Source: an optimization exercise on an open RTL-to-GDS flow (aim: small area). Production flows keep margins and buffers that such runs may drop. The RTL was checked by simulation tests, not by an equivalence proof against the original design. The series may have gaps, and a smaller design here may also do less where the tests do not look. Power is estimated from default activity; no workload was simulated.

**flow/config.mk**
```make
export PLATFORM = sky130hd
export DESIGN_NAME = top
export DESIGN_NICKNAME = top
export VERILOG_FILES = /design/flow/design.v
export SDC_FILE = /design/flow/constraint.sdc
export NUM_CORES = 4
export LEC_CHECK = 0
export CAP_MARGIN = 20
export CORE_MARGIN = 2
export CORE_UTILIZATION = 40
export SLEW_MARGIN = 20
```
**flow/constraint.sdc**
```tcl
create_clock -name core_clock -period 25.0 [get_ports {CLK100MHZ}]
set_input_delay 5.0000 -clock core_clock [delete_from_list [all_inputs] [get_ports {CLK100MHZ}]]
set_output_delay 5.0000 -clock core_clock [all_outputs]
set_load 0.01 [all_outputs]
```
**flow/design.v**
```verilog
`timescale 1ns / 1ps
module clkgen_200KHz(
    input clk_100MHz,
    input rst,
    output tick_200KHz
    );
    reg [7:0] counter;
    reg clk_reg;
    always @(posedge clk_100MHz or posedge rst) begin
        if(rst) begin
            counter <= 8'h00;
            clk_reg <= 1'b1;
        end
        else if(counter == 24) begin
            counter <= 8'h00;
            clk_reg <= ~clk_reg;
        end
        else
            counter <= counter + 1;
    end
    assign tick_200KHz = (counter == 24) && !clk_reg;
endmodule
`timescale 1ns / 1ps
module clkgen_1Hz(
    input clk_100MHz,
    input rst,
    output tick_1Hz
    );
    localparam [26:0] HALF_PERIOD = 27'd14999;
    reg [26:0] counter;
    reg clk_reg;
    always @(posedge clk_100MHz or posedge rst) begin
        if(rst) begin
            counter <= 27'd0;
            clk_reg <= 1'b1;
        end
        else if(counter == HALF_PERIOD) begin
            counter <= 27'd0;
            clk_reg <= ~clk_reg;
        end
        else
            counter <= counter + 1;
    end
    assign tick_1Hz = (counter == HALF_PERIOD) && !clk_reg;
endmodule
`timescale 1ns / 1ps
module temperature_sensor_interface(
    input clk,
    input rst,
    input tick_200KHz,
    input sda_in,
    output sda_out,
    output sda_oe,
    output [7:0] temperature_output,
    output sensor_clock
);
wire data_line_direction;
reg [3:0] clock_divider;
reg clock_signal;
assign sensor_clock = clock_signal;
parameter [7:0] device_identifier = 8'b1001_0111;
reg [7:0] temperature_msb;
reg [7:0] temperature_lsb;
reg output_bit;
reg [11:0] cycle_counter;
reg [7:0] temperature_buffer;
localparam [4:0] INITIALIZATION = 5'h00,
TRANSMISSION_START = 5'h01,
ADDRESS_TRANSMISSION_6 = 5'h02,
ADDRESS_TRANSMISSION_5 = 5'h03,
ADDRESS_TRANSMISSION_4 = 5'h04,
ADDRESS_TRANSMISSION_3 = 5'h05,
ADDRESS_TRANSMISSION_2 = 5'h06,
ADDRESS_TRANSMISSION_1 = 5'h07,
ADDRESS_TRANSMISSION_0 = 5'h08,
READ_WRITE_MODE = 5'h09,
ACKNOWLEDGMENT_RECEPTION = 5'h0A,
MSB_RECEPTION_7 = 5'h0B,
MSB_RECEPTION_6 = 5'h0C,
MSB_RECEPTION_5 = 5'h0D,
MSB_RECEPTION_4 = 5'h0E,
MSB_RECEPTION_3 = 5'h0F,
MSB_RECEPTION_2 = 5'h10,
MSB_RECEPTION_1 = 5'h11,
MSB_RECEPTION_0 = 5'h12,
ACKNOWLEDGMENT_TRANSMISSION = 5'h13,
LSB_RECEPTION_7 = 5'h14,
LSB_RECEPTION_6 = 5'h15,
LSB_RECEPTION_5 = 5'h16,
LSB_RECEPTION_4 = 5'h17,
LSB_RECEPTION_3 = 5'h18,
LSB_RECEPTION_2 = 5'h19,
LSB_RECEPTION_1 = 5'h1A,
LSB_RECEPTION_0 = 5'h1B,
NO_ACKNOWLEDGMENT = 5'h1C;
reg [4:0] current_state;
wire input_bit;
always @(posedge clk or posedge rst) begin
    if(rst) begin
        clock_divider <= 4'b0;
        clock_signal <= 1'b1;
        temperature_msb <= 8'b0;
        temperature_lsb <= 8'b0;
        output_bit <= 1'b1;
        cycle_counter <= 12'b0;
        current_state <= INITIALIZATION;
    end
    else if(tick_200KHz) begin
    if(clock_divider == 9) begin
        clock_divider <= 4'b0;
        clock_signal <= ~clock_signal;
    end
    else
        clock_divider <= clock_divider + 1;
        cycle_counter <= cycle_counter + 1;
        case(current_state)
        INITIALIZATION: begin
            if(cycle_counter == 12'd1999)
            current_state <= TRANSMISSION_START;
        end
        TRANSMISSION_START: begin
            if(cycle_counter == 12'd2004)
            output_bit <= 1'b0;
            if(cycle_counter == 12'd2013)
            current_state <= ADDRESS_TRANSMISSION_6;
        end
        ADDRESS_TRANSMISSION_6: begin
            output_bit <= device_identifier[7];
            if(cycle_counter == 12'd2033)
            current_state <= ADDRESS_TRANSMISSION_5;
        end
        ADDRESS_TRANSMISSION_5: begin
            output_bit <= device_identifier[6];
            if(cycle_counter == 12'd2053)
            current_state <= ADDRESS_TRANSMISSION_4;
        end
        ADDRESS_TRANSMISSION_4: begin
            output_bit <= device_identifier[5];
            if(cycle_counter == 12'd2073)
            current_state <= ADDRESS_TRANSMISSION_3;
        end
        ADDRESS_TRANSMISSION_3: begin
            output_bit <= device_identifier[4];
            if(cycle_counter == 12'd2093)
            current_state <= ADDRESS_TRANSMISSION_2;
        end
        ADDRESS_TRANSMISSION_2: begin
            output_bit <= device_identifier[3];
            if(cycle_counter == 12'd2113)
            current_state <= ADDRESS_TRANSMISSION_1;
        end
        ADDRESS_TRANSMISSION_1: begin
            output_bit <= device_identifier[2];
            if(cycle_counter == 12'd2133)
            current_state <= ADDRESS_TRANSMISSION_0;
        end
        ADDRESS_TRANSMISSION_0: begin
            output_bit <= device_identifier[1];
            if(cycle_counter == 12'd2153)
            current_state <= READ_WRITE_MODE;
        end
        READ_WRITE_MODE: begin
            output_bit <= device_identifier[0];
            if(cycle_counter == 12'd2169)
            current_state <= ACKNOWLEDGMENT_RECEPTION;
        end
        ACKNOWLEDGMENT_RECEPTION: begin
            if(cycle_counter == 12'd2189)
            current_state <= MSB_RECEPTION_7;
        end
        MSB_RECEPTION_7: begin
            temperature_msb[7] <= input_bit;
            if(cycle_counter == 12'd2209)
            current_state <= MSB_RECEPTION_6;
        end
        MSB_RECEPTION_6: begin
            temperature_msb[6] <= input_bit;
            if(cycle_counter == 12'd2229)
            current_state <= MSB_RECEPTION_5;
        end
        MSB_RECEPTION_5: begin
            temperature_msb[5] <= input_bit;
            if(cycle_counter == 12'd2249)
            current_state <= MSB_RECEPTION_4;       
        end
        MSB_RECEPTION_4: begin
            temperature_msb[4] <= input_bit;
            if(cycle_counter == 12'd2269)
            current_state <= MSB_RECEPTION_3;
        end
        MSB_RECEPTION_3: begin
            temperature_msb[3] <= input_bit;
            if(cycle_counter == 12'd2289)
            current_state <= MSB_RECEPTION_2;
        end
        MSB_RECEPTION_2: begin
        temperature_msb[2] <= input_bit;
        if(cycle_counter == 12'd2309)
        current_state <= MSB_RECEPTION_1;
        end
        MSB_RECEPTION_1: begin
            temperature_msb[1] <= input_bit;
            if(cycle_counter == 12'd2329)
                current_state <= MSB_RECEPTION_0;   
        end
        MSB_RECEPTION_0: begin
        output_bit <= 1'b0;
        temperature_msb[0] <= input_bit;
        if(cycle_counter == 12'd2349)
        current_state <= ACKNOWLEDGMENT_TRANSMISSION;
    end
    ACKNOWLEDGMENT_TRANSMISSION: begin
    if(cycle_counter == 12'd2369)
    current_state <= LSB_RECEPTION_7;
    end
    LSB_RECEPTION_7: begin
    temperature_lsb[7] <= input_bit;
    if(cycle_counter == 12'd2389)
        current_state <= LSB_RECEPTION_6;
    end
    LSB_RECEPTION_6: begin
        temperature_lsb[6] <= input_bit;
        if(cycle_counter == 12'd2409)
            current_state <= LSB_RECEPTION_5;
    end
    LSB_RECEPTION_5: begin
        temperature_lsb[5] <= input_bit;
        if(cycle_counter == 12'd2429)
            current_state <= LSB_RECEPTION_4;
    end
    LSB_RECEPTION_4: begin
        temperature_lsb[4] <= input_bit;
        if(cycle_counter == 12'd2449)
            current_state <= LSB_RECEPTION_3;
    end
    LSB_RECEPTION_3: begin
        temperature_lsb[3] <= input_bit;
        if(cycle_counter == 12'd2469)
            current_state <= LSB_RECEPTION_2;
    end
    LSB_RECEPTION_2: begin
        temperature_lsb[2] <= input_bit;
        if(cycle_counter == 12'd2489)   
            current_state <= LSB_RECEPTION_1;
    end
    LSB_RECEPTION_1: begin
        temperature_lsb[1] <= input_bit;
        if(cycle_counter == 12'd2509)   
            current_state <= LSB_RECEPTION_0;
    end
    LSB_RECEPTION_0: begin
        output_bit <= 1'b1; 
        temperature_lsb[0] <= input_bit;
        if(cycle_counter == 12'd2529)
            current_state <= NO_ACKNOWLEDGMENT; 
    end
    NO_ACKNOWLEDGMENT: begin
        if(cycle_counter == 12'd2559) begin
        cycle_counter <= 12'd2000;
        current_state <= TRANSMISSION_START;
    end
end
endcase
    end
end
always @(posedge clk or posedge rst)
if(rst)
    temperature_buffer <= 8'b0;
else if(tick_200KHz && current_state == NO_ACKNOWLEDGMENT)
    temperature_buffer <= { temperature_msb[6:0], temperature_lsb[7] };
assign data_line_direction = (
current_state == INITIALIZATION || current_state == TRANSMISSION_START || 
current_state == ADDRESS_TRANSMISSION_6 || current_state == ADDRESS_TRANSMISSION_5 ||
current_state == ADDRESS_TRANSMISSION_4 || current_state == ADDRESS_TRANSMISSION_3 ||
current_state == ADDRESS_TRANSMISSION_2 || current_state == ADDRESS_TRANSMISSION_1 ||
current_state == ADDRESS_TRANSMISSION_0 || current_state == READ_WRITE_MODE ||
current_state == ACKNOWLEDGMENT_TRANSMISSION || current_state == NO_ACKNOWLEDGMENT) ? 1 : 0;
assign sda_oe = data_line_direction;
assign sda_out = output_bit;
assign input_bit = sda_in;
assign temperature_output = temperature_buffer;
endmodule
`timescale 1ns / 1ps
module tempConverter(
    input [7:0] c,
    output reg[7:0] f
    );
    reg [15:0] a;
    reg [7:0] b,d;
    always@(*)begin
        a = c * 9;
        b = a / 5;
        f = b + 32;
    end
endmodule
`timescale 1ns / 1ps
module seg7c(
    input clk_100MHz,                
    input rst,                       
    input [7:0] display_data,        
    input [7:0] f_data,              
    output reg [6:0] SEG,            
    output reg [7:0] AN              
    );
    wire [3:0] f_tens, f_ones;
    wire [3:0] display_tens, display_ones;
    assign f_tens = f_data / 10;            
    assign f_ones = f_data % 10;            
    assign display_tens = display_data / 10;            
    assign display_ones = display_data % 10;            
    parameter ZERO  = 7'b000_0001;   
    parameter ONE   = 7'b100_1111;   
    parameter TWO   = 7'b001_0010;   
    parameter THREE = 7'b000_0110;   
    parameter FOUR  = 7'b100_1100;   
    parameter FIVE  = 7'b010_0100;   
    parameter SIX   = 7'b010_0000;   
    parameter SEVEN = 7'b000_1111;   
    parameter EIGHT = 7'b000_0000;   
    parameter NINE  = 7'b000_0100;   
    parameter DEG   = 7'b001_1100;   
    parameter F     = 7'b011_1000;   
    reg [2:0] anode_select;          
    reg [16:0] anode_timer;          
    always @(posedge clk_100MHz or posedge rst) begin
        if(rst) begin
            anode_timer <= 0;
            anode_select <= 0;
        end
        else if(anode_timer == 99_999) begin          
            anode_timer <= 0;                    
            anode_select <=  anode_select + 1;
        end
        else
            anode_timer <=  anode_timer + 1;
    end
    always @(anode_select) begin
        case(anode_select) 
            3'o0 : AN = 8'b1111_1110;
            3'o1 : AN = 8'b1111_1101;
            3'o2 : AN = 8'b1111_1011;
            3'o3 : AN = 8'b1111_0111;
            3'o4 : AN = 8'b1110_1111;
            3'o5 : AN = 8'b1101_1111;
            3'o6 : AN = 8'b1011_1111;
            3'o7 : AN = 8'b0111_1111;
        endcase
    end
    always @*
        case(anode_select)
            3'o0 : SEG = F;     
            3'o1 : SEG = DEG;   
            3'o2 : begin        
                        case(display_ones)
                            4'b0000 : SEG = ZERO;
                            4'b0001 : SEG = ONE;
                            4'b0010 : SEG = TWO;
                            4'b0011 : SEG = THREE;
                            4'b0100 : SEG = FOUR;
                            4'b0101 : SEG = FIVE;
                            4'b0110 : SEG = SIX;
                            4'b0111 : SEG = SEVEN;
                            4'b1000 : SEG = EIGHT;
                            4'b1001 : SEG = NINE;
                            default : SEG = 7'b111_1111;   
                        endcase
                    end
            3'o3 : begin        
                        case(display_tens)
                            4'b0000 : SEG = ZERO;
                            4'b0001 : SEG = ONE;
                            4'b0010 : SEG = TWO;
                            4'b0011 : SEG = THREE;
                            4'b0100 : SEG = FOUR;
                            4'b0101 : SEG = FIVE;
                            4'b0110 : SEG = SIX;
                            4'b0111 : SEG = SEVEN;
                            4'b1000 : SEG = EIGHT;
                            4'b1001 : SEG = NINE;
                            default : SEG = 7'b111_1111;   
                        endcase
                    end
            3'o4 : SEG = F;     
            3'o5 : SEG = DEG;   
            3'o6 : begin        
                        case(f_ones)
                            4'b0000 : SEG = ZERO;
                            4'b0001 : SEG = ONE;
                            4'b0010 : SEG = TWO;
                            4'b0011 : SEG = THREE;
                            4'b0100 : SEG = FOUR;
                            4'b0101 : SEG = FIVE;
                            4'b0110 : SEG = SIX;
                            4'b0111 : SEG = SEVEN;
                            4'b1000 : SEG = EIGHT;
                            4'b1001 : SEG = NINE;
                            default : SEG = 7'b111_1111;   
                        endcase
                    end
            3'o7 : begin        
                        case(f_tens)
                            4'b0000 : SEG = ZERO;
                            4'b0001 : SEG = ONE;
                            4'b0010 : SEG = TWO;
                            4'b0011 : SEG = THREE;
                            4'b0100 : SEG = FOUR;
                            4'b0101 : SEG = FIVE;
                            4'b0110 : SEG = SIX;
                            4'b0111 : SEG = SEVEN;
                            4'b1000 : SEG = EIGHT;
                            4'b1001 : SEG = NINE;
                            default : SEG = 7'b111_1111;   
                        endcase
                    end             
        endcase  
endmodule
`timescale 1ns / 1ps
module setTemperature(
    input [1:0]   selectionSW,    
    input         CLK100MHZ,         
    input [7:0] set_temp,              
    input [7:0] ave_temp,              
    input [7:0] max_temp,             
    input [7:0] min_temp,             
    output reg[7:0] display_reg           
    );
    always@(posedge CLK100MHZ)begin
        case(selectionSW)
            2'b00: begin
                display_reg <= set_temp;
            end
            2'b01: begin
                display_reg <= ave_temp;
            end
            2'b10: begin
                display_reg <= min_temp;
            end
            2'b11: begin
                display_reg <= max_temp;
            end
        endcase
    end
endmodule
`timescale 1ns / 1ps
module BRAMController ( 
     input wire clk,  
     input wire tick,  
     input wire rst,  
     input wire [7:0] new_temp,  
     input wire new_temp_valid,  
     output reg [7:0] avg_temp,  
     output reg [7:0] max_temp,  
     output reg [7:0] min_temp  
     ); 
     reg [7:0] bram [0:9];  
     reg [3:0] write_pointer;  
     reg [11:0] temp_sum;  
     reg [7:0] max_calc, min_calc;
     integer i;  
     always @(*) begin
            temp_sum = 0; 
            max_calc = 8'd1; 
            min_calc = 8'd255; 
            for (i = 0; i < 10; i = i + 1) 
                begin temp_sum = temp_sum + bram[i]; 
                if (bram[i] > max_calc) max_calc = bram[i]; 
                if (bram[i] < min_calc) min_calc = bram[i]; 
            end 
     end
     always @(posedge clk or posedge rst) begin 
        if (rst) begin  
            write_pointer <= 0; 
            avg_temp <= 8'd0; 
            max_temp <= 8'd0; 
            min_temp <= 8'd255;
            for (i = 0; i < 10; i = i + 1) begin 
                bram[i] <= 8'd0; 
            end 
            end 
            else if (tick && new_temp_valid) begin 
            bram[write_pointer] <= new_temp; 
            write_pointer <= (write_pointer + 1) % 10; 
            max_temp <= max_calc;
            min_temp <= min_calc;
            avg_temp <= temp_sum / 10; 
        end 
    end
 endmodule
`timescale 1ns / 1ps
module temp_controller(
    input[7:0] current_temp,
    input [7:0] set_temp,
    output reg red,
    output reg blue
    );
    always@(*)begin
        red = (current_temp < set_temp) ? 1'b1 : 1'b0;
        blue = (current_temp > set_temp) ? 1'b1 : 1'b0; 
    end
endmodule
`timescale 1ns / 1ps
module top(
    input [1:0]   selectionSW,       
    input [7:0]   desired_temp,       
    input         CLK100MHZ,         
    input         rst,
    input         TMP_SDA_i,         
    output        TMP_SDA_o,         
    output        TMP_SDA_oe,        
    output        TMP_SCL,           
    output [6:0]  SEG,               
    output [7:0]  AN,                
    output [15:0] LED,                
    output redLED,
    output blueLED
    );
    wire w_200KHz;                   
    wire w_1Hz;                      
    wire [7:0] c_data;               
    wire [7:0] f_data;               
    wire [7:0] display_data;         
    wire [7:0] ave_temp;
    wire [7:0] min_temp;
    wire [7:0] max_temp;
temperature_sensor_interface i2cmaster(
    .clk(CLK100MHZ),
    .rst(rst),
    .tick_200KHz(w_200KHz),
    .sda_in(TMP_SDA_i),
    .sda_out(TMP_SDA_o),
    .sda_oe(TMP_SDA_oe),
    .temperature_output(c_data),
    .sensor_clock(TMP_SCL)
    );
clkgen_200KHz clkgen(
    .clk_100MHz(CLK100MHZ),
    .rst(rst),
    .tick_200KHz(w_200KHz)
    );
clkgen_1Hz clkgen1(
    .clk_100MHz(CLK100MHZ),
    .rst(rst),
    .tick_1Hz(w_1Hz)
    ); 
seg7c segcontrol(
    .clk_100MHz(CLK100MHZ),
    .rst(rst),
    .display_data(display_data),
    .f_data(f_data),
    .SEG(SEG),
    .AN(AN)
    );
tempConverter tempconv(
    .c(c_data),
    .f(f_data)
    );
setTemperature set(
    .set_temp(desired_temp),
    .ave_temp(ave_temp),
    .max_temp(max_temp),
    .min_temp(min_temp),
    .selectionSW(selectionSW),
    .CLK100MHZ(CLK100MHZ),
    .display_reg(display_data)
    );
 BRAMController bram( 
    .clk(CLK100MHZ),
    .tick(w_1Hz),
    .rst(rst),      
    .new_temp(f_data), 
    .new_temp_valid(1'b1), 
    .avg_temp(ave_temp), 
    .max_temp(max_temp), 
    .min_temp(min_temp) 
    );
temp_controller heater_ac(
    .current_temp(f_data),
    .set_temp(desired_temp),
    .red(redLED),
    .blue(blueLED)
    );
assign LED = {display_data, f_data};
endmodule
```
**flow/run.sh**
```bash
#!/bin/bash
# synth_recipe.tcl (not shown) runs the flow's synth.tcl, then flattens the netlist and writes it again
# the make line also repeats each setting of config.mk as NAME=value (left out here)
make -C /OpenROAD-flow-scripts/flow DESIGN_CONFIG=/design/flow/config.mk WORK_HOME=/design/flow/orfs CLKGATE_MAP_FILE= SYNTH_SCRIPT=/design/flow/synth_recipe.tcl finish
```
Fig. 1: run 1, I/O pins on the die edge
Scale: 1.5 px per µm. Pins as bars across the die edge, other pins in grey.
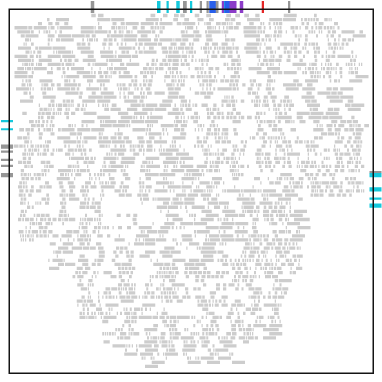
legend:
  blue:
    port: `SEG`
    pins: 7
    direction: output
    edge: north
  purple:
    port: `AN`
    pins: 8
    direction: output
    edge: north
  cyan:
    port: `LED`
    pins: 16
    direction: output
    edge: 7 north, 7 east, 2 west
  red:
    port: `TMP_SDA_i`
    pins: 1
    direction: input
    edge: north

Fig. 2: run 1, signal wires on met2
Scale: 1.5 px per µm.
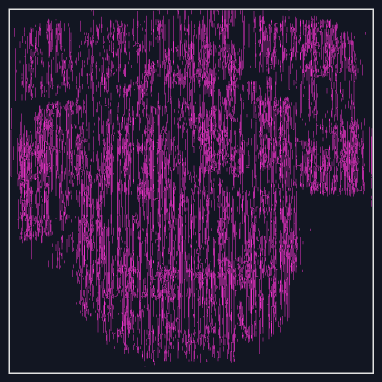
main direction: vertical
wire length on this layer: 31.4 mm
nets with wire on the layer: 2,531
share of all routed wire: 46%

==> run summary, run 1 <==
max layer used=met4; ys flop type=dfrtp_1; largest family of logic cells by synthesized area=compound AO/OA/AOI/OAI gates; Hold Path Depth=2; NetSw=205 µW; hold path start=bram.max_temp[6]; status=finished clean; FF+latch count=about 210; multi-input combinational area share=0.653; worst setup margin=approximately 6.3 ns; P_comb=50.3 µW; number of synthesized flops with an enable pin=0; capture point of the worst path=bram.min_temp[1]; VDD IR max=0.0471 mV; Non-clock buffers=66; asr flop ratio synth=0.962; I/O pin count=49; inverters=186; wl on met1=32.0 mm; slowest CP cell=o41ai_2; Min-Delay Endpoint=bram.max_temp[6]; Post-Syn Instances=2,770; Nets=between 3,000 and 4,000; sequential-to-total area share from yosys stat=0.234; Critical R2R Capture=bram.min_temp[1]; buffers and inverters on the worst path=4; Rel. slew slack=0.296; setup bufs post-CTS=0; P_int=637 µW; # DRC=0; initial core utilization=0.402; met2 wire len=31.4 mm; clock buffers=36; met3 WL post-DR=approximately 3.6 mm; area of the multi-input gates=16,200 µm²; clock tree buffer depth=3; TritonRoute pass-1 iters=5; Die Area=58,400 µm²; post-route design area=24,800 µm²; most frequent cells in the layout=nand2_1, ha_1, o21ai_0, nor2_1, dfrtp_1; fillers=approximately 5,600; Hold Path Class=reg2reg; met1 usage=0.326; level count of the clock H-tree=1; core area=56,200 µm²; DP Worst Slack=6.76 ns; site row count=87; sum of net half-perimeters after detailed placement=53.1 mm; Clock group=447 µW; Critical Path Source=bram.bram[0][1]; Leakage=10.9 nW; Clock power frac=0.530; Final Util=0.441; CTS Buf Count=28; Reg2Reg Setup Slack=~6.3 ns; Tot GR Track Use=0.231; Worst-Skew Late Latency=about 0.6 ns; Worst Tran Pin Value=1.05 ns; Largest register FFs=80; count leader, synth=nand2_1; overall power=about 840 µW; DR WL/cell=19.4 µm; global-route wire length before repair=111 mm; Synth Register Bits=212; Yosys top cell by area=dfrtp_1; M2 GR Usage=0.379; Reg2Reg Depth=between 60 and 70; commonest non-fill, non-tap cell in the layout=nand2_1; top cells by count, synth=nand2_1, ha_1, o21ai_0; startpoint types=flip-flop; final wirelength=a little under 70 mm; Area Overhead vs Synth=9.61%; worst hold slack=0.477 ns; CTS Root Cell=clkbuf_16; adder-cell share of the synthesized area=0.179; mux cell area share after synthesis=0.0555; Final setup viols=0; CP Class=reg2reg; clock tree from TritonCTS=built; post-synth top area share=0.213; pin count of the biggest net entering global routing=138; cts hold-fix bufs=0; compound-cell area share of the yosys netlist=0.245; Die X=242 µm; number of port buffers=48; Comb power frac=0.060; #MultiIn Comb=about 2,300; Hold Vio Cnt, Final=0; Placed Cells=3,476; PwrDens=approximately 34 nW/µm²; initial antenna violation count=0; Max Clock Skew=around 0.043 ns; Max Slew Vio Count=0; Synth Area in XOR/XNOR=0.0405; synthesized area=22,600 µm²; worst r2r src=bram.bram[0][1]; top cell category=multi-input combinational cells; Final Instance Count excl. Fillers=3,528; post-synthesis cell type count=110; clock network share of area=0.0414; Post-Synth Simple-Gate Area=0.195; Final period util=0.747; Top Usage Layer GRT=met2; Largest regs=bram.bram: 80 flops, clkgen1.counter: 27 flops, segcontrol.anode_timer: 17 flops; Ant. Diodes=0; sum of negative setup slack=0 ns; vias=20,922; antenna viol nets, final=0; WP data arrival=19.15 ns; P_seq=345 µW; Crit path max-delay family=compound AO/OA/AOI/OAI gates; Reg clk slew, reported paths=0.06 ns; vias in the first global route=20,066; Largest Register=bram.bram; Worst path depth=a little under 70; Die H=242 µm; Clock Sinks=212; sequential share of cell area=0.213; First DRT Iteration DRCs=1,631; Max stage delay on crit path=between 0.9 and 1 ns; RSZ-0062 raised after global routing=false; placed inst area=roughly 24,000 µm²; Synth Warn #=9; Period minus WS final=18.67 ns; Top pwr grp=clock; Post-Syn Area per Cell=8.16 µm²
Fig. 3: run 1, flops by top-level scope
Scale: 3 px per µm.
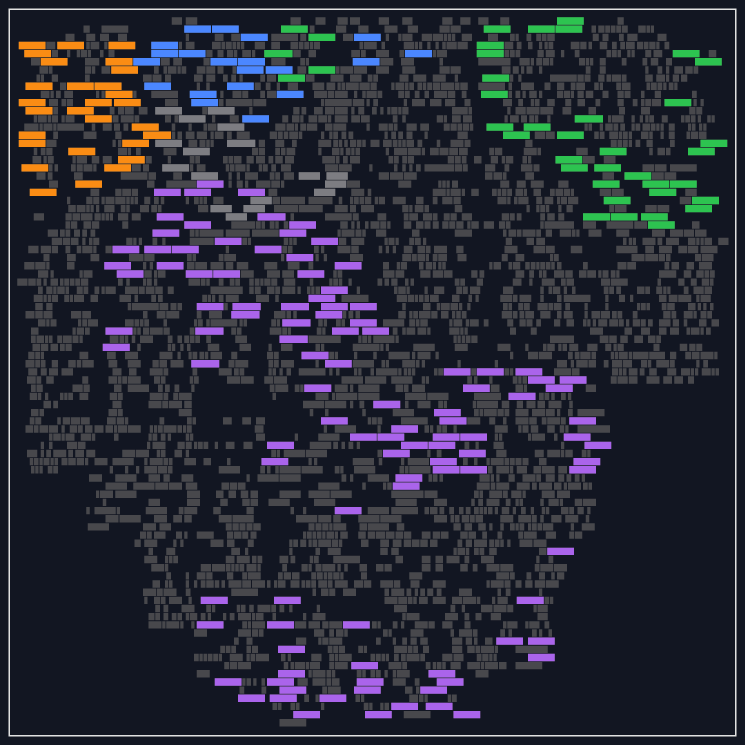
legend:
  orange:
    scope: `clkgen1`
    flops: 28
    where: north-west
  blue:
    scope: `segcontrol`
    flops: 20
  green:
    scope: `i2cmaster`
    flops: 39
  purple:
    scope: `bram`
    flops: 108
not coloured: 17

Fig. 4: run 1, logic cells by family
Scale: 2 px per µm.
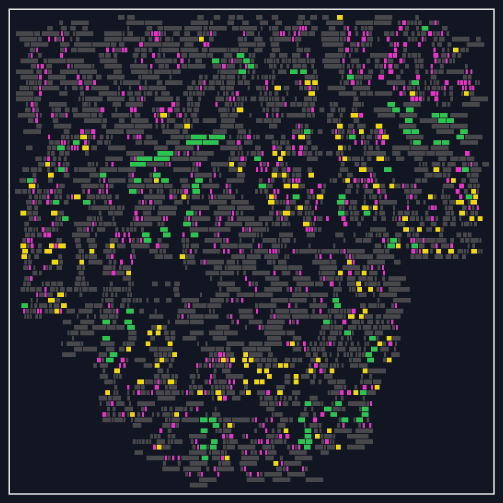
legend:
  green:
    family: mux cells
    cells: 109
    where: all over the die
  yellow:
    family: non-inverting ao/oa cells
    cells: 152
  magenta:
    family: nand cells
    cells: 475
    where: all over the die

## Run 2: files that changed since run 1, shown whole
==> flow/design.v <==
`timescale 1ns / 1ps
module top(
    input [1:0]   selectionSW,
    input [7:0]   desired_temp,
    input         CLK100MHZ,
    input         rst,
    input         TMP_SDA_i,
    output        TMP_SDA_o,
    output        TMP_SDA_oe,
    output        TMP_SCL,
    output reg [6:0] SEG,
    output reg [7:0] AN,
    output [15:0] LED,
    output redLED,
    output blueLED
    );
    reg [5:0] ph;        
    reg [3:0] cd;        
    reg [7:0] q;         
    reg [5:0] b60;       
    reg [3:0] a10;       
    reg [2:0] anode_select;
    wire tick   = (ph == 6'd49);
    wire tick10 = tick & (cd == 4'd9);
    wire lastp  = (cd == 4'd9) & (b60 == 6'd59);    
    wire stat   = tick & lastp;
    wire an_adv = tick10 & (((a10 == 4'd3) & (b60 == 6'd19)) |
                            ((a10 == 4'd6) & (b60 == 6'd39)) |
                            ((a10 == 4'd9) & (b60 == 6'd59)));
    always @(posedge CLK100MHZ or posedge rst) begin
        if (rst) begin
            ph <= 6'd0;
            cd <= 4'd0;
            q <= 8'd0;
            b60 <= 6'd0;
            a10 <= 4'd0;
            anode_select <= 3'd0;
        end else begin
            ph <= tick ? 6'd0 : ph + 6'd1;
            if (tick)
                cd <= (cd == 4'd9) ? 4'd0 : cd + 4'd1;
            if (tick10) begin
                q <= (q == 8'd255) ? 8'd200 : q + 8'd1;
                b60 <= (b60 == 6'd59) ? 6'd0 : b60 + 6'd1;
                if (b60 == 6'd59)
                    a10 <= (a10 == 4'd9) ? 4'd0 : a10 + 4'd1;
            end
            if (an_adv)
                anode_select <= anode_select + 3'd1;
        end
    end
    wire h = (cd >= 4'd5);
    assign TMP_SCL = ~q[0];
    assign TMP_SDA_oe = (q < 8'd217) | (q == 8'd235) | (q == 8'd236) | (q >= 8'd253);
    assign TMP_SDA_o = ~(((q == 8'd200) & h) | ((q == 8'd201) & ~h) |
                         ((q == 8'd203) & h) | ((q >= 8'd204) & (q <= 8'd206)) | ((q == 8'd207) & ~h) |
                         ((q == 8'd209) & h) | (q == 8'd210) | ((q == 8'd211) & ~h) |
                         (q == 8'd235) | (q == 8'd236));
    wire samp = tick10 & (((q >= 8'd222) & (q <= 8'd234) & ~q[0]) | (q == 8'd238));
    wire first = (q == 8'd222);
    reg [7:0] v;
    reg [2:0] r;
    reg [7:0] f_data;
    wire [2:0] rr = first ? 3'd0 : r;
    wire [4:0] t = {rr, 1'b0} + (TMP_SDA_i ? 5'd9 : 5'd0);
    reg [1:0] dq;
    reg [2:0] rn;
    always @(*) begin
        if (t >= 5'd15)      begin dq = 2'd3; rn = t - 5'd15; end
        else if (t >= 5'd10) begin dq = 2'd2; rn = t - 5'd10; end
        else if (t >= 5'd5)  begin dq = 2'd1; rn = t - 5'd5;  end
        else                 begin dq = 2'd0; rn = t[2:0];    end
    end
    always @(posedge CLK100MHZ) begin
        if (samp) begin
            v <= {v[6:0], 1'b0} + {6'd0, dq};
            r <= rn;
        end
    end
    always @(posedge CLK100MHZ or posedge rst) begin
        if (rst)
            f_data <= 8'd32;
        else if (tick & (q >= 8'd253))
            f_data <= v + 8'd32;
    end
    reg [7:0] ring [0:10];
    integer k;
    always @(posedge CLK100MHZ) begin
        ring[0] <= stat ? f_data : ring[10];
        for (k = 1; k < 11; k = k + 1)
            ring[k] <= ring[k-1];
    end
    reg [3:0] cnt;       
    reg [7:0] avg_temp, max_temp, min_temp;
    always @(posedge CLK100MHZ or posedge rst) begin
        if (rst) begin
            cnt <= 4'd0;
            avg_temp <= 8'd0;
            max_temp <= 8'd0;
            min_temp <= 8'd255;
        end else if (stat) begin
            if (cnt != 4'd10) cnt <= cnt + 4'd1;
            avg_temp <= acc[7:0];
            max_temp <= mx;
            min_temp <= mn;
        end
    end
    wire scan = lastp & (ph >= 6'd17) & (ph <= 6'd26);
    wire sfirst = (ph == 6'd17);
    wire div = lastp & (ph >= 6'd27) & (ph <= 6'd34);
    reg [3:0] age;
    always @(*) begin
        case (ph[3:0])
            4'd1:  age = 4'd7;    
            4'd2:  age = 4'd3;
            4'd3:  age = 4'd10;
            4'd4:  age = 4'd6;
            4'd5:  age = 4'd2;
            4'd6:  age = 4'd9;
            4'd7:  age = 4'd5;
            4'd8:  age = 4'd1;
            4'd9:  age = 4'd8;
            default: age = 4'd4;  
        endcase
    end
    wire [7:0] x = (age <= cnt) ? ring[10] : 8'd0;
    reg [11:0] acc;
    reg [7:0] mx, mn;
    wire [7:0] mx0 = sfirst ? 8'd1 : mx;
    wire [7:0] mn0 = sfirst ? 8'd255 : mn;
    wire [11:0] acc0 = sfirst ? 12'd0 : acc;
    wire [4:0] dt = {acc[11:8], acc[7]};
    wire dge = (dt >= 5'd10);
    wire [4:0] dr = dge ? dt - 5'd10 : dt;
    always @(posedge CLK100MHZ) begin
        if (scan) begin
            acc <= acc0 + {4'd0, x};
            mx <= (x > mx0) ? x : mx0;
            mn <= (x < mn0) ? x : mn0;
        end else if (div) begin
            acc <= {dr[3:0], acc[6:0], dge};
        end
    end
    reg [7:0] display_reg;
    always @(posedge CLK100MHZ) begin
        case (selectionSW)
            2'b00: display_reg <= desired_temp;
            2'b01: display_reg <= avg_temp;
            2'b10: display_reg <= min_temp;
            2'b11: display_reg <= max_temp;
        endcase
    end
    wire [7:0] val = anode_select[2] ? f_data : display_reg;
    wire [7:0] tens8 = val / 8'd10;
    wire [3:0] ones = val % 8'd10;
    wire [3:0] digit = anode_select[0] ? tens8[3:0] : ones;
    always @(*) begin
        if (!anode_select[1])
            SEG = anode_select[0] ? 7'b001_1100 : 7'b011_1000;
        else case (digit)
            4'd0: SEG = 7'b000_0001;
            4'd1: SEG = 7'b100_1111;
            4'd2: SEG = 7'b001_0010;
            4'd3: SEG = 7'b000_0110;
            4'd4: SEG = 7'b100_1100;
            4'd5: SEG = 7'b010_0100;
            4'd6: SEG = 7'b010_0000;
            4'd7: SEG = 7'b000_1111;
            4'd8: SEG = 7'b000_0000;
            4'd9: SEG = 7'b000_0100;
            default: SEG = 7'b111_1111;
        endcase
    end
    always @(*) begin
        AN = 8'hff;
        AN[anode_select] = 1'b0;
    end
    assign LED = {display_reg, f_data};
    assign redLED = f_data < desired_temp;
    assign blueLED = f_data > desired_temp;
endmodule
Fig. 5: run 2, close-up of the layout
Region (20, 20) to (60, 60) µm. Cells in grey, sequential cells in the stronger grey; small squares are vias.
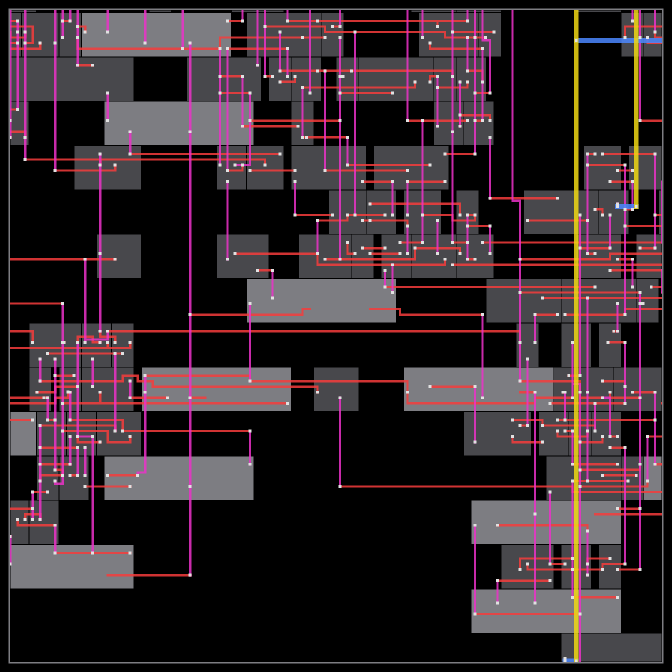
legend:
  blue:
    layer: metal 3
  red:
    layer: metal 1
  yellow:
    layer: metal 4
  magenta:
    layer: metal 2
cells with their middle in the window: 80
netlist names of flops here include: `a10` (3), `cnt` (3), `ph` (3)
sequential cells in the window: 9
most frequent: inv_1 (9), ha_1 (9), dfrtp_1 (9)

Fig. 6: run 2, logic cells by family
Scale: 4 px per µm.
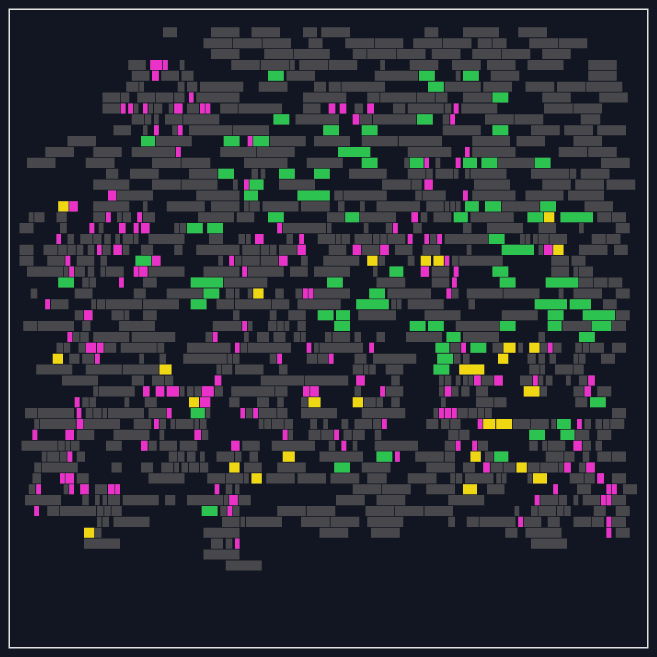
commonest non-fill, non-tap cell in the layout: dfxtp_1
Final Instance Count excl. Fillers: 1,284
multi-input combinational area share: 0.410

Fig. 7: run 2, clock routing
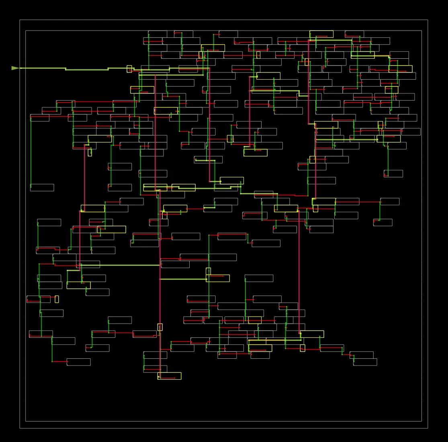
Max Clock Skew: 0.00790 ns
CTS Buf Count: 22
FF+latch count: 202
Clock Sinks: 202

==> run summary, run 2 <==
setup bufs post-CTS=0; RSZ-0062 raised after global routing=false; Max Slew Vio Count=0; Hold Vio Cnt, Final=0; Critical Path Source=desired_temp[1]; Final period util=0.500; PwrDens=60.7 nW/µm²; Clock group=about 310 µW; clock tree buffer depth=3; Top Usage Layer GRT=met2; post-synth top area share=0.199; top cell category=registers; NetSw=147 µW; ys flop type=dfxtp_1; initial core utilization=0.410; Comb power frac=0.048; TritonRoute pass-1 iters=4; status=finished clean; Ant. Diodes=0; Top pwr grp=registers; Area Overhead vs Synth=15.8%; worst hold slack=0.320 ns; VDD IR max=roughly 0.042 mV; Worst path depth=11; Die Area=25,400 µm²; capture point of the worst path=blueLED; count leader, synth=dfxtp_1; Post-Syn Instances=895; Synth Register Bits=202; clock buffers=28; fillers=2,166; vias=6,595; adder-cell share of the synthesized area=0.0955; Final Util=0.474; DP Worst Slack=12.53 ns; Reg2Reg Setup Slack=19.43 ns; slowest CP cell=clkdlybuf4s50_1; CTS Root Cell=clkbuf_16; area of the multi-input gates=4580 µm²; asr flop ratio synth=0.332; Synth Warn #=2; final wirelength=20.4 mm; M2 GR Usage=0.253; Min-Delay Endpoint=ring[4][6]; worst r2r src=ph[1]; Yosys top cell by area=dfxtp_1; placed inst area=10,500 µm²; Reg clk slew, reported paths=0.06 ns; Clock power frac=0.460; Hold Path Class=reg2reg; cts hold-fix bufs=0; WP data arrival=7.50 ns; site row count=56; Placed Cells=1,244; synthesized area=9640 µm²; number of synthesized flops with an enable pin=39; clock network share of area=0.0626; compound-cell area share of the yosys netlist=0.116; sum of negative setup slack=0 ns; Nets=between 1,000 and 1,500; mux cell area share after synthesis=0.0977; met3 WL post-DR=887 µm; P_int=531 µW; vias in the first global route=about 6,500; Rel. slew slack=0.299; met1 usage=0.235; CP Class=in2out; pin count of the biggest net entering global routing=around 70; worst setup margin=12.50 ns; Non-clock buffers=53; post-route design area=11,200 µm²; top cells by count, synth=dfxtp_1, nand2_1, ha_1; sequential share of cell area=0.428; Max stage delay on crit path=0.51 ns; I/O pin count=49; buffers and inverters on the worst path=3; largest family of logic cells by synthesized area=simple AND/OR/NAND/NOR gates; sum of net half-perimeters after detailed placement=around 14 mm; First DRT Iteration DRCs=344; P_seq=334 µW; Largest Register=ring; Post-Synth Simple-Gate Area=0.130; wl on met1=10.2 mm; Hold Path Depth=0; Synth Area in XOR/XNOR=0.0345
--- run 3 (diff from run 2) ---
--- a/flow/design.v
+++ b/flow/design.v
@@ -83,51 +83,21 @@
         else if (tick & (q >= 8'd253))
             f_data <= v + 8'd32;
     end
-    reg [7:0] ring [0:10];
+    reg [7:0] ring [0:9];
     integer k;
+    wire clr = (q == 8'd0);
+    wire wr = lastp & ph[5] & ~ph[4] & (ph[3:0] == a10);    
     always @(posedge CLK100MHZ) begin
-        ring[0] <= stat ? f_data : ring[10];
-        for (k = 1; k < 11; k = k + 1)
+        ring[0] <= wr ? f_data : (clr ? 8'd0 : ring[9]);
+        for (k = 1; k < 10; k = k + 1)
             ring[k] <= ring[k-1];
     end
-    reg [3:0] cnt;       
-    reg [7:0] avg_temp, max_temp, min_temp;
-    always @(posedge CLK100MHZ or posedge rst) begin
-        if (rst) begin
-            cnt <= 4'd0;
-            avg_temp <= 8'd0;
-            max_temp <= 8'd0;
-            min_temp <= 8'd255;
-        end else if (stat) begin
-            if (cnt != 4'd10) cnt <= cnt + 4'd1;
-            avg_temp <= acc[7:0];
-            max_temp <= mx;
-            min_temp <= mn;
-        end
-    end
-    wire scan = lastp & (ph >= 6'd17) & (ph <= 6'd26);
-    wire sfirst = (ph == 6'd17);
-    wire div = lastp & (ph >= 6'd27) & (ph <= 6'd34);
-    reg [3:0] age;
-    always @(*) begin
-        case (ph[3:0])
-            4'd1:  age = 4'd7;    
-            4'd2:  age = 4'd3;
-            4'd3:  age = 4'd10;
-            4'd4:  age = 4'd6;
-            4'd5:  age = 4'd2;
-            4'd6:  age = 4'd9;
-            4'd7:  age = 4'd5;
-            4'd8:  age = 4'd1;
-            4'd9:  age = 4'd8;
-            default: age = 4'd4;  
-        endcase
-    end
-    wire [7:0] x = (age <= cnt) ? ring[10] : 8'd0;
+    wire scan = lastp & (ph <= 6'd9);
+    wire sfirst = (ph == 6'd0);
+    wire div = lastp & (ph >= 6'd10) & (ph <= 6'd17);
+    wire [7:0] x = ring[9];
     reg [11:0] acc;
     reg [7:0] mx, mn;
-    wire [7:0] mx0 = sfirst ? 8'd1 : mx;
-    wire [7:0] mn0 = sfirst ? 8'd255 : mn;
     wire [11:0] acc0 = sfirst ? 12'd0 : acc;
     wire [4:0] dt = {acc[11:8], acc[7]};
     wire dge = (dt >= 5'd10);
@@ -135,19 +105,28 @@
     always @(posedge CLK100MHZ) begin
         if (scan) begin
             acc <= acc0 + {4'd0, x};
-            mx <= (x > mx0) ? x : mx0;
-            mn <= (x < mn0) ? x : mn0;
+            if (sfirst | (x > mx)) mx <= x;
+            if (sfirst | (x < mn)) mn <= x;
         end else if (div) begin
             acc <= {dr[3:0], acc[6:0], dge};
         end
     end
+    reg [7:0] avg_temp, max_temp, min_temp;
+    always @(posedge CLK100MHZ) begin
+        if (stat) begin
+            avg_temp <= acc[7:0];
+            max_temp <= {mx[7:1], mx[0] | ~(|mx[7:1])};
+            min_temp <= mn;
+        end
+    end
+    wire svalid = (q >= 8'd60);
     reg [7:0] display_reg;
     always @(posedge CLK100MHZ) begin
         case (selectionSW)
             2'b00: display_reg <= desired_temp;
-            2'b01: display_reg <= avg_temp;
-            2'b10: display_reg <= min_temp;
-            2'b11: display_reg <= max_temp;
+            2'b01: display_reg <= svalid ? avg_temp : 8'd0;
+            2'b10: display_reg <= svalid ? min_temp : 8'd255;
+            2'b11: display_reg <= svalid ? max_temp : 8'd0;
         endcase
     end
     wire [7:0] val = anode_select[2] ? f_data : display_reg;
--- a/flow/config.mk
+++ b/flow/config.mk
@@ -8,4 +8,5 @@
 export CAP_MARGIN = 20
 export CORE_MARGIN = 2
 export CORE_UTILIZATION = 40
+export CTS_BUF_LIST = sky130_fd_sc_hd__clkbuf_8
 export SLEW_MARGIN = 20
Fig. 8: run 3, I/O pins on the die edge
Scale: 2 px per µm. Pins as bars across the die edge, other pins in grey.
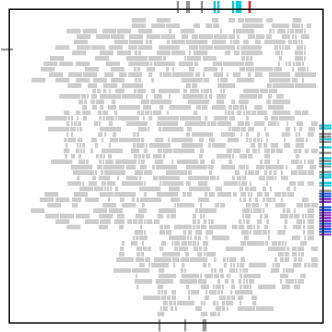
legend:
  blue:
    port: `SEG`
    pins: 7
    direction: output
    edge: east
  cyan:
    port: `LED`
    pins: 16
    direction: output
    edge: 10 east, 6 north
  purple:
    port: `AN`
    pins: 8
    direction: output
    edge: east
  red:
    port: `TMP_SDA_i`
    pins: 1
    direction: input
    edge: north
all pins by edge: 33 east, 11 north, 4 south, 1 west

Fig. 9: run 3, logic cells by family
Scale: 4 px per µm.
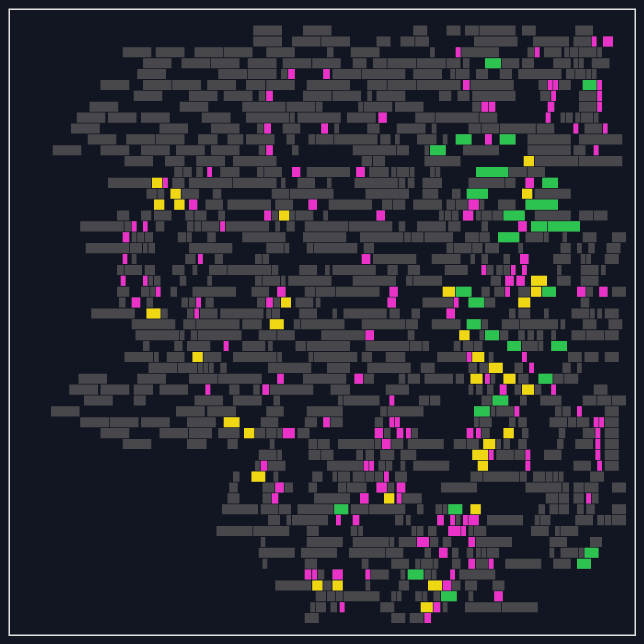
legend:
  green:
    family: mux cells
    cells: 29
  magenta:
    family: nand cells
    cells: 134
    where: all over the die
  yellow:
    family: non-inverting ao/oa cells
    cells: 34

Fig. 10: run 3, close-up of the layout
Region (19, 19) to (59, 59) µm. Cells in grey, sequential cells in the stronger grey; small squares are vias.
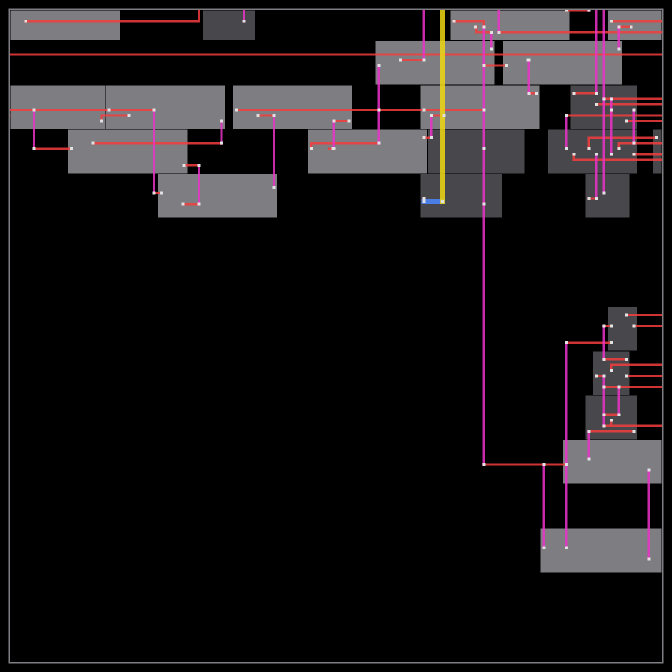

==> run summary, run 3 <==
synthesized area=9250 µm²; I/O pin count=49; Max Clock Skew=0.0239 ns; startpoint types=input port; First DRT Iteration DRCs=370; Hold Path Depth=0; WP data arrival=around 7.2 ns; DR WL/cell=about 16 µm; count leader, synth=dfxtp_1; buffers and inverters on the worst path=3; Post-Synth Simple-Gate Area=0.144; TritonRoute pass-1 iters=4; worst setup margin=12.76 ns; Synth Warn #=2; Top pwr grp=registers; Tot GR Track Use=0.163; worst hold slack=0.325 ns; final wirelength=19.1 mm; Critical R2R Capture=acc[11]; P_comb=roughly 59 µW; Clock group=211 µW; site row count=55; P_int=432 µW; Die X=156 µm; status=finished clean; post-synthesis cell type count=84; initial antenna violation count=0; Leakage=4.22 nW; Hold Vio Cnt, Final=0; Die H=156 µm; antenna viol nets, final=0; Reg clk slew, reported paths=0.10 ns; Clock power frac=0.358; sum of net half-perimeters after detailed placement=about 14 mm; wl on met1=9.16 mm; Area Overhead vs Synth=12.6%; Largest Register=ring; Placed Cells=roughly 1,200; sequential-to-total area share from yosys stat=0.500; placed inst area=9990 µm²; #MultiIn Comb=approximately 600; Max stage delay on crit path=0.60 ns; Top Usage Layer GRT=met2; sequential share of cell area=0.444; clock buffers=18; worst r2r src=ph[2]; hold path start=ring[8][0]; asr flop ratio synth=0.205; Hold Path Class=reg2reg; Synth Area in XOR/XNOR=0.0379; PwrDens=56.6 nW/µm²; M2 GR Usage=0.267; number of synthesized flops with an enable pin=63; level count of the clock H-tree=4; adder-cell share of the synthesized area=0.0900; pin count of the biggest net entering global routing=40; VDD IR max=0.0282 mV; FF+latch count=190; Die Area=approximately 24,000 µm²; top cell category=registers; slowest CP cell=clkdlybuf4s50_1; NetSw=roughly 160 µW; # DRC=0; cts hold-fix bufs=0; Comb power frac=0.100; compound-cell area share of the yosys netlist=0.146; Non-clock buffers=55; clock network share of area=0.0417
--- run 4 (diff from run 3) ---
==> flow/flow/run.sh (new file) <==
#!/bin/bash
# Layout flow: the standard ORFS flow (standard.sh), with two changes:
#  - synthesis maps the logic with an area-oriented ABC script (flow/area.abc) and
#    without Yosys's half/full-adder extraction; everything else in the standard
#    synthesis script (synth_recipe.tcl) is unchanged, so the registers are the same;
#  - port buffers use the smallest buffer cell (sky130_fd_sc_hd__buf_1).
# Each tool writes its full log under orfs/logs/; make's output goes to flow_make.log.
set -euo pipefail
W=$(pwd)
F=$W/flow
{
  echo "proc abc {args} { set o {}; set s 0; foreach a \$args { if {\$s} {set s 0; continue}; if {\$a eq \"-script\"} {set s 1; continue}; lappend o \$a }; yosys abc -script $F/area.abc {*}\$o }"
  echo "proc extract_fa {args} { }"
  cat "$W/synth_recipe.tcl"
} > "$W/area_synth.tcl"
sed "s#SYNTH_SCRIPT=[^ ]*#SYNTH_SCRIPT=$W/area_synth.tcl #" "$W/standard.sh" > "$W/area_standard.sh"
bash "$W/area_standard.sh" "BUFFER_PORTS_ARGS=-buffer_cell sky130_fd_sc_hd__buf_1" finish > "$W/flow_make.log" 2>&1
==> flow/flow/area.abc (new file) <==
strash
dch -f
map -a
strash
dch -f
map -a
strash
dch -f
map -a
strash
dch -f
map -a
strash
dch -f
map -a
topo
==> flow/standard.sh (new file) <==
#!/bin/bash
# synth_recipe.tcl (not shown) runs the flow's synth.tcl, then flattens the netlist and writes it again
# the make line also repeats each setting of config.mk as NAME=value (left out here)
make -C /OpenROAD-flow-scripts/flow DESIGN_CONFIG=/design/flow/config.mk WORK_HOME=/design/flow/orfs CLKGATE_MAP_FILE= SYNTH_SCRIPT=/design/flow/synth_recipe.tcl "${@:-finish}"
--- a/flow/config.mk
+++ b/flow/config.mk
@@ -5,8 +5,8 @@
 export SDC_FILE = /design/flow/constraint.sdc
 export NUM_CORES = 4
 export LEC_CHECK = 0
-export CAP_MARGIN = 20
+export CAP_MARGIN = 0
 export CORE_MARGIN = 2
 export CORE_UTILIZATION = 40
 export CTS_BUF_LIST = sky130_fd_sc_hd__clkbuf_8
-export SLEW_MARGIN = 20
+export SLEW_MARGIN = 0
removed: flow/run.sh
Fig. 11: run 4, close-up of the layout
Region (15, 15) to (55, 55) µm. Cells in grey, sequential cells in the stronger grey; small squares are vias.
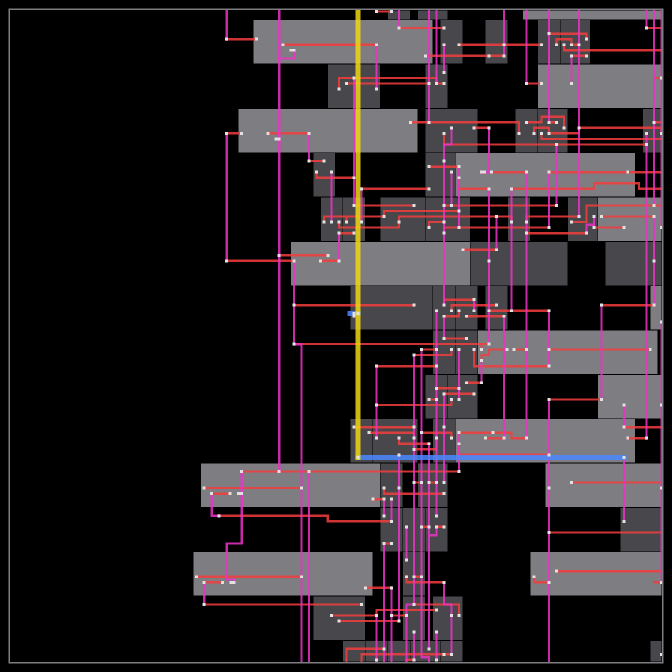
legend:
  red:
    layer: metal 1
  magenta:
    layer: metal 2
  yellow:
    layer: metal 4
  blue:
    layer: metal 3
cells with their middle in the window: 52
sequential cells in the window: 11
most frequent: nor2_1 (10), edfxtp_1 (8)
netlist names of flops here include: `v` (6), `q` (2), `r` (2)

Fig. 12: run 4, clock routing
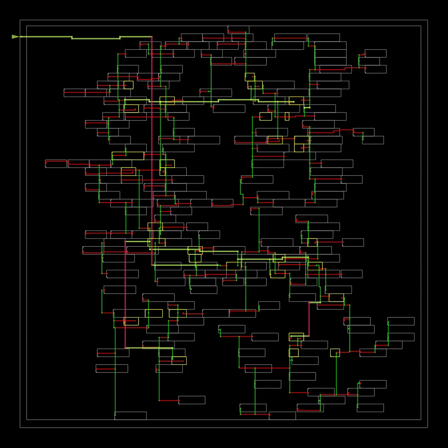
Worst-Skew Late Latency: 0.46 ns
CTS Buf Count: 17
clock buffers: 17
Clock group: 200 µW

Fig. 13: run 4, I/O pins on the die edge
Scale: 3 px per µm. Pins as bars across the die edge, other pins in grey.
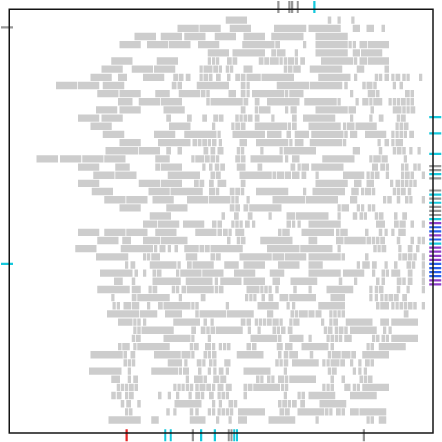
Die H: 141 µm
Die X: 141 µm

==> run summary, run 4 <==
top cells by count, synth=nor2_1, clkinv_1, nand2_1; Ant. Diodes=0; post-route design area=8410 µm²; number of port buffers=48; Final setup viols=0; Post-Syn Instances=803; Critical R2R Capture=acc[10]; largest family of logic cells by synthesized area=simple AND/OR/NAND/NOR gates; # DRC=0; VDD IR max=around 0.04 mV; level count of the clock H-tree=4; PwrDens=between 60 and 70 nW/µm²; Min-Delay Endpoint=ring[3][6]; DR WL/cell=between 10 and 15 µm; First DRT Iteration DRCs=between 200 and 300; Post-Synth Simple-Gate Area=0.162; Tap Count=234; Final period util=0.456; area of the multi-input gates=2420 µm²; Period minus WS final=11.39 ns; site row count=50; I/O pin count=49; sum of net half-perimeters after detailed placement=about 11 mm; overall power=roughly 550 µW; hold path start=ring[2][6]; P_seq=319 µW; multi-input combinational area share=0.288; worst setup margin=about 14 ns; max layer used=met4; Largest regs=ring: 80 flops, acc: 12 flops; count leader, synth=nor2_1; total of max-cap violations=0; global-route wire length before repair=25.0 mm; Post-Syn Area per Cell=9.32 µm²; inverters=118; Hold Vio Cnt, Final=0; Area Overhead vs Synth=12.4%; commonest non-fill, non-tap cell in the layout=nor2_1; WP data arrival=between 6 and 7 ns; TritonRoute pass-1 iters=4; mux cell area share after synthesis=0; CP Class=in2out; Nets=~890; status=finished clean; Non-clock buffers=52; FF+latch count=between 150 and 200; final wirelength=15.1 mm; Die Area=19,800 µm²; most frequent cells in the layout=nor2_1, clkinv_1, nand2_1, dfxtp_1, o21ai_0; met1 usage=0.210; Synth Register Bits=190; NetSw=roughly 140 µW; critical path required time=20.00 ns; synthesized area=7480 µm²; sequential share of power=0.580; ys flop type=dfxtp_1; Hold Path Depth=0; antenna viol nets, final=0; Largest register FFs=80; placed inst area=8000 µm²; Synth Warn #=2; #MultiIn Comb=495; Worst Tran Pin Value=roughly 1.1 ns; initial core utilization=0.404; Largest Register=ring; slowest CP cell=a221oi_1; cts hold-fix bufs=0; Yosys top cell by area=edfxtp_1; Reg2Reg Setup Slack=21.19 ns; Max Clock Skew=0.0178 ns; Reg2Reg Depth=21; Comb power frac=0.056; Top pwr grp=registers; worst r2r src=ph[2]; Max stage delay on crit path=0.34 ns; vias in the first global route=5,071; share of layout cells above drive strength 1=0.0519; Leakage=3.17 nW; wl on met1=slightly above 7 mm; compound-cell area share of the yosys netlist=0.141; Top Usage Layer GRT=met2; met2 wire len=a little over 7 mm; met3 WL post-DR=587 µm; Final Instance Count excl. Fillers=between 1,000 and 1,500; sum of negative setup slack=0 ns; setup bufs post-CTS=0; Crit. End Element=primary output; DP Worst Slack=~14 ns; Area contributors post-synth=edfxtp_1, dfxtp_1, dfrtp_1; vias=~5,500; post-synthesis cell type count=32; Tot GR Track Use=0.161; Hold Path Class=reg2reg; clock tree from TritonCTS=built; clock network share of area=0.0485; Clock power frac=0.364; M2 GR Usage=0.266; number of synthesized flops with an enable pin=63; fillers=approximately 1,800; core area=around 19,000 µm²; Rel. slew slack=0.254; asr flop ratio synth=0.205; sequential share of cell area=0.551; worst hold slack=roughly 0.33 ns; sequential-to-total area share from yosys stat=0.619; Fmax=approximately 90 MHz; CTS Root Cell=clkbuf_8; adder-cell share of the synthesized area=0; pin count of the biggest net entering global routing=40; P_int=412 µW; Clock Sinks=between 150 and 200; clock tree buffer depth=2; RSZ-0062 raised after global routing=false; Final Util=0.454; Synth Area in XOR/XNOR=0.0187; Max Slew Vio Count=0; Critical Path Source=desired_temp[1]; capture point of the worst path=blueLED; post-synth top area share=0.253; Crit path max-delay family=compound AO/OA/AOI/OAI gates; P_comb=between 30 and 40 µW; top cell category=registers; Worst path depth=8; initial antenna violation count=0; startpoint types=input port; Reg clk slew, reported paths=0.10 ns; Placed Cells=1,089; buffers and inverters on the worst path=2
--- run 5 (diff from run 4) ---
--- a/flow/config.mk
+++ b/flow/config.mk
@@ -5,8 +5,8 @@
 export SDC_FILE = /design/flow/constraint.sdc
 export NUM_CORES = 4
 export LEC_CHECK = 0
-export CAP_MARGIN = 0
+export CAP_MARGIN = 20
 export CORE_MARGIN = 2
 export CORE_UTILIZATION = 40
 export CTS_BUF_LIST = sky130_fd_sc_hd__clkbuf_8
-export SLEW_MARGIN = 0
+export SLEW_MARGIN = 20
Fig. 14: run 5, close-up of the layout
Region (15, 15) to (55, 55) µm. Cells in grey, sequential cells in the stronger grey; small squares are vias.
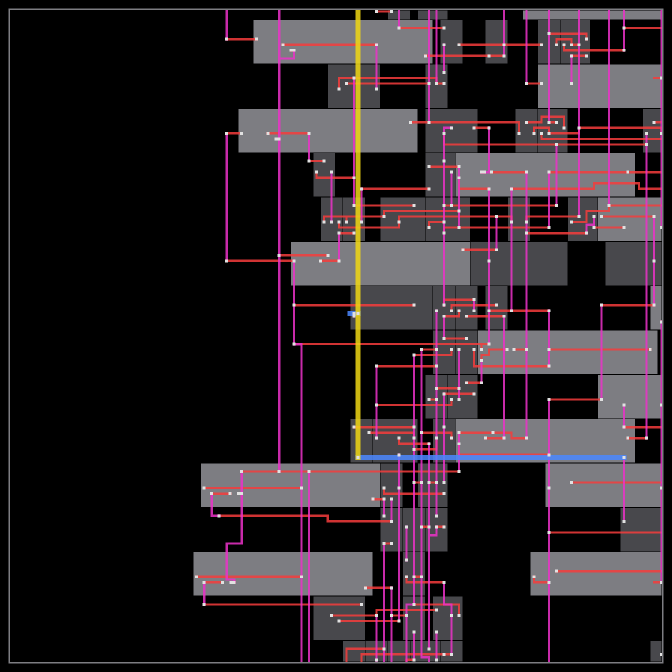
legend:
  magenta:
    layer: metal 2
  yellow:
    layer: metal 4
  red:
    layer: metal 1
  blue:
    layer: metal 3
sequential cells in the window: 11
netlist names of flops here include: `v` (6), `q` (2), `r` (2)
cells with their middle in the window: 52
most frequent: nor2_1 (10), edfxtp_1 (8)

Fig. 15: run 5, I/O pins on the die edge
Scale: 3 px per µm. Pins as bars across the die edge, other pins in grey.
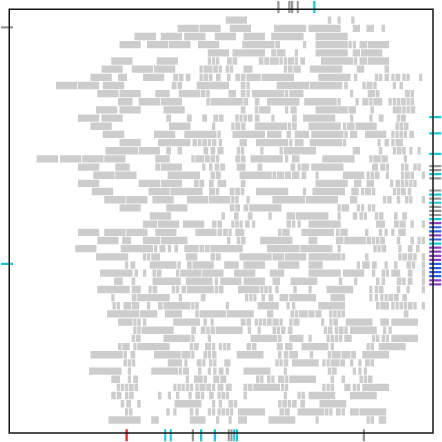
number of port buffers: 48

Fig. 16: run 5, logic cells by family
Scale: 4 px per µm.
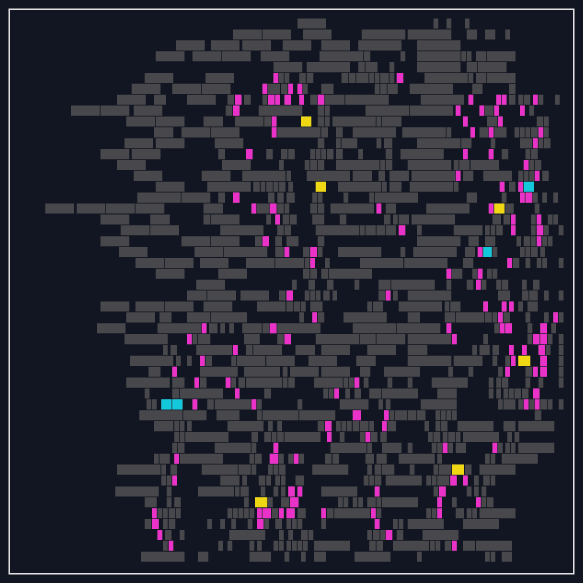
commonest non-fill, non-tap cell in the layout: nor2_1
Final Instance Count excl. Fillers: 1,121

==> run summary, run 5 <==
Post-Synth Simple-Gate Area=0.162; Final period util=0.455; met2 wire len=7.17 mm; Tap Count=234; Period minus WS final=approximately 11 ns; CP Class=in2out; setup bufs post-CTS=0; Synth Area in XOR/XNOR=0.0187; Largest regs=ring: 80 flops, acc: 12 flops; number of synthesized flops with an enable pin=63; adder-cell share of the synthesized area=0; mux cell area share after synthesis=0; final wirelength=15.1 mm; worst setup margin=13.61 ns; Reg2Reg Setup Slack=21.16 ns; P_int=412 µW; Die H=about 140 µm; P_comb=30.7 µW; Top pwr grp=registers; Yosys top cell by area=edfxtp_1; CP Max Fanout=3; Reg2Reg Depth=21; Max Clock Skew=0.0174 ns; hold path start=ring[2][6]; buffers and inverters on the worst path=2; post-synth top area share=0.253; Synth Warn #=2; top cells by count, synth=nor2_1, clkinv_1, nand2_1; PwrDens=65.4 nW/µm²; pin count of the biggest net entering global routing=40; Top Usage Layer GRT=met2; clock network share of area=0.0485; Signal buf overhead=0.0250; initial core utilization=0.404; TritonRoute pass-1 iters=4; Synth Register Bits=between 150 and 200; clock tree from TritonCTS=built; Hold Path Class=reg2reg; Clock Sinks=190; RSZ-0062 raised after global routing=false; Min-Delay Endpoint=ring[3][6]; synthesized area=7480 µm²; Placed Cells=1,089; critical path required time=20.00 ns; inverters=118; vias=5,466; level count of the clock H-tree=4; Fmax=between 80 and 90 MHz; met3 WL post-DR=597 µm; sum of negative setup slack=0 ns; startpoint types=input port; I/O pin count=49; clock buffers=17; met1 usage=0.210; slowest CP cell=a221oi_1; Post-Syn Area per Cell=9.32 µm²; initial antenna violation count=0; top cell category=registers; sum of net half-perimeters after detailed placement=11.4 mm; core area=18,500 µm²; max layer used=met4; Hold Path Depth=0; cts hold-fix bufs=0; Rel. slew slack=0.432; worst r2r src=ph[2]; post-route design area=between 8000 and 9000 µm²; Worst Tran Pin Value=approximately 0.84 ns; Die Area=19,800 µm²; Post-Syn Instances=803; area of the multi-input gates=roughly 2400 µm²; Critical Path Source=desired_temp[1]; Critical R2R Capture=acc[10]; Final Util=0.454; Crit. End Element=primary output; VDD IR max=a little over 0.04 mV; wl on met1=between 7 and 8 mm; Non-clock buffers=52; antenna viol nets, final=0; Comb power frac=0.056; post-synthesis cell type count=32; most frequent cells in the layout=nor2_1, clkinv_1, nand2_1, dfxtp_1, o21ai_0; sequential-to-total area share from yosys stat=0.619; Hold Vio Cnt, Final=0; share of layout cells above drive strength 1=0.0519; First DRT Iteration DRCs=252; Largest Register=ring; critical-path cell list=buf_1 > or2_2 > o211ai_1 > a31oi_1 > o21a_1 > a221oi_1 > a31oi_1 > buf_1; Nets=a little under 900; worst hold slack=0.327 ns; total of max-cap violations=0; Tot GR Track Use=0.161; Clock power frac=0.364; register area=4630 µm²; Max stage delay on crit path=roughly 0.34 ns; CTS Root Cell=clkbuf_8; Area Overhead vs Synth=12.5%; placed inst area=8000 µm²; overall power=550 µW; DP Worst Slack=13.56 ns; gr ovfl total=0; clock tree buffer depth=2; multi-input combinational area share=0.289; post-CTS sizing=0; via/cell ratio=4.88; Ant. Diodes=0; Leakage=3.17 nW; NetSw=138 µW; Clock group=around 200 µW; vias in the first global route=5,071; compound-cell area share of the yosys netlist=0.141; global-route wire length before repair=25.0 mm; site row count=50; count leader, synth=nor2_1; WP data arrival=6.39 ns; Area contributors post-synth=edfxtp_1, dfxtp_1, dfrtp_1; FF+latch count=190; Crit path max-delay family=compound AO/OA/AOI/OAI gates; asr flop ratio synth=0.205; largest family of logic cells by synthesized area=simple AND/OR/NAND/NOR gates; fillers=between 1,500 and 2,000; Die X=about 140 µm; #MultiIn Comb=495; Max Slew Vio Count=0; sequential share of power=0.580; M2 GR Usage=0.266; # DRC=0; Largest register FFs=80; CTS Buf Count=17; DR WL/cell=13.5 µm; P_seq=319 µW; status=finished clean; capture point of the worst path=blueLED; Final setup viols=0; ys flop type=dfxtp_1; Worst path depth=8; Reg clk slew, reported paths=0.10 ns; Worst-Skew Late Latency=0.47 ns; Mapped Nets=816; sequential share of cell area=0.550
--- run 6 (diff from run 5) ---
--- a/flow/design.v
+++ b/flow/design.v
@@ -55,7 +55,7 @@
     assign TMP_SDA_o = ~(((q == 8'd200) & h) | ((q == 8'd201) & ~h) |
                          ((q == 8'd203) & h) | ((q >= 8'd204) & (q <= 8'd206)) | ((q == 8'd207) & ~h) |
                          ((q == 8'd209) & h) | (q == 8'd210) | ((q == 8'd211) & ~h) |
-                         (q == 8'd235) | (q == 8'd236));
+                         ((q >= 8'd217) & (q <= 8'd252)));
     wire samp = tick10 & (((q >= 8'd222) & (q <= 8'd234) & ~q[0]) | (q == 8'd238));
     wire first = (q == 8'd222);
     reg [7:0] v;
@@ -86,15 +86,14 @@
     reg [7:0] ring [0:9];
     integer k;
     wire clr = (q == 8'd0);
-    wire wr = lastp & ph[5] & ~ph[4] & (ph[3:0] == a10);    
+    wire wr = (cd == 4'd0) & (b60 == 6'd0) & ph[5] & ~ph[4] & (ph[3:0] == a10);    
     always @(posedge CLK100MHZ) begin
-        ring[0] <= wr ? f_data : (clr ? 8'd0 : ring[9]);
+        ring[0] <= clr ? 8'd0 : (wr ? f_data : ring[9]);
         for (k = 1; k < 10; k = k + 1)
             ring[k] <= ring[k-1];
     end
-    wire scan = lastp & (ph <= 6'd9);
-    wire sfirst = (ph == 6'd0);
-    wire div = lastp & (ph >= 6'd10) & (ph <= 6'd17);
+    wire scan = lastp & (ph >= 6'd31) & (ph <= 6'd40);
+    wire sfirst = (ph == 6'd31);
     wire [7:0] x = ring[9];
     reg [11:0] acc;
     reg [7:0] mx, mn;
@@ -103,13 +102,12 @@
     wire dge = (dt >= 5'd10);
     wire [4:0] dr = dge ? dt - 5'd10 : dt;
     always @(posedge CLK100MHZ) begin
-        if (scan) begin
+        if (scan)
             acc <= acc0 + {4'd0, x};
-            if (sfirst | (x > mx)) mx <= x;
-            if (sfirst | (x < mn)) mn <= x;
-        end else if (div) begin
+        else
             acc <= {dr[3:0], acc[6:0], dge};
-        end
+        if (scan & (sfirst | (x > mx))) mx <= x;
+        if (scan & (sfirst | (x < mn))) mn <= x;
     end
     reg [7:0] avg_temp, max_temp, min_temp;
     always @(posedge CLK100MHZ) begin
--- a/flow/flow/run.sh
+++ b/flow/flow/run.sh
@@ -3,7 +3,8 @@
 #  - synthesis maps the logic with an area-oriented ABC script (flow/area.abc) and
 #    without Yosys's half/full-adder extraction; everything else in the standard
 #    synthesis script (synth_recipe.tcl) is unchanged, so the registers are the same;
-#  - port buffers use the smallest buffer cell (sky130_fd_sc_hd__buf_1).
+#  - port buffers use the smallest buffer cell (sky130_fd_sc_hd__buf_1);
+#  - clock tree synthesis uses clkbuf_8 buffers and inserts no dummy loads.
 # Each tool writes its full log under orfs/logs/; make's output goes to flow_make.log.
 set -euo pipefail
 W=$(pwd)
@@ -14,4 +15,7 @@
   cat "$W/synth_recipe.tcl"
 } > "$W/area_synth.tcl"
 sed "s#SYNTH_SCRIPT=[^ ]*#SYNTH_SCRIPT=$W/area_synth.tcl #" "$W/standard.sh" > "$W/area_standard.sh"
-bash "$W/area_standard.sh" "BUFFER_PORTS_ARGS=-buffer_cell sky130_fd_sc_hd__buf_1" finish > "$W/flow_make.log" 2>&1
+bash "$W/area_standard.sh" \
+  "BUFFER_PORTS_ARGS=-buffer_cell sky130_fd_sc_hd__buf_1" \
+  "CTS_ARGS=-sink_clustering_enable -repair_clock_nets -buf_list sky130_fd_sc_hd__clkbuf_16 -sink_clustering_size 40 -dont_use_dummy_load" \
+  finish > "$W/flow_make.log" 2>&1
--- a/flow/config.mk
+++ b/flow/config.mk
@@ -8,5 +8,4 @@
 export CAP_MARGIN = 20
 export CORE_MARGIN = 2
 export CORE_UTILIZATION = 40
-export CTS_BUF_LIST = sky130_fd_sc_hd__clkbuf_8
 export SLEW_MARGIN = 20
Fig. 17: run 6, logic cells by family
Scale: 4 px per µm.
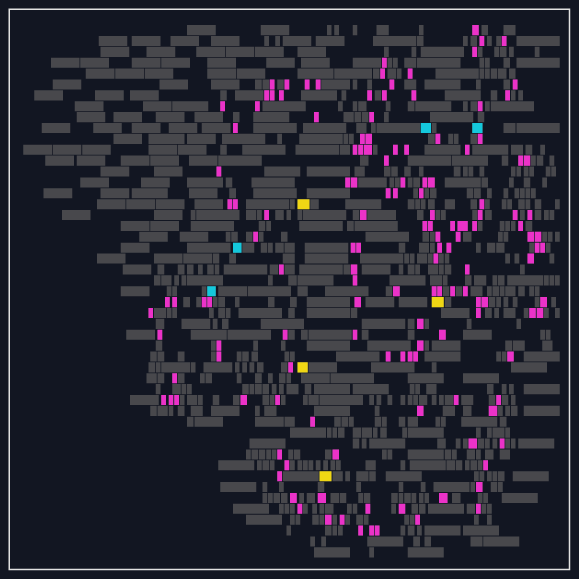
legend:
  magenta:
    family: nand cells
    cells: 143
  cyan:
    family: and/or cells
    cells: 4
  yellow:
    family: non-inverting ao/oa cells
    cells: 4

Fig. 18: run 6, clock routing
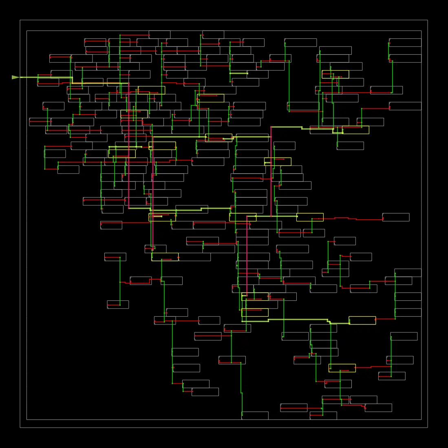
FF+latch count: 190
Clock Sinks: 190

Fig. 19: run 6, I/O pins on the die edge
Scale: 3 px per µm. Pins as bars across the die edge, other pins in grey.
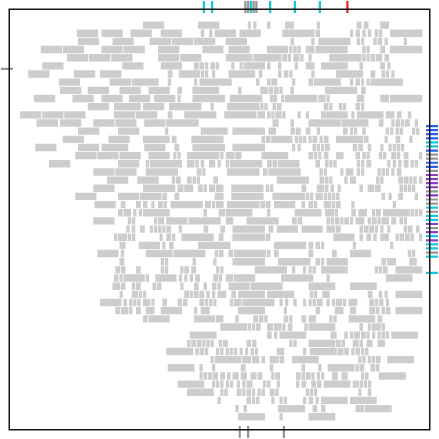
Die X: 140 µm
Die H: 140 µm

==> run summary, run 6 <==
P_seq=317 µW; multi-input combinational area share=0.290; Post-Syn Instances=810; clock network share of area=0.0512; Top pwr grp=registers; max layer used=met4; Critical R2R Capture=acc[11]; asr flop ratio synth=0.205; Period minus WS final=11.12 ns; VDD IR max=slightly below 0.05 mV; Placed Cells=1,093; Synth Register Bits=190; Die Area=19,500 µm²; antenna viol nets, final=0; PwrDens=68.6 nW/µm²; initial antenna violation count=0; most frequent cells in the layout=nor2_1, clkinv_1, nand2_1, dfxtp_1, o21ai_0; TritonRoute pass-1 iters=4; Max Slew Vio Count=0; Final Util=0.461; mux cell area share after synthesis=0; Synth Warn #=2; commonest non-fill, non-tap cell in the layout=nor2_1; NetSw=124 µW; met2 wire len=roughly 7.1 mm; I/O pin count=49; global-route wire length before repair=26.2 mm; Area contributors post-synth=dfxtp_1, edfxtp_1, dfrtp_1; Clock power frac=0.381; post-route design area=8300 µm²; post-synth top area share=0.272; Reg2Reg Depth=29; buffers and inverters on the worst path=4; Crit. End Element=primary output; inverters=about 120; capture point of the worst path=blueLED; Fmax=89.9 MHz; clock tree buffer depth=2; met1 usage=0.230; Final Instance Count excl. Fillers=1,110; Non-clock buffers=54; Leakage=3.12 nW; critical path required time=20.00 ns; post-CTS sizing=0; Area Overhead vs Synth=12.8%; share of layout cells above drive strength 1=0.0363; Hold Vio Cnt, Final=0; DP Worst Slack=13.89 ns; compound-cell area share of the yosys netlist=0.141; WP data arrival=6.12 ns; count leader, synth=nor2_1; Final period util=0.445; P_comb=35.4 µW; Tot GR Track Use=0.169; vias in the first global route=5,201; First DRT Iteration DRCs=286; Worst Tran Pin Value=1.06 ns; level count of the clock H-tree=4; Largest regs=ring: 80 flops, acc: 12 flops; Reg2Reg Setup Slack=roughly 20 ns; slowest CP cell=a21oi_1; adder-cell share of the synthesized area=0; top cells by count, synth=nor2_1, clkinv_1, nand2_1; sequential-to-total area share from yosys stat=0.613; # DRC=0; Hold Path Depth=0; cts hold-fix bufs=0; status=finished clean; Yosys top cell by area=dfxtp_1; sequential share of cell area=0.543; fillers=1,740; #MultiIn Comb=501; via/cell ratio=5.04; Worst path depth=10; worst hold slack=0.311 ns; Min-Delay Endpoint=ring[9][2]; post-synthesis cell type count=33; total of max-cap violations=0; Clock group=217 µW; Comb power frac=0.062; Crit path max-delay family=compound AO/OA/AOI/OAI gates; Worst-Skew Late Latency=0.44 ns; sequential share of power=0.557; core area=18,000 µm²; clock buffers=17; initial core utilization=0.408; worst r2r src=ph[0]; Synth Area in XOR/XNOR=0.0155; Signal buf overhead=0.0271; Reg clk slew, reported paths=0.07 ns; RSZ-0062 raised after global routing=false; CP Class=in2out; overall power=569 µW; Nets=896; Tap Count=229; critical-path cell list=buf_1 > o22ai_1 > a21oi_1 > nand2_1 > clkinv_1 > nand4_1 > clkinv_1 > a21oi_1 > nor2_1 > buf_1; site row count=49; vias=5,590; Final setup viols=0
--- run 7 (diff from run 6) ---
--- a/flow/flow/run.sh
+++ b/flow/flow/run.sh
@@ -17,5 +17,5 @@
 sed "s#SYNTH_SCRIPT=[^ ]*#SYNTH_SCRIPT=$W/area_synth.tcl #" "$W/standard.sh" > "$W/area_standard.sh"
 bash "$W/area_standard.sh" \
   "BUFFER_PORTS_ARGS=-buffer_cell sky130_fd_sc_hd__buf_1" \
-  "CTS_ARGS=-sink_clustering_enable -repair_clock_nets -buf_list sky130_fd_sc_hd__clkbuf_16 -sink_clustering_size 40 -dont_use_dummy_load" \
+  "CTS_ARGS=-sink_clustering_enable -repair_clock_nets -buf_list sky130_fd_sc_hd__clkbuf_8 -dont_use_dummy_load" \
   finish > "$W/flow_make.log" 2>&1
Fig. 20: run 7, logic cells by family
Scale: 4 px per µm.
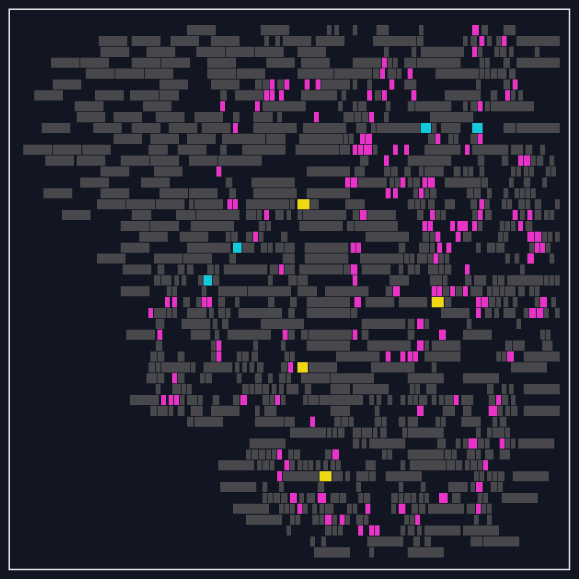
legend:
  yellow:
    family: non-inverting ao/oa cells
    cells: 4
  magenta:
    family: nand cells
    cells: 143
  cyan:
    family: and/or cells
    cells: 4

Fig. 21: run 7, clock routing
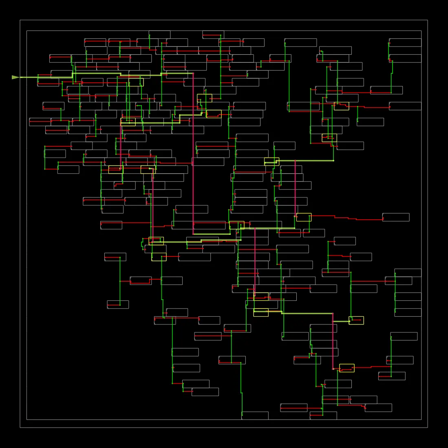
Worst-Skew Late Latency: 0.47 ns
Max Clock Skew: 0.0510 ns
Clock group: 152 µW

Fig. 22: run 7, signal wires on met2
Scale: 3 px per µm.
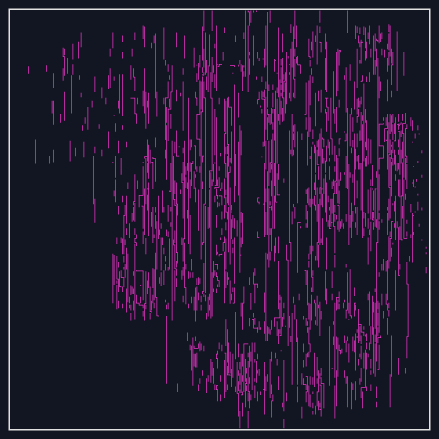
main direction: vertical
share of all routed wire: 44%
wire length on this layer: 6,940 µm
longest straight run: 61.5 µm

==> run summary, run 7 <==
most frequent cells in the layout=nor2_1, clkinv_1, nand2_1, dfxtp_1, o21ai_0; max layer used=met4; FF+latch count=190; sum of negative setup slack=0 ns; Fmax=90.0 MHz; Die H=140 µm; mux cell area share after synthesis=0; post-route design area=8110 µm²; # DRC=0; Max Slew Vio Count=0; Max stage delay on crit path=about 0.21 ns; Placed Cells=1,093; CP Max Fanout=3; Final Util=0.450; CTS Root Cell=clkbuf_8; largest family of logic cells by synthesized area=simple AND/OR/NAND/NOR gates; clock network share of area=0.0288; vias in the first global route=5,191; commonest non-fill, non-tap cell in the layout=nor2_1; Largest register FFs=80; placed inst area=~8000 µm²; Clock Sinks=190; inverters=119; share of layout cells above drive strength 1=0.0363; initial core utilization=0.408; post-synthesis cell type count=33; Tot GR Track Use=0.168; hold path start=ring[8][2]; Reg2Reg Depth=29; Critical R2R Capture=acc[11]; clock buffers=17; count leader, synth=nor2_1; initial antenna violation count=0; status=finished clean; I/O pin count=49; gr ovfl total=0; wl on met1=7.76 mm; Die Area=19,500 µm²; sequential share of power=0.628; cts hold-fix bufs=0; antenna viol nets, final=0; pin count of the biggest net entering global routing=40; Yosys top cell by area=dfxtp_1; #MultiIn Comb=501; NetSw=117 µW; Min-Delay Endpoint=ring[9][2]; Synth Register Bits=190; area of the multi-input gates=between 2000 and 2500 µm²; multi-input combinational area share=0.297; Ant. Diodes=0; Non-clock buffers=54; buffers and inverters on the worst path=4; Post-Synth Simple-Gate Area=0.171; M2 GR Usage=0.260; P_seq=317 µW; CTS Buf Count=17; CP Class=in2out; PwrDens=just over 60 nW/µm²; clock tree buffer depth=2; P_comb=35.4 µW; Hold Vio Cnt, Final=0; via/cell ratio=5.00; Clock power frac=0.302; Reg2Reg Setup Slack=20.36 ns; Mapped Nets=823; VDD IR max=0.0356 mV; Final period util=0.444; Largest Register=ring; fillers=1,772; clock tree from TritonCTS=built; met2 wire len=6.94 mm; synthesized area=7360 µm²; Period minus WS final=~11 ns; Synth Warn #=2; worst r2r src=ph[0]; worst setup margin=13.89 ns; Tap Count=229; sequential share of cell area=0.556; First DRT Iteration DRCs=227; site row count=49; sum of net half-perimeters after detailed placement=11.8 mm; total of max-cap violations=0; Top Usage Layer GRT=met2; worst hold slack=a little over 0.3 ns; adder-cell share of the synthesized area=0; register area=4510 µm²; overall power=504 µW; Die X=140 µm; asr flop ratio synth=0.205; top cells by count, synth=nor2_1, clkinv_1, nand2_1; startpoint types=input port; level count of the clock H-tree=4; global-route wire length before repair=26.1 mm; Rel. slew slack=0.299; Nets=about 900; Area Overhead vs Synth=10.2%; final wirelength=15.8 mm; Hold Path Class=reg2reg; TritonRoute pass-1 iters=4; slowest CP cell=a21oi_1; post-synth top area share=0.272; Critical Path Source=desired_temp[6]; number of synthesized flops with an enable pin=51; Post-Syn Instances=810; capture point of the worst path=blueLED; P_int=387 µW; Hold Path Depth=0; Worst path depth=10; Crit. End Element=primary output; Post-Syn Area per Cell=a little over 9 µm²; core area=18,000 µm²; DR WL/cell=approximately 14 µm; top cell category=registers; DP Worst Slack=13.89 ns; Final setup viols=0; Signal buf overhead=0.0278; number of port buffers=48; Area contributors post-synth=dfxtp_1, edfxtp_1, dfrtp_1; post-CTS sizing=0; Worst Tran Pin Value=1.05 ns; critical-path cell list=buf_1 > o22ai_1 > a21oi_1 > nand2_1 > clkinv_1 > nand4_1 > clkinv_1 > a21oi_1 > nor2_1 > buf_1; met1 usage=0.228; WP data arrival=about 6.1 ns; Leakage=3.03 nW; compound-cell area share of the yosys netlist=0.141; vias=5,548; critical path required time=~20 ns; Comb power frac=0.070; ys flop type=dfxtp_1
--- run 8 (diff from run 7) ---
--- a/flow/flow/run.sh
+++ b/flow/flow/run.sh
@@ -1,5 +1,5 @@
 #!/bin/bash
-# Layout flow: the standard ORFS flow (standard.sh), with two changes:
+# Layout flow: the standard ORFS flow (standard.sh), with these changes:
 #  - synthesis maps the logic with an area-oriented ABC script (flow/area.abc) and
 #    without Yosys's half/full-adder extraction; everything else in the standard
 #    synthesis script (synth_recipe.tcl) is unchanged, so the registers are the same;
==> flow/flow/area.abc (replaced) <==
strash
dch -f
map -a
strash
&get -n
&deepsyn -T 60
&put
strash
dch -f
map -a
strash
dch -f
map -a
strash
dch -f
map -a
topo
Fig. 23: run 8, signal wires on met2
Scale: 3 px per µm.
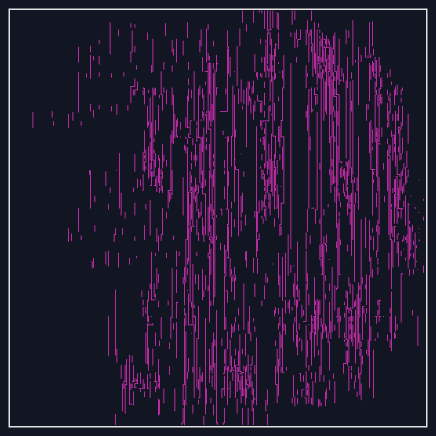
longest straight run: 75.8 µm
share of all routed wire: 45%

Fig. 24: run 8, logic cells by family
Scale: 4 px per µm.
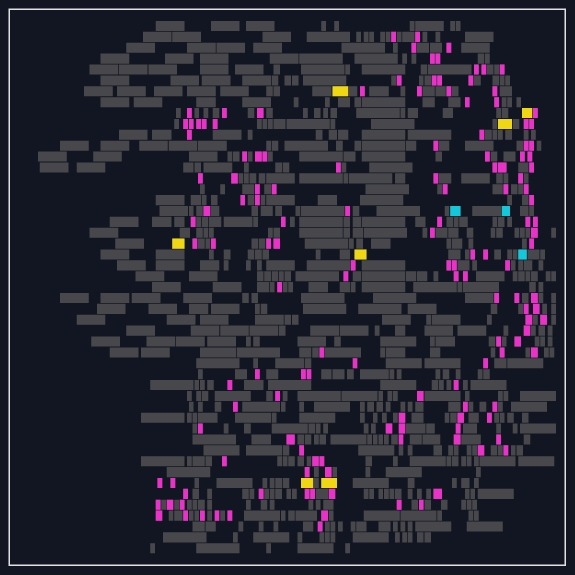
legend:
  cyan:
    family: and/or cells
    cells: 3
  magenta:
    family: nand cells
    cells: 145
  yellow:
    family: non-inverting ao/oa cells
    cells: 7

Fig. 25: run 8, close-up of the layout
Region (15, 15) to (55, 55) µm. Cells in grey, sequential cells in the stronger grey; small squares are vias.
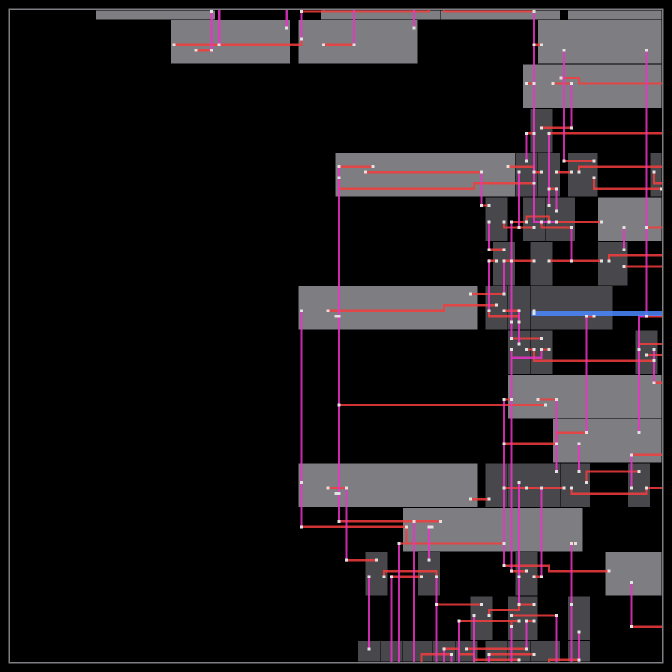
legend:
  blue:
    layer: metal 3
  red:
    layer: metal 1
  magenta:
    layer: metal 2
sequential cells in the window: 10
netlist names of flops here include: `v` (5), `f_data` (2), `ring` (2)
cells with their middle in the window: 37
most frequent: nor2_1 (9), nand2_1 (6), edfxtp_1 (6)

==> run summary, run 8 <==
largest family of logic cells by synthesized area=simple AND/OR/NAND/NOR gates; P_comb=approximately 23 µW; wl on met1=7.19 mm; Hold Path Class=reg2reg; Max stage delay on crit path=0.30 ns; RSZ-0062 raised after global routing=false; TritonRoute pass-1 iters=5; placed inst area=7780 µm²; asr flop ratio synth=0.205; CTS Root Cell=clkbuf_8; worst setup margin=13.50 ns; count leader, synth=nor2_1; Die X=139 µm; Post-Syn Area per Cell=9.33 µm²; overall power=488 µW; Clock power frac=0.304; # DRC=0; Yosys top cell by area=dfxtp_1; post-synth top area share=0.276; Max Slew Vio Count=0; critical path required time=20.00 ns; Reg clk slew, reported paths=0.07 ns; Hold Path Depth=0; Reg2Reg Setup Slack=20.45 ns; Die H=139 µm; top cells by count, synth=nor2_1, nand2_1, clkinv_1; Worst-Skew Late Latency=0.47 ns; Final Util=0.448; met3 WL post-DR=464 µm; status=finished clean; adder-cell share of the synthesized area=0; number of synthesized flops with an enable pin=51; Comb power frac=0.048; Critical R2R Capture=anode_select[2]; Die Area=19,200 µm²; Worst Tran Pin Value=0.867 ns; sum of net half-perimeters after detailed placement=roughly 11 mm; CP Max Fanout=2; DP Worst Slack=13.51 ns; met1 usage=0.214; Crit. End Element=primary output; DR WL/cell=13.4 µm; Max Clock Skew=0.0436 ns; area of the multi-input gates=about 2300 µm²; global-route wire length before repair=24.1 mm; VDD IR max=0.0301 mV; clock tree buffer depth=2; clock tree from TritonCTS=built; multi-input combinational area share=0.293; PwrDens=60.8 nW/µm²; Min-Delay Endpoint=ring[3][0]; Area Overhead vs Synth=10.5%; Final period util=0.460; critical-path cell list=buf_1 > clkinv_1 > a21oi_1 > o221ai_1 > nor3_1 > a32oi_1 > a31oi_1 > buf_1; level count of the clock H-tree=4; Crit path max-delay family=compound AO/OA/AOI/OAI gates; Clock Sinks=190; Signal buf overhead=0.0281; total of max-cap violations=0; antenna viol nets, final=0; Period minus WS final=11.50 ns; sequential-to-total area share from yosys stat=0.622; NetSw=approximately 100 µW; share of layout cells above drive strength 1=0.0425; WP data arrival=6.50 ns; Reg2Reg Depth=20; startpoint types=input port; ys flop type=dfxtp_1; capture point of the worst path=blueLED; worst r2r src=ph[4]; hold path start=ring[2][0]; cts hold-fix bufs=0; vias=5,310; I/O pin count=49; number of port buffers=48; pin count of the biggest net entering global routing=40; Synth Register Bits=190; post-CTS sizing=0; Top Usage Layer GRT=met2; clock network share of area=0.0292; Post-Synth Simple-Gate Area=0.169; Area contributors post-synth=dfxtp_1, edfxtp_1, dfrtp_1; Fmax=86.9 MHz; Mapped Nets=790; First DRT Iteration DRCs=approximately 350; met2 wire len=around 6.5 mm; Critical Path Source=desired_temp[6]; final wirelength=around 14 mm; initial antenna violation count=0; Non-clock buffers=54; commonest non-fill, non-tap cell in the layout=nor2_1; Post-Syn Instances=777; clock buffers=17; Ant. Diodes=0; most frequent cells in the layout=nor2_1, nand2_1, clkinv_1, dfxtp_1, o21ai_0; setup bufs post-CTS=0; P_int=between 300 and 400 µW
--- run 9 (diff from run 8) ---
==> flow/flow/area.abc (replaced) <==
strash
&get -n
&dch -f
&nf -a -R 1000
&put
strash
&get -n
&deepsyn -T 60
&put
strash
&get -n
&dch -f
&nf -a -R 1000
&put
strash
&get -n
&dch -f
&nf -a -R 1000
&put
strash
&get -n
&dch -f
&nf -a -R 1000
&put
topo
Fig. 26: run 9, clock routing
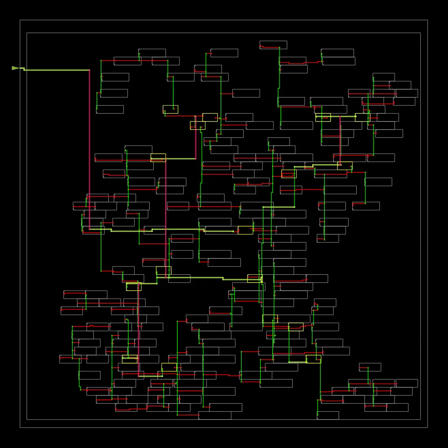
Max Clock Skew: 0.0429 ns
Clock group: 149 µW
Worst-Skew Late Latency: 0.46 ns

Fig. 27: run 9, close-up of the layout
Region (14, 14) to (54, 54) µm. Cells in grey, sequential cells in the stronger grey; small squares are vias.
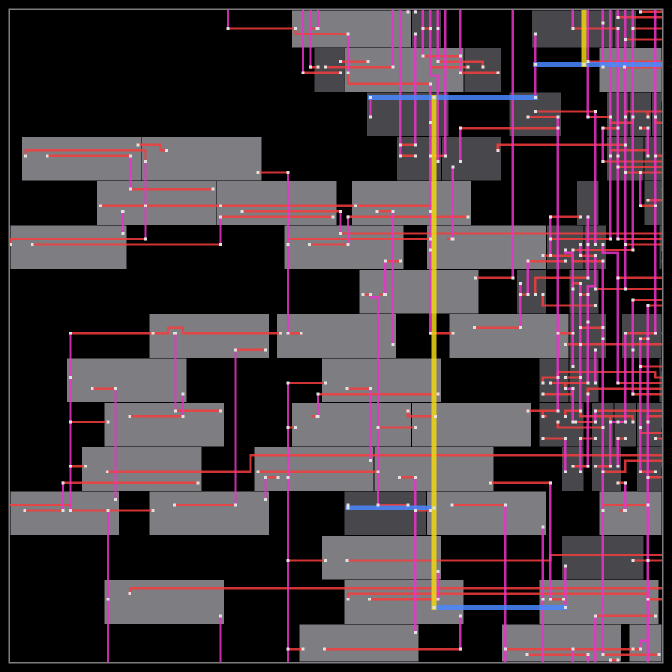
legend:
  magenta:
    layer: metal 2
  yellow:
    layer: metal 4
  red:
    layer: metal 1
  blue:
    layer: metal 3
most frequent: dfxtp_1 (33), o21ai_0 (6)
netlist names of flops here include: `ring` (27), `acc` (6)
sequential cells in the window: 33
cells with their middle in the window: 64

Fig. 28: run 9, signal wires on met2
Scale: 3 px per µm.
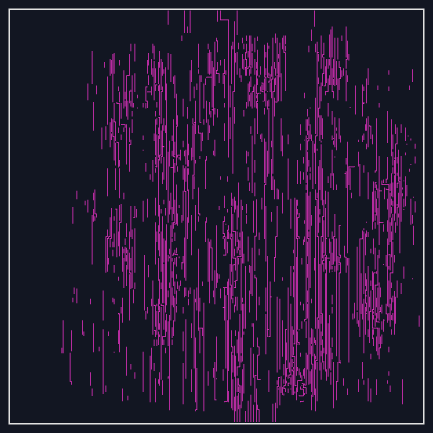
main direction: vertical
longest straight run: 48.8 µm
nets with wire on the layer: 644
share of all routed wire: 47%
wire length on this layer: 7,350 µm

==> run summary, run 9 <==
Tot GR Track Use=0.173; max layer used=met4; Hold Path Class=reg2reg; Max Slew Vio Count=0; worst setup margin=13.52 ns; level count of the clock H-tree=4; Signal buf overhead=0.0267; post-synth top area share=0.280; Clock power frac=0.304; Reg2Reg Depth=15; Clock Sinks=190; gr ovfl total=0; #MultiIn Comb=440; core area=about 17,000 µm²; Yosys top cell by area=dfxtp_1; met2 wire len=7.35 mm; I/O pin count=49; asr flop ratio synth=0.205; clock buffers=17; placed inst area=around 7600 µm²; mux cell area share after synthesis=0.0103; # DRC=0; Placed Cells=between 900 and 1,000; adder-cell share of the synthesized area=0.00841; Comb power frac=0.048; clock tree buffer depth=2; worst hold slack=0.315 ns; CTS Root Cell=clkbuf_8; hold path start=ring[3][6]; post-synthesis cell type count=51; sequential share of cell area=0.572; Final setup viols=0; pin count of the biggest net entering global routing=40; Final period util=0.459; register area=approximately 4500 µm²; Final Util=0.454; First DRT Iteration DRCs=306; Area Overhead vs Synth=10.3%; total of max-cap violations=0; site row count=48; vias=5,155; largest family of logic cells by synthesized area=compound AO/OA/AOI/OAI gates; Synth Warn #=2; capture point of the worst path=blueLED; Nets=~750; Top pwr grp=registers; Post-Syn Instances=around 660; DR WL/cell=16.2 µm; startpoint types=input port; most frequent cells in the layout=dfxtp_1, nor2_1, a21oi_1, nand2_1, edfxtp_1; final wirelength=15.5 mm; Max stage delay on crit path=0.35 ns; wl on met1=6.95 mm; number of port buffers=48; VDD IR max=~0.034 mV; Reg clk slew, reported paths=around 0.080 ns; P_seq=317 µW; clock tree from TritonCTS=built; WP data arrival=6.48 ns; Fmax=87.1 MHz; P_int=384 µW; Ant. Diodes=0; PwrDens=~62 nW/µm²; NetSw=105 µW; share of layout cells above drive strength 1=0.0328; Min-Delay Endpoint=ring[4][6]; sequential share of power=0.648; Final Instance Count excl. Fillers=956; P_comb=23.5 µW; Worst path depth=8; status=finished clean; Die H=138 µm; critical-path cell list=buf_1 > a22o_1 > a31oi_1 > o221ai_1 > a222oi_1 > o2bb2ai_1 > a21oi_1 > buf_1; sum of net half-perimeters after detailed placement=11.5 mm
--- run 10 (diff from run 9) ---
==> flow/flow/run.sh (replaced) <==
#!/bin/bash
# Layout flow: the standard ORFS flow (standard.sh), with these changes:
#  - synthesis maps the logic with an area-oriented ABC script (flow/area.abc.in,
#    run with four random seeds for its &deepsyn step; the smallest result is kept)
#    and without Yosys's half/full-adder extraction; everything else in the
#    standard synthesis script (synth_recipe.tcl) is unchanged, so the registers
#    are the same;
#  - port buffers use the smallest buffer cell (sky130_fd_sc_hd__buf_1);
#  - clock tree synthesis uses clkbuf_8 buffers and inserts no dummy loads.
# Each tool writes its full log under orfs/logs/; make's output goes to flow_make.log.
# Optional arguments: the make targets (default finish).
set -euo pipefail
W=$(pwd)
F=$W/flow
SEEDS="1 2 3 4"
DEEPSYN_S=${DEEPSYN_S:-100}
for s in $SEEDS; do
  sed -e "s/@SEED@/$s/" -e "s/@TIME@/$DEEPSYN_S/" "$F/area.abc.in" > "$W/area_$s.abc"
done
cat > "$W/area_synth.tcl" <<EOF
proc abc {args} {
  set o {}; set s 0; set lib {}
  foreach a \$args {
    if {\$s == 1} { set s 0; continue }
    if {\$s == 2} { set s 0; set lib \$a; lappend o \$a; continue }
    if {\$a eq "-script"} { set s 1; continue }
    if {\$a eq "-liberty"} { set s 2 }
    lappend o \$a
  }
  yosys design -save abc_pre
  set best 1e30
  foreach seed {$SEEDS} {
    yosys design -load abc_pre
    yosys abc -script $W/area_\$seed.abc {*}\$o
    yosys tee -q -o $W/abc_stat_\$seed.txt stat -liberty \$lib
    set fh [open $W/abc_stat_\$seed.txt]; set txt [read \$fh]; close \$fh
    regexp {Chip area for module[^:]*:\s*([0-9.]+)} \$txt -> area
    puts "area_synth: ABC seed \$seed gives \$area um2"
    if {\$area < \$best} { set best \$area; yosys design -save abc_best }
  }
  yosys design -load abc_best
  puts "area_synth: kept \$best um2"
}
proc extract_fa {args} { }
EOF
cat "$W/synth_recipe.tcl" >> "$W/area_synth.tcl"
sed "s#SYNTH_SCRIPT=[^ ]*#SYNTH_SCRIPT=$W/area_synth.tcl #" "$W/standard.sh" > "$W/area_standard.sh"
bash "$W/area_standard.sh" \
  "BUFFER_PORTS_ARGS=-buffer_cell sky130_fd_sc_hd__buf_1" \
  "CTS_ARGS=-sink_clustering_enable -repair_clock_nets -buf_list sky130_fd_sc_hd__clkbuf_8 -dont_use_dummy_load" \
  "${@:-finish}" > "$W/flow_make.log" 2>&1
==> flow/flow/area.abc.in (new file) <==
strash
&get -n
&dch -f
&nf -a -R 1000
&put
strash
&get -n
&deepsyn -T @TIME@ -S @SEED@
&put
strash
&get -n
&dch -f
&nf -a -R 1000
&put
strash
&get -n
&dch -f
&nf -a -R 1000
&put
strash
&get -n
&dch -f
&nf -a -R 1000
&put
topo
removed: flow/flow/area.abc
Fig. 29: run 10, close-up of the layout
Region (14, 14) to (54, 54) µm. Cells in grey, sequential cells in the stronger grey; small squares are vias.
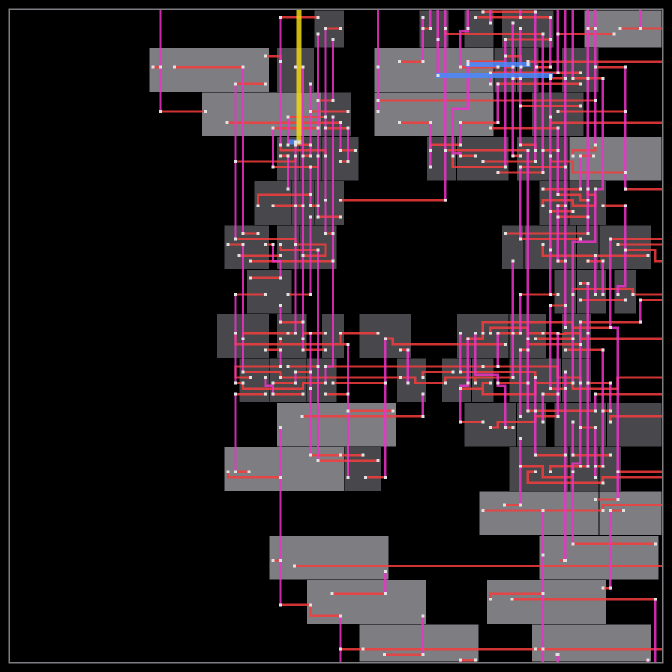
legend:
  magenta:
    layer: metal 2
  blue:
    layer: metal 3
  red:
    layer: metal 1
  yellow:
    layer: metal 4
cells with their middle in the window: 70
netlist names of flops here include: `acc` (9), `ring` (6)
most frequent: dfxtp_1 (15), a21oi_1 (9), nor2_1 (8)
sequential cells in the window: 15

Fig. 30: run 10, clock routing
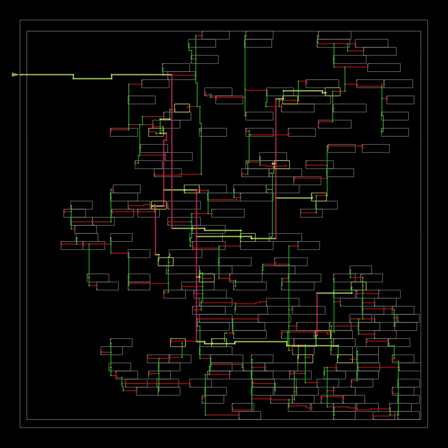
Max Clock Skew: 0.0534 ns
Clock group: 148 µW
Worst-Skew Late Latency: 0.48 ns

Fig. 31: run 10, I/O pins on the die edge
Scale: 3 px per µm. Pins as bars across the die edge, other pins in grey.
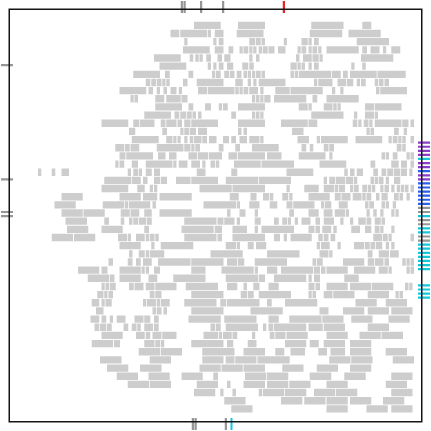
legend:
  cyan:
    port: `LED`
    pins: 16
    direction: output
    edge: 15 east, 1 south
  red:
    port: `TMP_SDA_i`
    pins: 1
    direction: input
    edge: north
  blue:
    port: `SEG`
    pins: 7
    direction: output
    edge: east
  purple:
    port: `AN`
    pins: 8
    direction: output
    edge: east
all pins by edge: 36 east, 5 north, 4 west, 4 south

==> run summary, run 10 <==
CTS Buf Count=17; compound-cell area share of the yosys netlist=0.116; worst hold slack=approximately 0.30 ns; Largest Register=ring; gr ovfl total=0; P_int=approximately 380 µW; largest family of logic cells by synthesized area=simple AND/OR/NAND/NOR gates; area of the multi-input gates=between 2000 and 2500 µm²; Max Slew Vio Count=0; fillers=roughly 1,600; pin count of the biggest net entering global routing=40; setup bufs post-CTS=0; sequential share of cell area=0.577; Worst Tran Pin Value=1.01 ns; status=finished clean; Area contributors post-synth=dfxtp_1, edfxtp_1, dfrtp_1; DR WL/cell=~16 µm; Final setup viols=0; Leakage=about 3.0 nW; Area Overhead vs Synth=10.4%; Reg2Reg Setup Slack=21.13 ns; Largest register FFs=80; sum of net half-perimeters after detailed placement=10.9 mm; site row count=48; Post-Synth Simple-Gate Area=0.157; Hold Vio Cnt, Final=0; post-route design area=between 7000 and 8000 µm²; Final Util=0.452; Placed Cells=922; adder-cell share of the synthesized area=0.0156; core area=17,300 µm²; clock tree buffer depth=2; max layer used=met4; Critical R2R Capture=anode_select[1]; startpoint types=input port; hold path start=ring[6][7]; top cells by count, synth=dfxtp_1, nor2_1, nand2_1; post-synthesis cell type count=48; Synth Area in XOR/XNOR=0.0483; P_seq=317 µW; NetSw=102 µW; Tap Count=225; Non-clock buffers=around 50; Min-Delay Endpoint=ring[7][7]; sequential-to-total area share from yosys stat=0.637; slowest CP cell=a222oi_1; vias in the first global route=4,693; #MultiIn Comb=about 430; Largest regs=ring: 80 flops, acc: 12 flops; Die Area=~19,000 µm²; vias=4,981; post-synth top area share=0.283; Clock Sinks=190; Signal buf overhead=0.0259; # DRC=0; Crit. End Element=primary output; Mapped Nets=~660; Reg clk slew, reported paths=about 0.12 ns; VDD IR max=between 0.03 and 0.04 mV; share of layout cells above drive strength 1=0.0322; register area=4510 µm²; Yosys top cell by area=dfxtp_1; global-route wire length before repair=23.6 mm; PwrDens=between 60 and 70 nW/µm²; initial antenna violation count=3; ys flop type=dfxtp_1; Ant. Diodes=3; CTS Root Cell=clkbuf_8; wl on met1=7.05 mm; inverters=30; total of max-cap violations=0; Period minus WS final=11.51 ns; multi-input combinational area share=0.315; Post-Syn Instances=646; level count of the clock H-tree=4; top cell category=registers; sum of negative setup slack=0 ns; Rel. slew slack=0.323; Synth Register Bits=190; capture point of the worst path=blueLED; Top Usage Layer GRT=met2; Hold Path Class=reg2reg; met1 usage=0.215; Crit path max-delay family=compound AO/OA/AOI/OAI gates; I/O pin count=49; antenna viol nets, final=0; Hold Path Depth=0; Clock power frac=0.304; number of port buffers=48; via/cell ratio=~5.3; Critical Path Source=desired_temp[2]; met2 wire len=6.74 mm; cts hold-fix bufs=0; Post-Syn Area per Cell=11.0 µm²; critical path required time=20.00 ns; TritonRoute pass-1 iters=5; final wirelength=15.1 mm; CP Max Fanout=3; overall power=between 400 and 500 µW; asr flop ratio synth=0.205; met3 WL post-DR=between 800 and 900 µm; Top pwr grp=registers; Comb power frac=0.043; WP data arrival=around 6.5 ns; number of synthesized flops with an enable pin=51; Nets=729; Worst path depth=7; RSZ-0062 raised after global routing=false; worst r2r src=ph[3]; Final period util=0.460; Die X=roughly 140 µm; Tot GR Track Use=0.165; post-CTS sizing=0; clock network share of area=0.0299; worst setup margin=around 13 ns; Final Instance Count excl. Fillers=around 940; synthesized area=about 7000 µm²; clock tree from TritonCTS=built; placed inst area=7570 µm²; commonest non-fill, non-tap cell in the layout=dfxtp_1; clock buffers=17
--- run 11 (diff from run 10) ---
--- a/flow/design.v
+++ b/flow/design.v
@@ -14,31 +14,26 @@
     output redLED,
     output blueLED
     );
-    reg [5:0] ph;        
-    reg [3:0] cd;        
+    reg [8:0] m;         
     reg [7:0] q;         
     reg [5:0] b60;       
     reg [3:0] a10;       
     reg [2:0] anode_select;
-    wire tick   = (ph == 6'd49);
-    wire tick10 = tick & (cd == 4'd9);
-    wire lastp  = (cd == 4'd9) & (b60 == 6'd59);    
-    wire stat   = tick & lastp;
+    wire tick10 = (m == 9'd499);                     
+    wire tick0  = (m == 9'd49);                      
+    wire stat   = tick10 & (b60 == 6'd59);
     wire an_adv = tick10 & (((a10 == 4'd3) & (b60 == 6'd19)) |
                             ((a10 == 4'd6) & (b60 == 6'd39)) |
                             ((a10 == 4'd9) & (b60 == 6'd59)));
     always @(posedge CLK100MHZ or posedge rst) begin
         if (rst) begin
-            ph <= 6'd0;
-            cd <= 4'd0;
+            m <= 9'd0;
             q <= 8'd0;
             b60 <= 6'd0;
             a10 <= 4'd0;
             anode_select <= 3'd0;
         end else begin
-            ph <= tick ? 6'd0 : ph + 6'd1;
-            if (tick)
-                cd <= (cd == 4'd9) ? 4'd0 : cd + 4'd1;
+            m <= tick10 ? 9'd0 : m + 9'd1;
             if (tick10) begin
                 q <= (q == 8'd255) ? 8'd200 : q + 8'd1;
                 b60 <= (b60 == 6'd59) ? 6'd0 : b60 + 6'd1;
@@ -49,7 +44,7 @@
                 anode_select <= anode_select + 3'd1;
         end
     end
-    wire h = (cd >= 4'd5);
+    wire h = (m >= 9'd250);      
     assign TMP_SCL = ~q[0];
     assign TMP_SDA_oe = (q < 8'd217) | (q == 8'd235) | (q == 8'd236) | (q >= 8'd253);
     assign TMP_SDA_o = ~(((q == 8'd200) & h) | ((q == 8'd201) & ~h) |
@@ -80,20 +75,20 @@
     always @(posedge CLK100MHZ or posedge rst) begin
         if (rst)
             f_data <= 8'd32;
-        else if (tick & (q >= 8'd253))
+        else if (tick0 & (q == 8'd253))     
             f_data <= v + 8'd32;
     end
     reg [7:0] ring [0:9];
     integer k;
     wire clr = (q == 8'd0);
-    wire wr = (cd == 4'd0) & (b60 == 6'd0) & ph[5] & ~ph[4] & (ph[3:0] == a10);    
+    wire wr = (m[8:6] == 3'd0) & m[5] & ~m[4] & (m[3:0] == a10) & (b60 == 6'd0);    
     always @(posedge CLK100MHZ) begin
         ring[0] <= clr ? 8'd0 : (wr ? f_data : ring[9]);
         for (k = 1; k < 10; k = k + 1)
             ring[k] <= ring[k-1];
     end
-    wire scan = lastp & (ph >= 6'd31) & (ph <= 6'd40);
-    wire sfirst = (ph == 6'd31);
+    wire scan = (m >= 9'd481) & (m <= 9'd490) & (b60 == 6'd59);
+    wire sfirst = (m == 9'd481);
     wire [7:0] x = ring[9];
     reg [11:0] acc;
     reg [7:0] mx, mn;
Fig. 32: run 11, signal wires on met2
Scale: 3 px per µm.
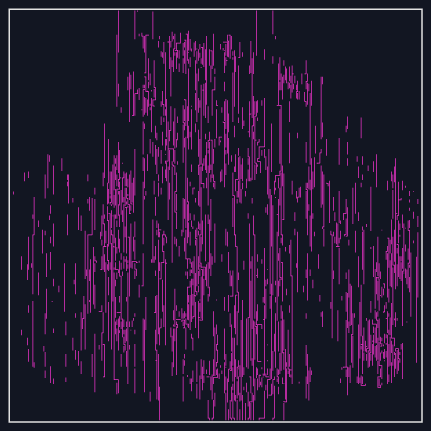
longest straight run: 43.5 µm
nets with wire on the layer: 627
wire length on this layer: 7,220 µm
share of all routed wire: 47%
main direction: vertical

Fig. 33: run 11, clock routing
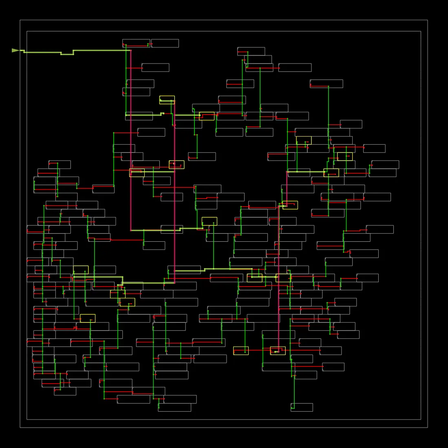
FF+latch count: 189
Clock group: 149 µW
Clock Sinks: 189
Worst-Skew Late Latency: 0.46 ns
Max Clock Skew: 0.0392 ns

Fig. 34: run 11, close-up of the layout
Region (14, 14) to (54, 54) µm. Cells in grey, sequential cells in the stronger grey; small squares are vias.
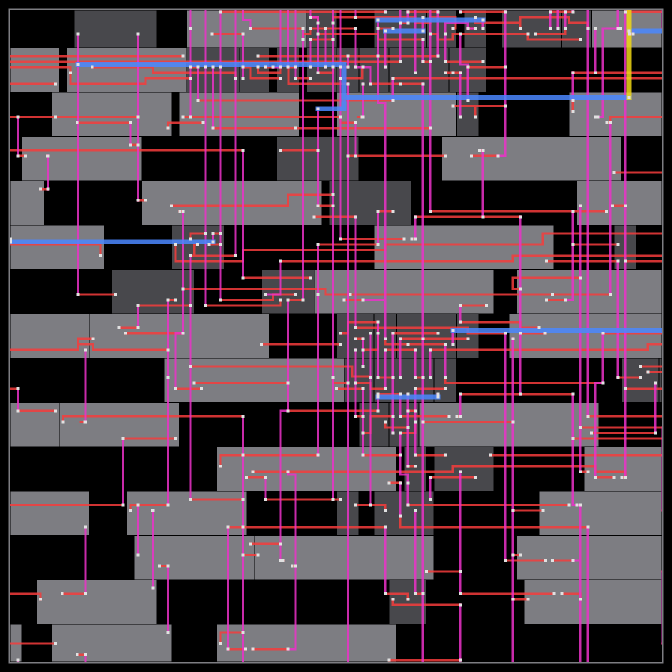
legend:
  yellow:
    layer: metal 4
  magenta:
    layer: metal 2
  red:
    layer: metal 1
  blue:
    layer: metal 3
most frequent: edfxtp_1 (16), dfxtp_1 (14)
sequential cells in the window: 30
cells with their middle in the window: 67
netlist names of flops here include: `ring` (12), `mx` (6), `max_temp` (4)

==> run summary, run 11 <==
status=finished clean; # DRC=0; critical-path cell list=buf_1 > nor2b_1 > a21oi_1 > o21ai_0 > o31ai_1 > buf_1; commonest non-fill, non-tap cell in the layout=dfxtp_1; startpoint types=input port; total of max-cap violations=0; Ant. Diodes=0; Worst path depth=6; worst r2r src=ring[9][1]; Final period util=0.448; cts hold-fix bufs=0; clock tree buffer depth=2; Hold Vio Cnt, Final=0; inverters=27; critical path required time=20.00 ns; asr flop ratio synth=0.201; clock buffers=17; Yosys top cell by area=dfxtp_1; Synth Warn #=2; Crit. End Element=primary output; Area Overhead vs Synth=10.4%; Placed Cells=between 900 and 1,000; number of synthesized flops with an enable pin=about 50; Die X=137 µm; Largest register FFs=80; Area contributors post-synth=dfxtp_1, edfxtp_1, dfrtp_1; number of port buffers=48; Post-Syn Area per Cell=between 10 and 15 µm²; Die Area=approximately 19,000 µm²; global-route wire length before repair=around 25 mm; Critical Path Source=desired_temp[7]; post-route design area=~7800 µm²; #MultiIn Comb=431; largest family of logic cells by synthesized area=simple AND/OR/NAND/NOR gates; Mapped Nets=660; capture point of the worst path=blueLED; DR WL/cell=16.4 µm; Clock power frac=0.306; met1 usage=0.239; Hold Path Class=reg2reg; register area=4490 µm²; post-CTS sizing=0; synthesized area=approximately 7000 µm²; CTS Root Cell=clkbuf_8; Final setup viols=0; mux cell area share after synthesis=0.0134; sequential share of power=0.646; Period minus WS final=11.20 ns; Crit path max-delay family=compound AO/OA/AOI/OAI gates; Final Util=0.452; top cells by count, synth=dfxtp_1, nor2_1, a21oi_1; Top Usage Layer GRT=met2; post-synthesis cell type count=50; met3 WL post-DR=approximately 640 µm; wl on met1=between 7 and 8 mm; Top pwr grp=registers; TritonRoute pass-1 iters=5; share of layout cells above drive strength 1=0.0321; site row count=48; multi-input combinational area share=0.320; Max Slew Vio Count=0; gr ovfl total=0; compound-cell area share of the yosys netlist=0.143; placed inst area=7580 µm²; sequential share of cell area=0.574; DP Worst Slack=13.82 ns; P_int=382 µW; initial antenna violation count=0; fillers=1,601; core area=17,300 µm²; met2 wire len=7.22 mm; Fmax=89.3 MHz; Critical R2R Capture=acc[11]; initial core utilization=0.409; worst setup margin=13.80 ns; Tot GR Track Use=0.174; final wirelength=15.5 mm; Post-Syn Instances=647; M2 GR Usage=0.272; sum of net half-perimeters after detailed placement=11.1 mm; hold path start=ring[2][1]; RSZ-0062 raised after global routing=false; Signal buf overhead=0.0269; Max stage delay on crit path=0.45 ns; pin count of the biggest net entering global routing=39; clock tree from TritonCTS=built; Die H=137 µm; P_seq=315 µW
--- run 12 (diff from run 11) ---
--- a/flow/design.v
+++ b/flow/design.v
@@ -19,12 +19,14 @@
     reg [5:0] b60;       
     reg [3:0] a10;       
     reg [2:0] anode_select;
-    wire tick10 = (m == 9'd499);                     
-    wire tick0  = (m == 9'd49);                      
-    wire stat   = tick10 & (b60 == 6'd59);
-    wire an_adv = tick10 & (((a10 == 4'd3) & (b60 == 6'd19)) |
-                            ((a10 == 4'd6) & (b60 == 6'd39)) |
-                            ((a10 == 4'd9) & (b60 == 6'd59)));
+    wire tick10 = (m[8:4] == 5'b11111) & m[1] & m[0];    
+    wire tick0  = (m == 9'd49);                           
+    wire b59    = (b60[5:3] == 3'b111) & b60[1] & b60[0];  
+    wire a9     = a10[3] & a10[0];                         
+    wire stat   = tick10 & b59;
+    wire an_adv = tick10 & ((~a10[2] & a10[1] & a10[0] & (b60 == 6'd19)) |      
+                            (a10[2] & a10[1] & ~a10[0] & (b60 == 6'd39)) |      
+                            (a9 & b59));
     always @(posedge CLK100MHZ or posedge rst) begin
         if (rst) begin
             m <= 9'd0;
@@ -36,9 +38,9 @@
             m <= tick10 ? 9'd0 : m + 9'd1;
             if (tick10) begin
                 q <= (q == 8'd255) ? 8'd200 : q + 8'd1;
-                b60 <= (b60 == 6'd59) ? 6'd0 : b60 + 6'd1;
-                if (b60 == 6'd59)
-                    a10 <= (a10 == 4'd9) ? 4'd0 : a10 + 4'd1;
+                b60 <= b59 ? 6'd0 : b60 + 6'd1;
+                if (b59)
+                    a10 <= a9 ? 4'd0 : a10 + 4'd1;
             end
             if (an_adv)
                 anode_select <= anode_select + 3'd1;
@@ -87,7 +89,7 @@
         for (k = 1; k < 10; k = k + 1)
             ring[k] <= ring[k-1];
     end
-    wire scan = (m >= 9'd481) & (m <= 9'd490) & (b60 == 6'd59);
+    wire scan = (m >= 9'd481) & (m <= 9'd490) & b59;
     wire sfirst = (m == 9'd481);
     wire [7:0] x = ring[9];
     reg [11:0] acc;
--- a/flow/flow/run.sh
+++ b/flow/flow/run.sh
@@ -1,7 +1,7 @@
 #!/bin/bash
 # Layout flow: the standard ORFS flow (standard.sh), with these changes:
 #  - synthesis maps the logic with an area-oriented ABC script (flow/area.abc.in,
-#    run with four random seeds for its &deepsyn step; the smallest result is kept)
+#    run with eight random seeds for its &deepsyn step; the smallest result is kept)
 #    and without Yosys's half/full-adder extraction; everything else in the
 #    standard synthesis script (synth_recipe.tcl) is unchanged, so the registers
 #    are the same;
@@ -12,8 +12,8 @@
 set -euo pipefail
 W=$(pwd)
 F=$W/flow
-SEEDS="1 2 3 4"
-DEEPSYN_S=${DEEPSYN_S:-100}
+SEEDS="1 2 3 4 5 6 7 8"
+DEEPSYN_S=${DEEPSYN_S:-80}
 for s in $SEEDS; do
   sed -e "s/@SEED@/$s/" -e "s/@TIME@/$DEEPSYN_S/" "$F/area.abc.in" > "$W/area_$s.abc"
 done
Fig. 35: run 12, signal wires on met2
Scale: 3 px per µm.
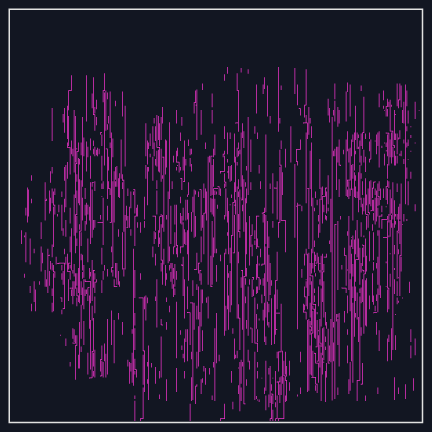
vias: 4,990
final wirelength: 15.2 mm

Fig. 36: run 12, close-up of the layout
Region (14, 14) to (54, 54) µm. Cells in grey, sequential cells in the stronger grey; small squares are vias.
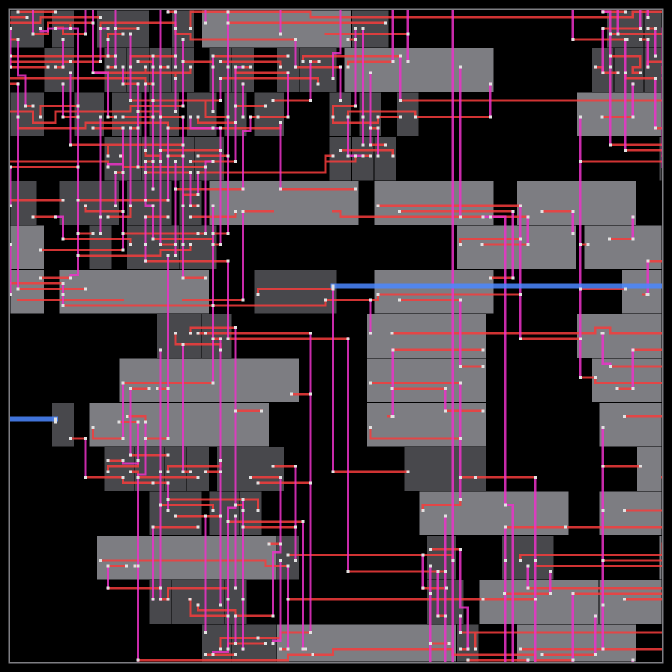
legend:
  magenta:
    layer: metal 2
  red:
    layer: metal 1
  blue:
    layer: metal 3
most frequent: nor2_1 (21), dfxtp_1 (16), nand2_1 (6)
netlist names of flops here include: `ring` (15), `q` (4), `r` (3)
cells with their middle in the window: 90
sequential cells in the window: 25

Fig. 37: run 12, I/O pins on the die edge
Scale: 3 px per µm. Pins as bars across the die edge, other pins in grey.
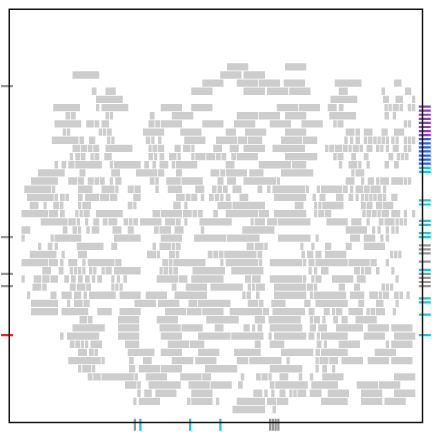
legend:
  cyan:
    port: `LED`
    pins: 16
    direction: output
    edge: 13 east, 3 south
  purple:
    port: `AN`
    pins: 8
    direction: output
    edge: east
  red:
    port: `TMP_SDA_i`
    pins: 1
    direction: input
    edge: west
  blue:
    port: `SEG`
    pins: 7
    direction: output
    edge: east

==> run summary, run 12 <==
Reg2Reg Setup Slack=roughly 22 ns; largest family of logic cells by synthesized area=simple AND/OR/NAND/NOR gates; hold path start=ring[0][0]; ys flop type=dfxtp_1; vias in the first global route=4,912; Crit. End Element=primary output; slowest CP cell=o22ai_1; CTS Buf Count=17; Worst Tran Pin Value=0.944 ns; RSZ-0062 raised after global routing=false; Clock Sinks=189; Post-Syn Instances=approximately 650; sum of net half-perimeters after detailed placement=11.0 mm; buffers and inverters on the worst path=2; worst r2r src=ring[9][0]; Top pwr grp=registers; total of max-cap violations=0; clock tree from TritonCTS=built; Final period util=0.452; First DRT Iteration DRCs=226; Fmax=88.6 MHz; overall power=481 µW; post-CTS sizing=0; met2 wire len=around 7.1 mm; #MultiIn Comb=~430; Largest regs=ring: 80 flops, acc: 12 flops, m: 9 flops; met1 usage=0.231; asr flop ratio synth=0.201; Rel. slew slack=0.368; worst hold slack=0.313 ns; Reg clk slew, reported paths=0.09 ns; site row count=48; WP data arrival=roughly 6.3 ns; register area=around 4500 µm²; CP Class=in2out; status=finished clean; Crit path max-delay family=compound AO/OA/AOI/OAI gates; placed inst area=7590 µm²; worst setup margin=around 14 ns; sequential share of power=0.655; Max Slew Vio Count=0; Clock power frac=0.308; post-route design area=7820 µm²; Comb power frac=0.037; Min-Delay Endpoint=ring[1][0]; Hold Path Class=reg2reg; Non-clock buffers=50; top cells by count, synth=dfxtp_1, nor2_1, nand2_1; Post-Syn Area per Cell=10.9 µm²; post-synth top area share=0.282; most frequent cells in the layout=dfxtp_1, nor2_1, nand2_1, edfxtp_1, buf_1; P_seq=315 µW; Final setup viols=0; antenna viol nets, final=0; Hold Vio Cnt, Final=0; CP Max Fanout=3; pin count of the biggest net entering global routing=39; Top Usage Layer GRT=met2; Die Area=between 15,000 and 20,000 µm²; Largest register FFs=80; clock tree buffer depth=2; share of layout cells above drive strength 1=0.0306; top cell category=registers; compound-cell area share of the yosys netlist=0.126; via/cell ratio=5.29; Final Instance Count excl. Fillers=943; Synth Register Bits=about 190; CTS Root Cell=clkbuf_8; setup bufs post-CTS=0; Critical R2R Capture=acc[11]; synthesized area=7100 µm²; Yosys top cell by area=dfxtp_1; Max stage delay on crit path=between 0.2 and 0.25 ns; initial core utilization=0.409; FF+latch count=about 190; Tap Count=between 200 and 250; Period minus WS final=11.29 ns; Area Overhead vs Synth=10.1%; fillers=roughly 1,700; DR WL/cell=16.2 µm; Hold Path Depth=0; capture point of the worst path=blueLED; Clock group=approximately 150 µW; Max Clock Skew=about 0.028 ns; TritonRoute pass-1 iters=4; Reg2Reg Depth=16; Largest Register=ring; P_int=381 µW; wl on met1=7.13 mm; clock network share of area=0.0299; Worst path depth=9; post-synthesis cell type count=49; adder-cell share of the synthesized area=0.00846; critical path required time=20.00 ns; I/O pin count=49; Nets=733; PwrDens=61.5 nW/µm²; Worst-Skew Late Latency=0.45 ns; Leakage=3.08 nW; critical-path cell list=buf_1 > o22ai_1 > nand2b_1 > a31oi_1 > o21ai_0 > o221ai_1 > nor2b_1 > a21oi_1 > buf_1; met3 WL post-DR=840 µm; mux cell area share after synthesis=0.0227; clock buffers=17; Signal buf overhead=0.0249; number of synthesized flops with an enable pin=51; Tot GR Track Use=0.173; # DRC=0; area of the multi-input gates=approximately 2500 µm²; core area=roughly 17,000 µm²; Synth Area in XOR/XNOR=0.0432; Post-Synth Simple-Gate Area=0.153; Die X=137 µm; multi-input combinational area share=0.321; level count of the clock H-tree=4; number of port buffers=48; Critical Path Source=desired_temp[1]; M2 GR Usage=0.277; DP Worst Slack=13.75 ns; NetSw=approximately 100 µW
--- run 13 (diff from run 12) ---
--- a/flow/design.v
+++ b/flow/design.v
@@ -80,12 +80,12 @@
         else if (tick0 & (q == 8'd253))     
             f_data <= v + 8'd32;
     end
+    wire svalid = (q >= 8'd60);      
     reg [7:0] ring [0:9];
     integer k;
-    wire clr = (q == 8'd0);
     wire wr = (m[8:6] == 3'd0) & m[5] & ~m[4] & (m[3:0] == a10) & (b60 == 6'd0);    
     always @(posedge CLK100MHZ) begin
-        ring[0] <= clr ? 8'd0 : (wr ? f_data : ring[9]);
+        ring[0] <= svalid ? (wr ? f_data : ring[9]) : 8'd0;
         for (k = 1; k < 10; k = k + 1)
             ring[k] <= ring[k-1];
     end
@@ -114,7 +114,6 @@
             min_temp <= mn;
         end
     end
-    wire svalid = (q >= 8'd60);
     reg [7:0] display_reg;
     always @(posedge CLK100MHZ) begin
         case (selectionSW)
Fig. 38: run 13, close-up of the layout
Region (14, 14) to (54, 54) µm. Cells in grey, sequential cells in the stronger grey; small squares are vias.
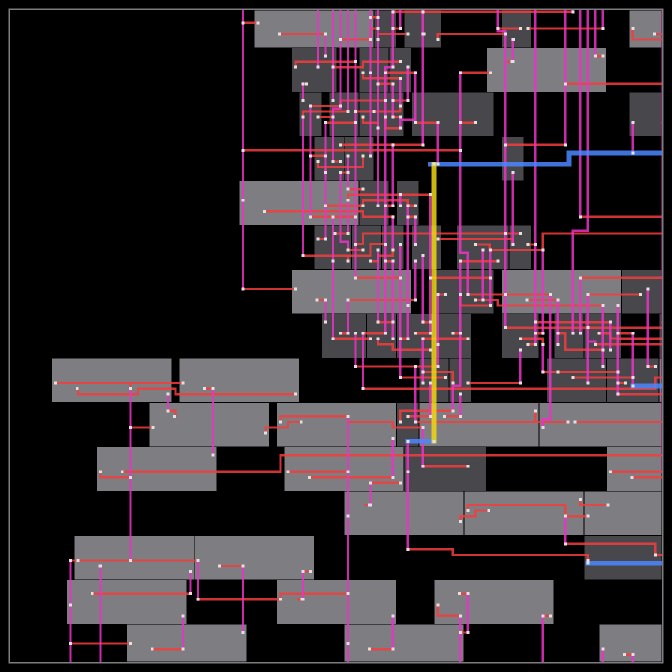
legend:
  red:
    layer: metal 1
  yellow:
    layer: metal 4
  magenta:
    layer: metal 2
  blue:
    layer: metal 3
netlist names of flops here include: `ring` (17), `acc` (6)
cells with their middle in the window: 61
sequential cells in the window: 24
most frequent: dfxtp_1 (23), nor2_1 (6)

Fig. 39: run 13, logic cells by family
Scale: 4 px per µm.
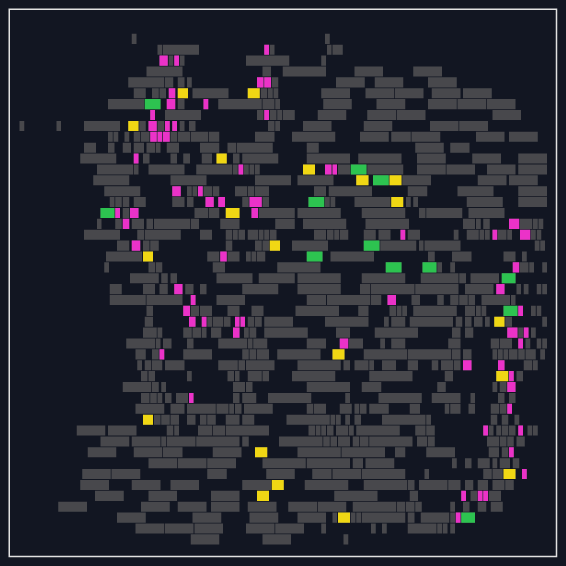
legend:
  green:
    family: mux cells
    cells: 12
  yellow:
    family: non-inverting ao/oa cells
    cells: 20
    where: all over the die
  magenta:
    family: nand cells
    cells: 66

Fig. 40: run 13, clock routing
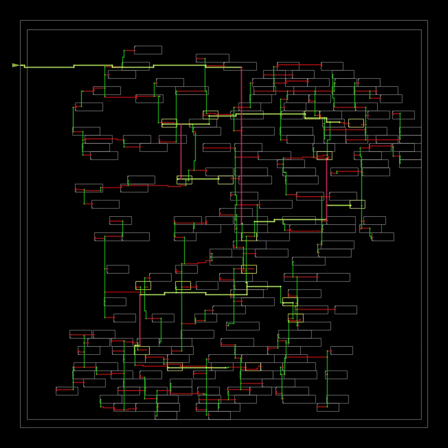
Max Clock Skew: 0.0402 ns
Clock group: 147 µW

==> run summary, run 13 <==
clock tree buffer depth=2; post-route design area=just under 8000 µm²; Die X=136 µm; final wirelength=14.7 mm; startpoint types=input port; Final Instance Count excl. Fillers=around 900; clock network share of area=0.0302; Rel. slew slack=0.425; asr flop ratio synth=0.201; # DRC=0; count leader, synth=dfxtp_1; Min-Delay Endpoint=ring[4][3]; via/cell ratio=5.45; met3 WL post-DR=768 µm; Tot GR Track Use=0.168; initial antenna violation count=0; P_int=380 µW; top cells by count, synth=dfxtp_1, a21oi_1, edfxtp_1, nor2_1, dfrtp_1; gr ovfl total=0; P_seq=315 µW; Worst-Skew Late Latency=0.46 ns; Hold Path Depth=0; largest family of logic cells by synthesized area=compound AO/OA/AOI/OAI gates; Reg2Reg Setup Slack=20.79 ns; Die Area=approximately 19,000 µm²; status=finished clean; FF+latch count=around 190; Clock power frac=0.306; Final period util=0.449; area of the multi-input gates=2420 µm²; Ant. Diodes=0; Largest register FFs=80; Hold Vio Cnt, Final=0; Reg2Reg Depth=13; hold path start=ring[3][3]; total of max-cap violations=0; Post-Syn Area per Cell=11.4 µm²; Final Util=0.450; critical path required time=20.00 ns; initial core utilization=0.407; Fmax=89.1 MHz; Comb power frac=0.039; Critical R2R Capture=acc[11]; Max stage delay on crit path=about 0.26 ns; ys flop type=dfxtp_1; WP data arrival=6.22 ns; PwrDens=slightly above 60 nW/µm²; Placed Cells=roughly 890; Leakage=roughly 2.8 nW; CTS Buf Count=17; fillers=1,586; commonest non-fill, non-tap cell in the layout=dfxtp_1; vias in the first global route=about 4,800; Post-Synth Simple-Gate Area=0.122; met1 usage=0.216; compound-cell area share of the yosys netlist=0.145; M2 GR Usage=0.274; Yosys top cell by area=dfxtp_1; Largest Register=ring; Period minus WS final=11.22 ns; synthesized area=7010 µm²; wl on met1=between 6 and 7 mm; critical-path cell list=buf_1 > o21ai_0 > o21ai_0 > nand2b_1 > a21oi_1 > a221oi_1 > o2bb2ai_1 > nor2_1 > buf_1; TritonRoute pass-1 iters=6; max layer used=met4; site row count=48; buffers and inverters on the worst path=2; sequential-to-total area share from yosys stat=0.639; pin count of the biggest net entering global routing=39; setup bufs post-CTS=0; post-CTS sizing=0; antenna viol nets, final=0; Top pwr grp=registers; worst setup margin=13.78 ns; post-synthesis cell type count=53; capture point of the worst path=blueLED; adder-cell share of the synthesized area=0.0171; level count of the clock H-tree=4; Worst Tran Pin Value=approximately 0.86 ns; Max Slew Vio Count=0; Mapped Nets=approximately 630; CP Max Fanout=4; post-synth top area share=0.285; cts hold-fix bufs=0; vias=4,967; number of synthesized flops with an enable pin=51; First DRT Iteration DRCs=336; CTS Root Cell=clkbuf_8; I/O pin count=49; Nets=701; sequential share of power=0.655; Post-Syn Instances=616; most frequent cells in the layout=dfxtp_1, a21oi_1, nor2_1, edfxtp_1, buf_1; Top Usage Layer GRT=met2; clock tree from TritonCTS=built; register area=4490 µm²; Critical Path Source=desired_temp[1]; placed inst area=7520 µm²; slowest CP cell=a221oi_1; clock buffers=17; DR WL/cell=16.1 µm; Synth Register Bits=between 150 and 200; Die H=136 µm; sequential share of cell area=0.578; Worst path depth=9; Signal buf overhead=0.0281; worst hold slack=0.299 ns; share of layout cells above drive strength 1=0.0364; Tap Count=225; Non-clock buffers=53; DP Worst Slack=roughly 14 ns; Crit path max-delay family=compound AO/OA/AOI/OAI gates; Synth Warn #=2; Crit. End Element=primary output; Reg clk slew, reported paths=approximately 0.10 ns; Synth Area in XOR/XNOR=0.0412

-- separate check: timing with driven ports --
No port has a modelled driver above. Below, the same layouts with a new extraction and two added sets of constraints. Step 1 assumes that a clkbuf_16 drives the clock port and a buf_2 every other input. Step 2 adds t to the input delays and takes it off the output delays; t is the mean of the earliest and latest rising clock arrival at the registers after step 1. Input paths then give back, and output paths get back, about the clock's delay inside the block. a / b / c = ideal / step 1 / step 2; a / b = the first two.
| run | shift t [ns] | setup WS [ns] | worst setup path at the end | worst register clock-pin slew, ns | worst slew at a driven data input, ns |
|---|---|---|---|---|---|
| run 1 | 0.630 | 6.332 / 6.332 / 6.332 | register to register | 0.07 / 0.07 | 0.07 |
| run 2 | 0.538 | 12.495 / 12.450 / 12.450 | input to output | 0.06 / 0.06 | 0.05 |
| run 3 | 0.503 | 12.758 / 12.726 / 12.726 | input to output | 0.11 / 0.11 | 0.06 |
| run 4 | 0.492 | 13.612 / 13.592 / 13.592 | input to output | 0.10 / 0.10 | 0.05 |
| run 5 | 0.502 | 13.613 / 13.592 / 13.592 | input to output | 0.11 / 0.11 | 0.05 |
| run 6 | 0.464 | 13.881 / 13.860 / 13.860 | input to output | 0.08 / 0.08 | 0.06 |
| run 7 | 0.487 | 13.889 / 13.868 / 13.868 | input to output | 0.12 / 0.12 | 0.06 |
| run 8 | 0.487 | 13.496 / 13.475 / 13.475 | input to output | 0.11 / 0.11 | 0.04 |
| run 9 | 0.480 | 13.515 / 13.492 / 13.492 | input to output | 0.10 / 0.10 | 0.06 |
| run 10 | 0.490 | 13.488 / 13.429 / 13.429 | input to output | 0.12 / 0.12 | 0.08 |
| run 11 | 0.483 | 13.803 / 13.778 / 13.778 | input to output | 0.11 / 0.11 | 0.03 |
| run 12 | 0.470 | 13.709 / 13.690 / 13.690 | input to output | 0.10 / 0.10 | 0.04 |
| run 13 | 0.475 | 13.780 / 13.758 / 13.758 | input to output | 0.10 / 0.10 | 0.05 |
After both steps setup and hold are still met in every run listed. For run 10, which loses most, drivers alone change the setup slack by -0.059 ns; drivers and shift together by -0.059 ns.
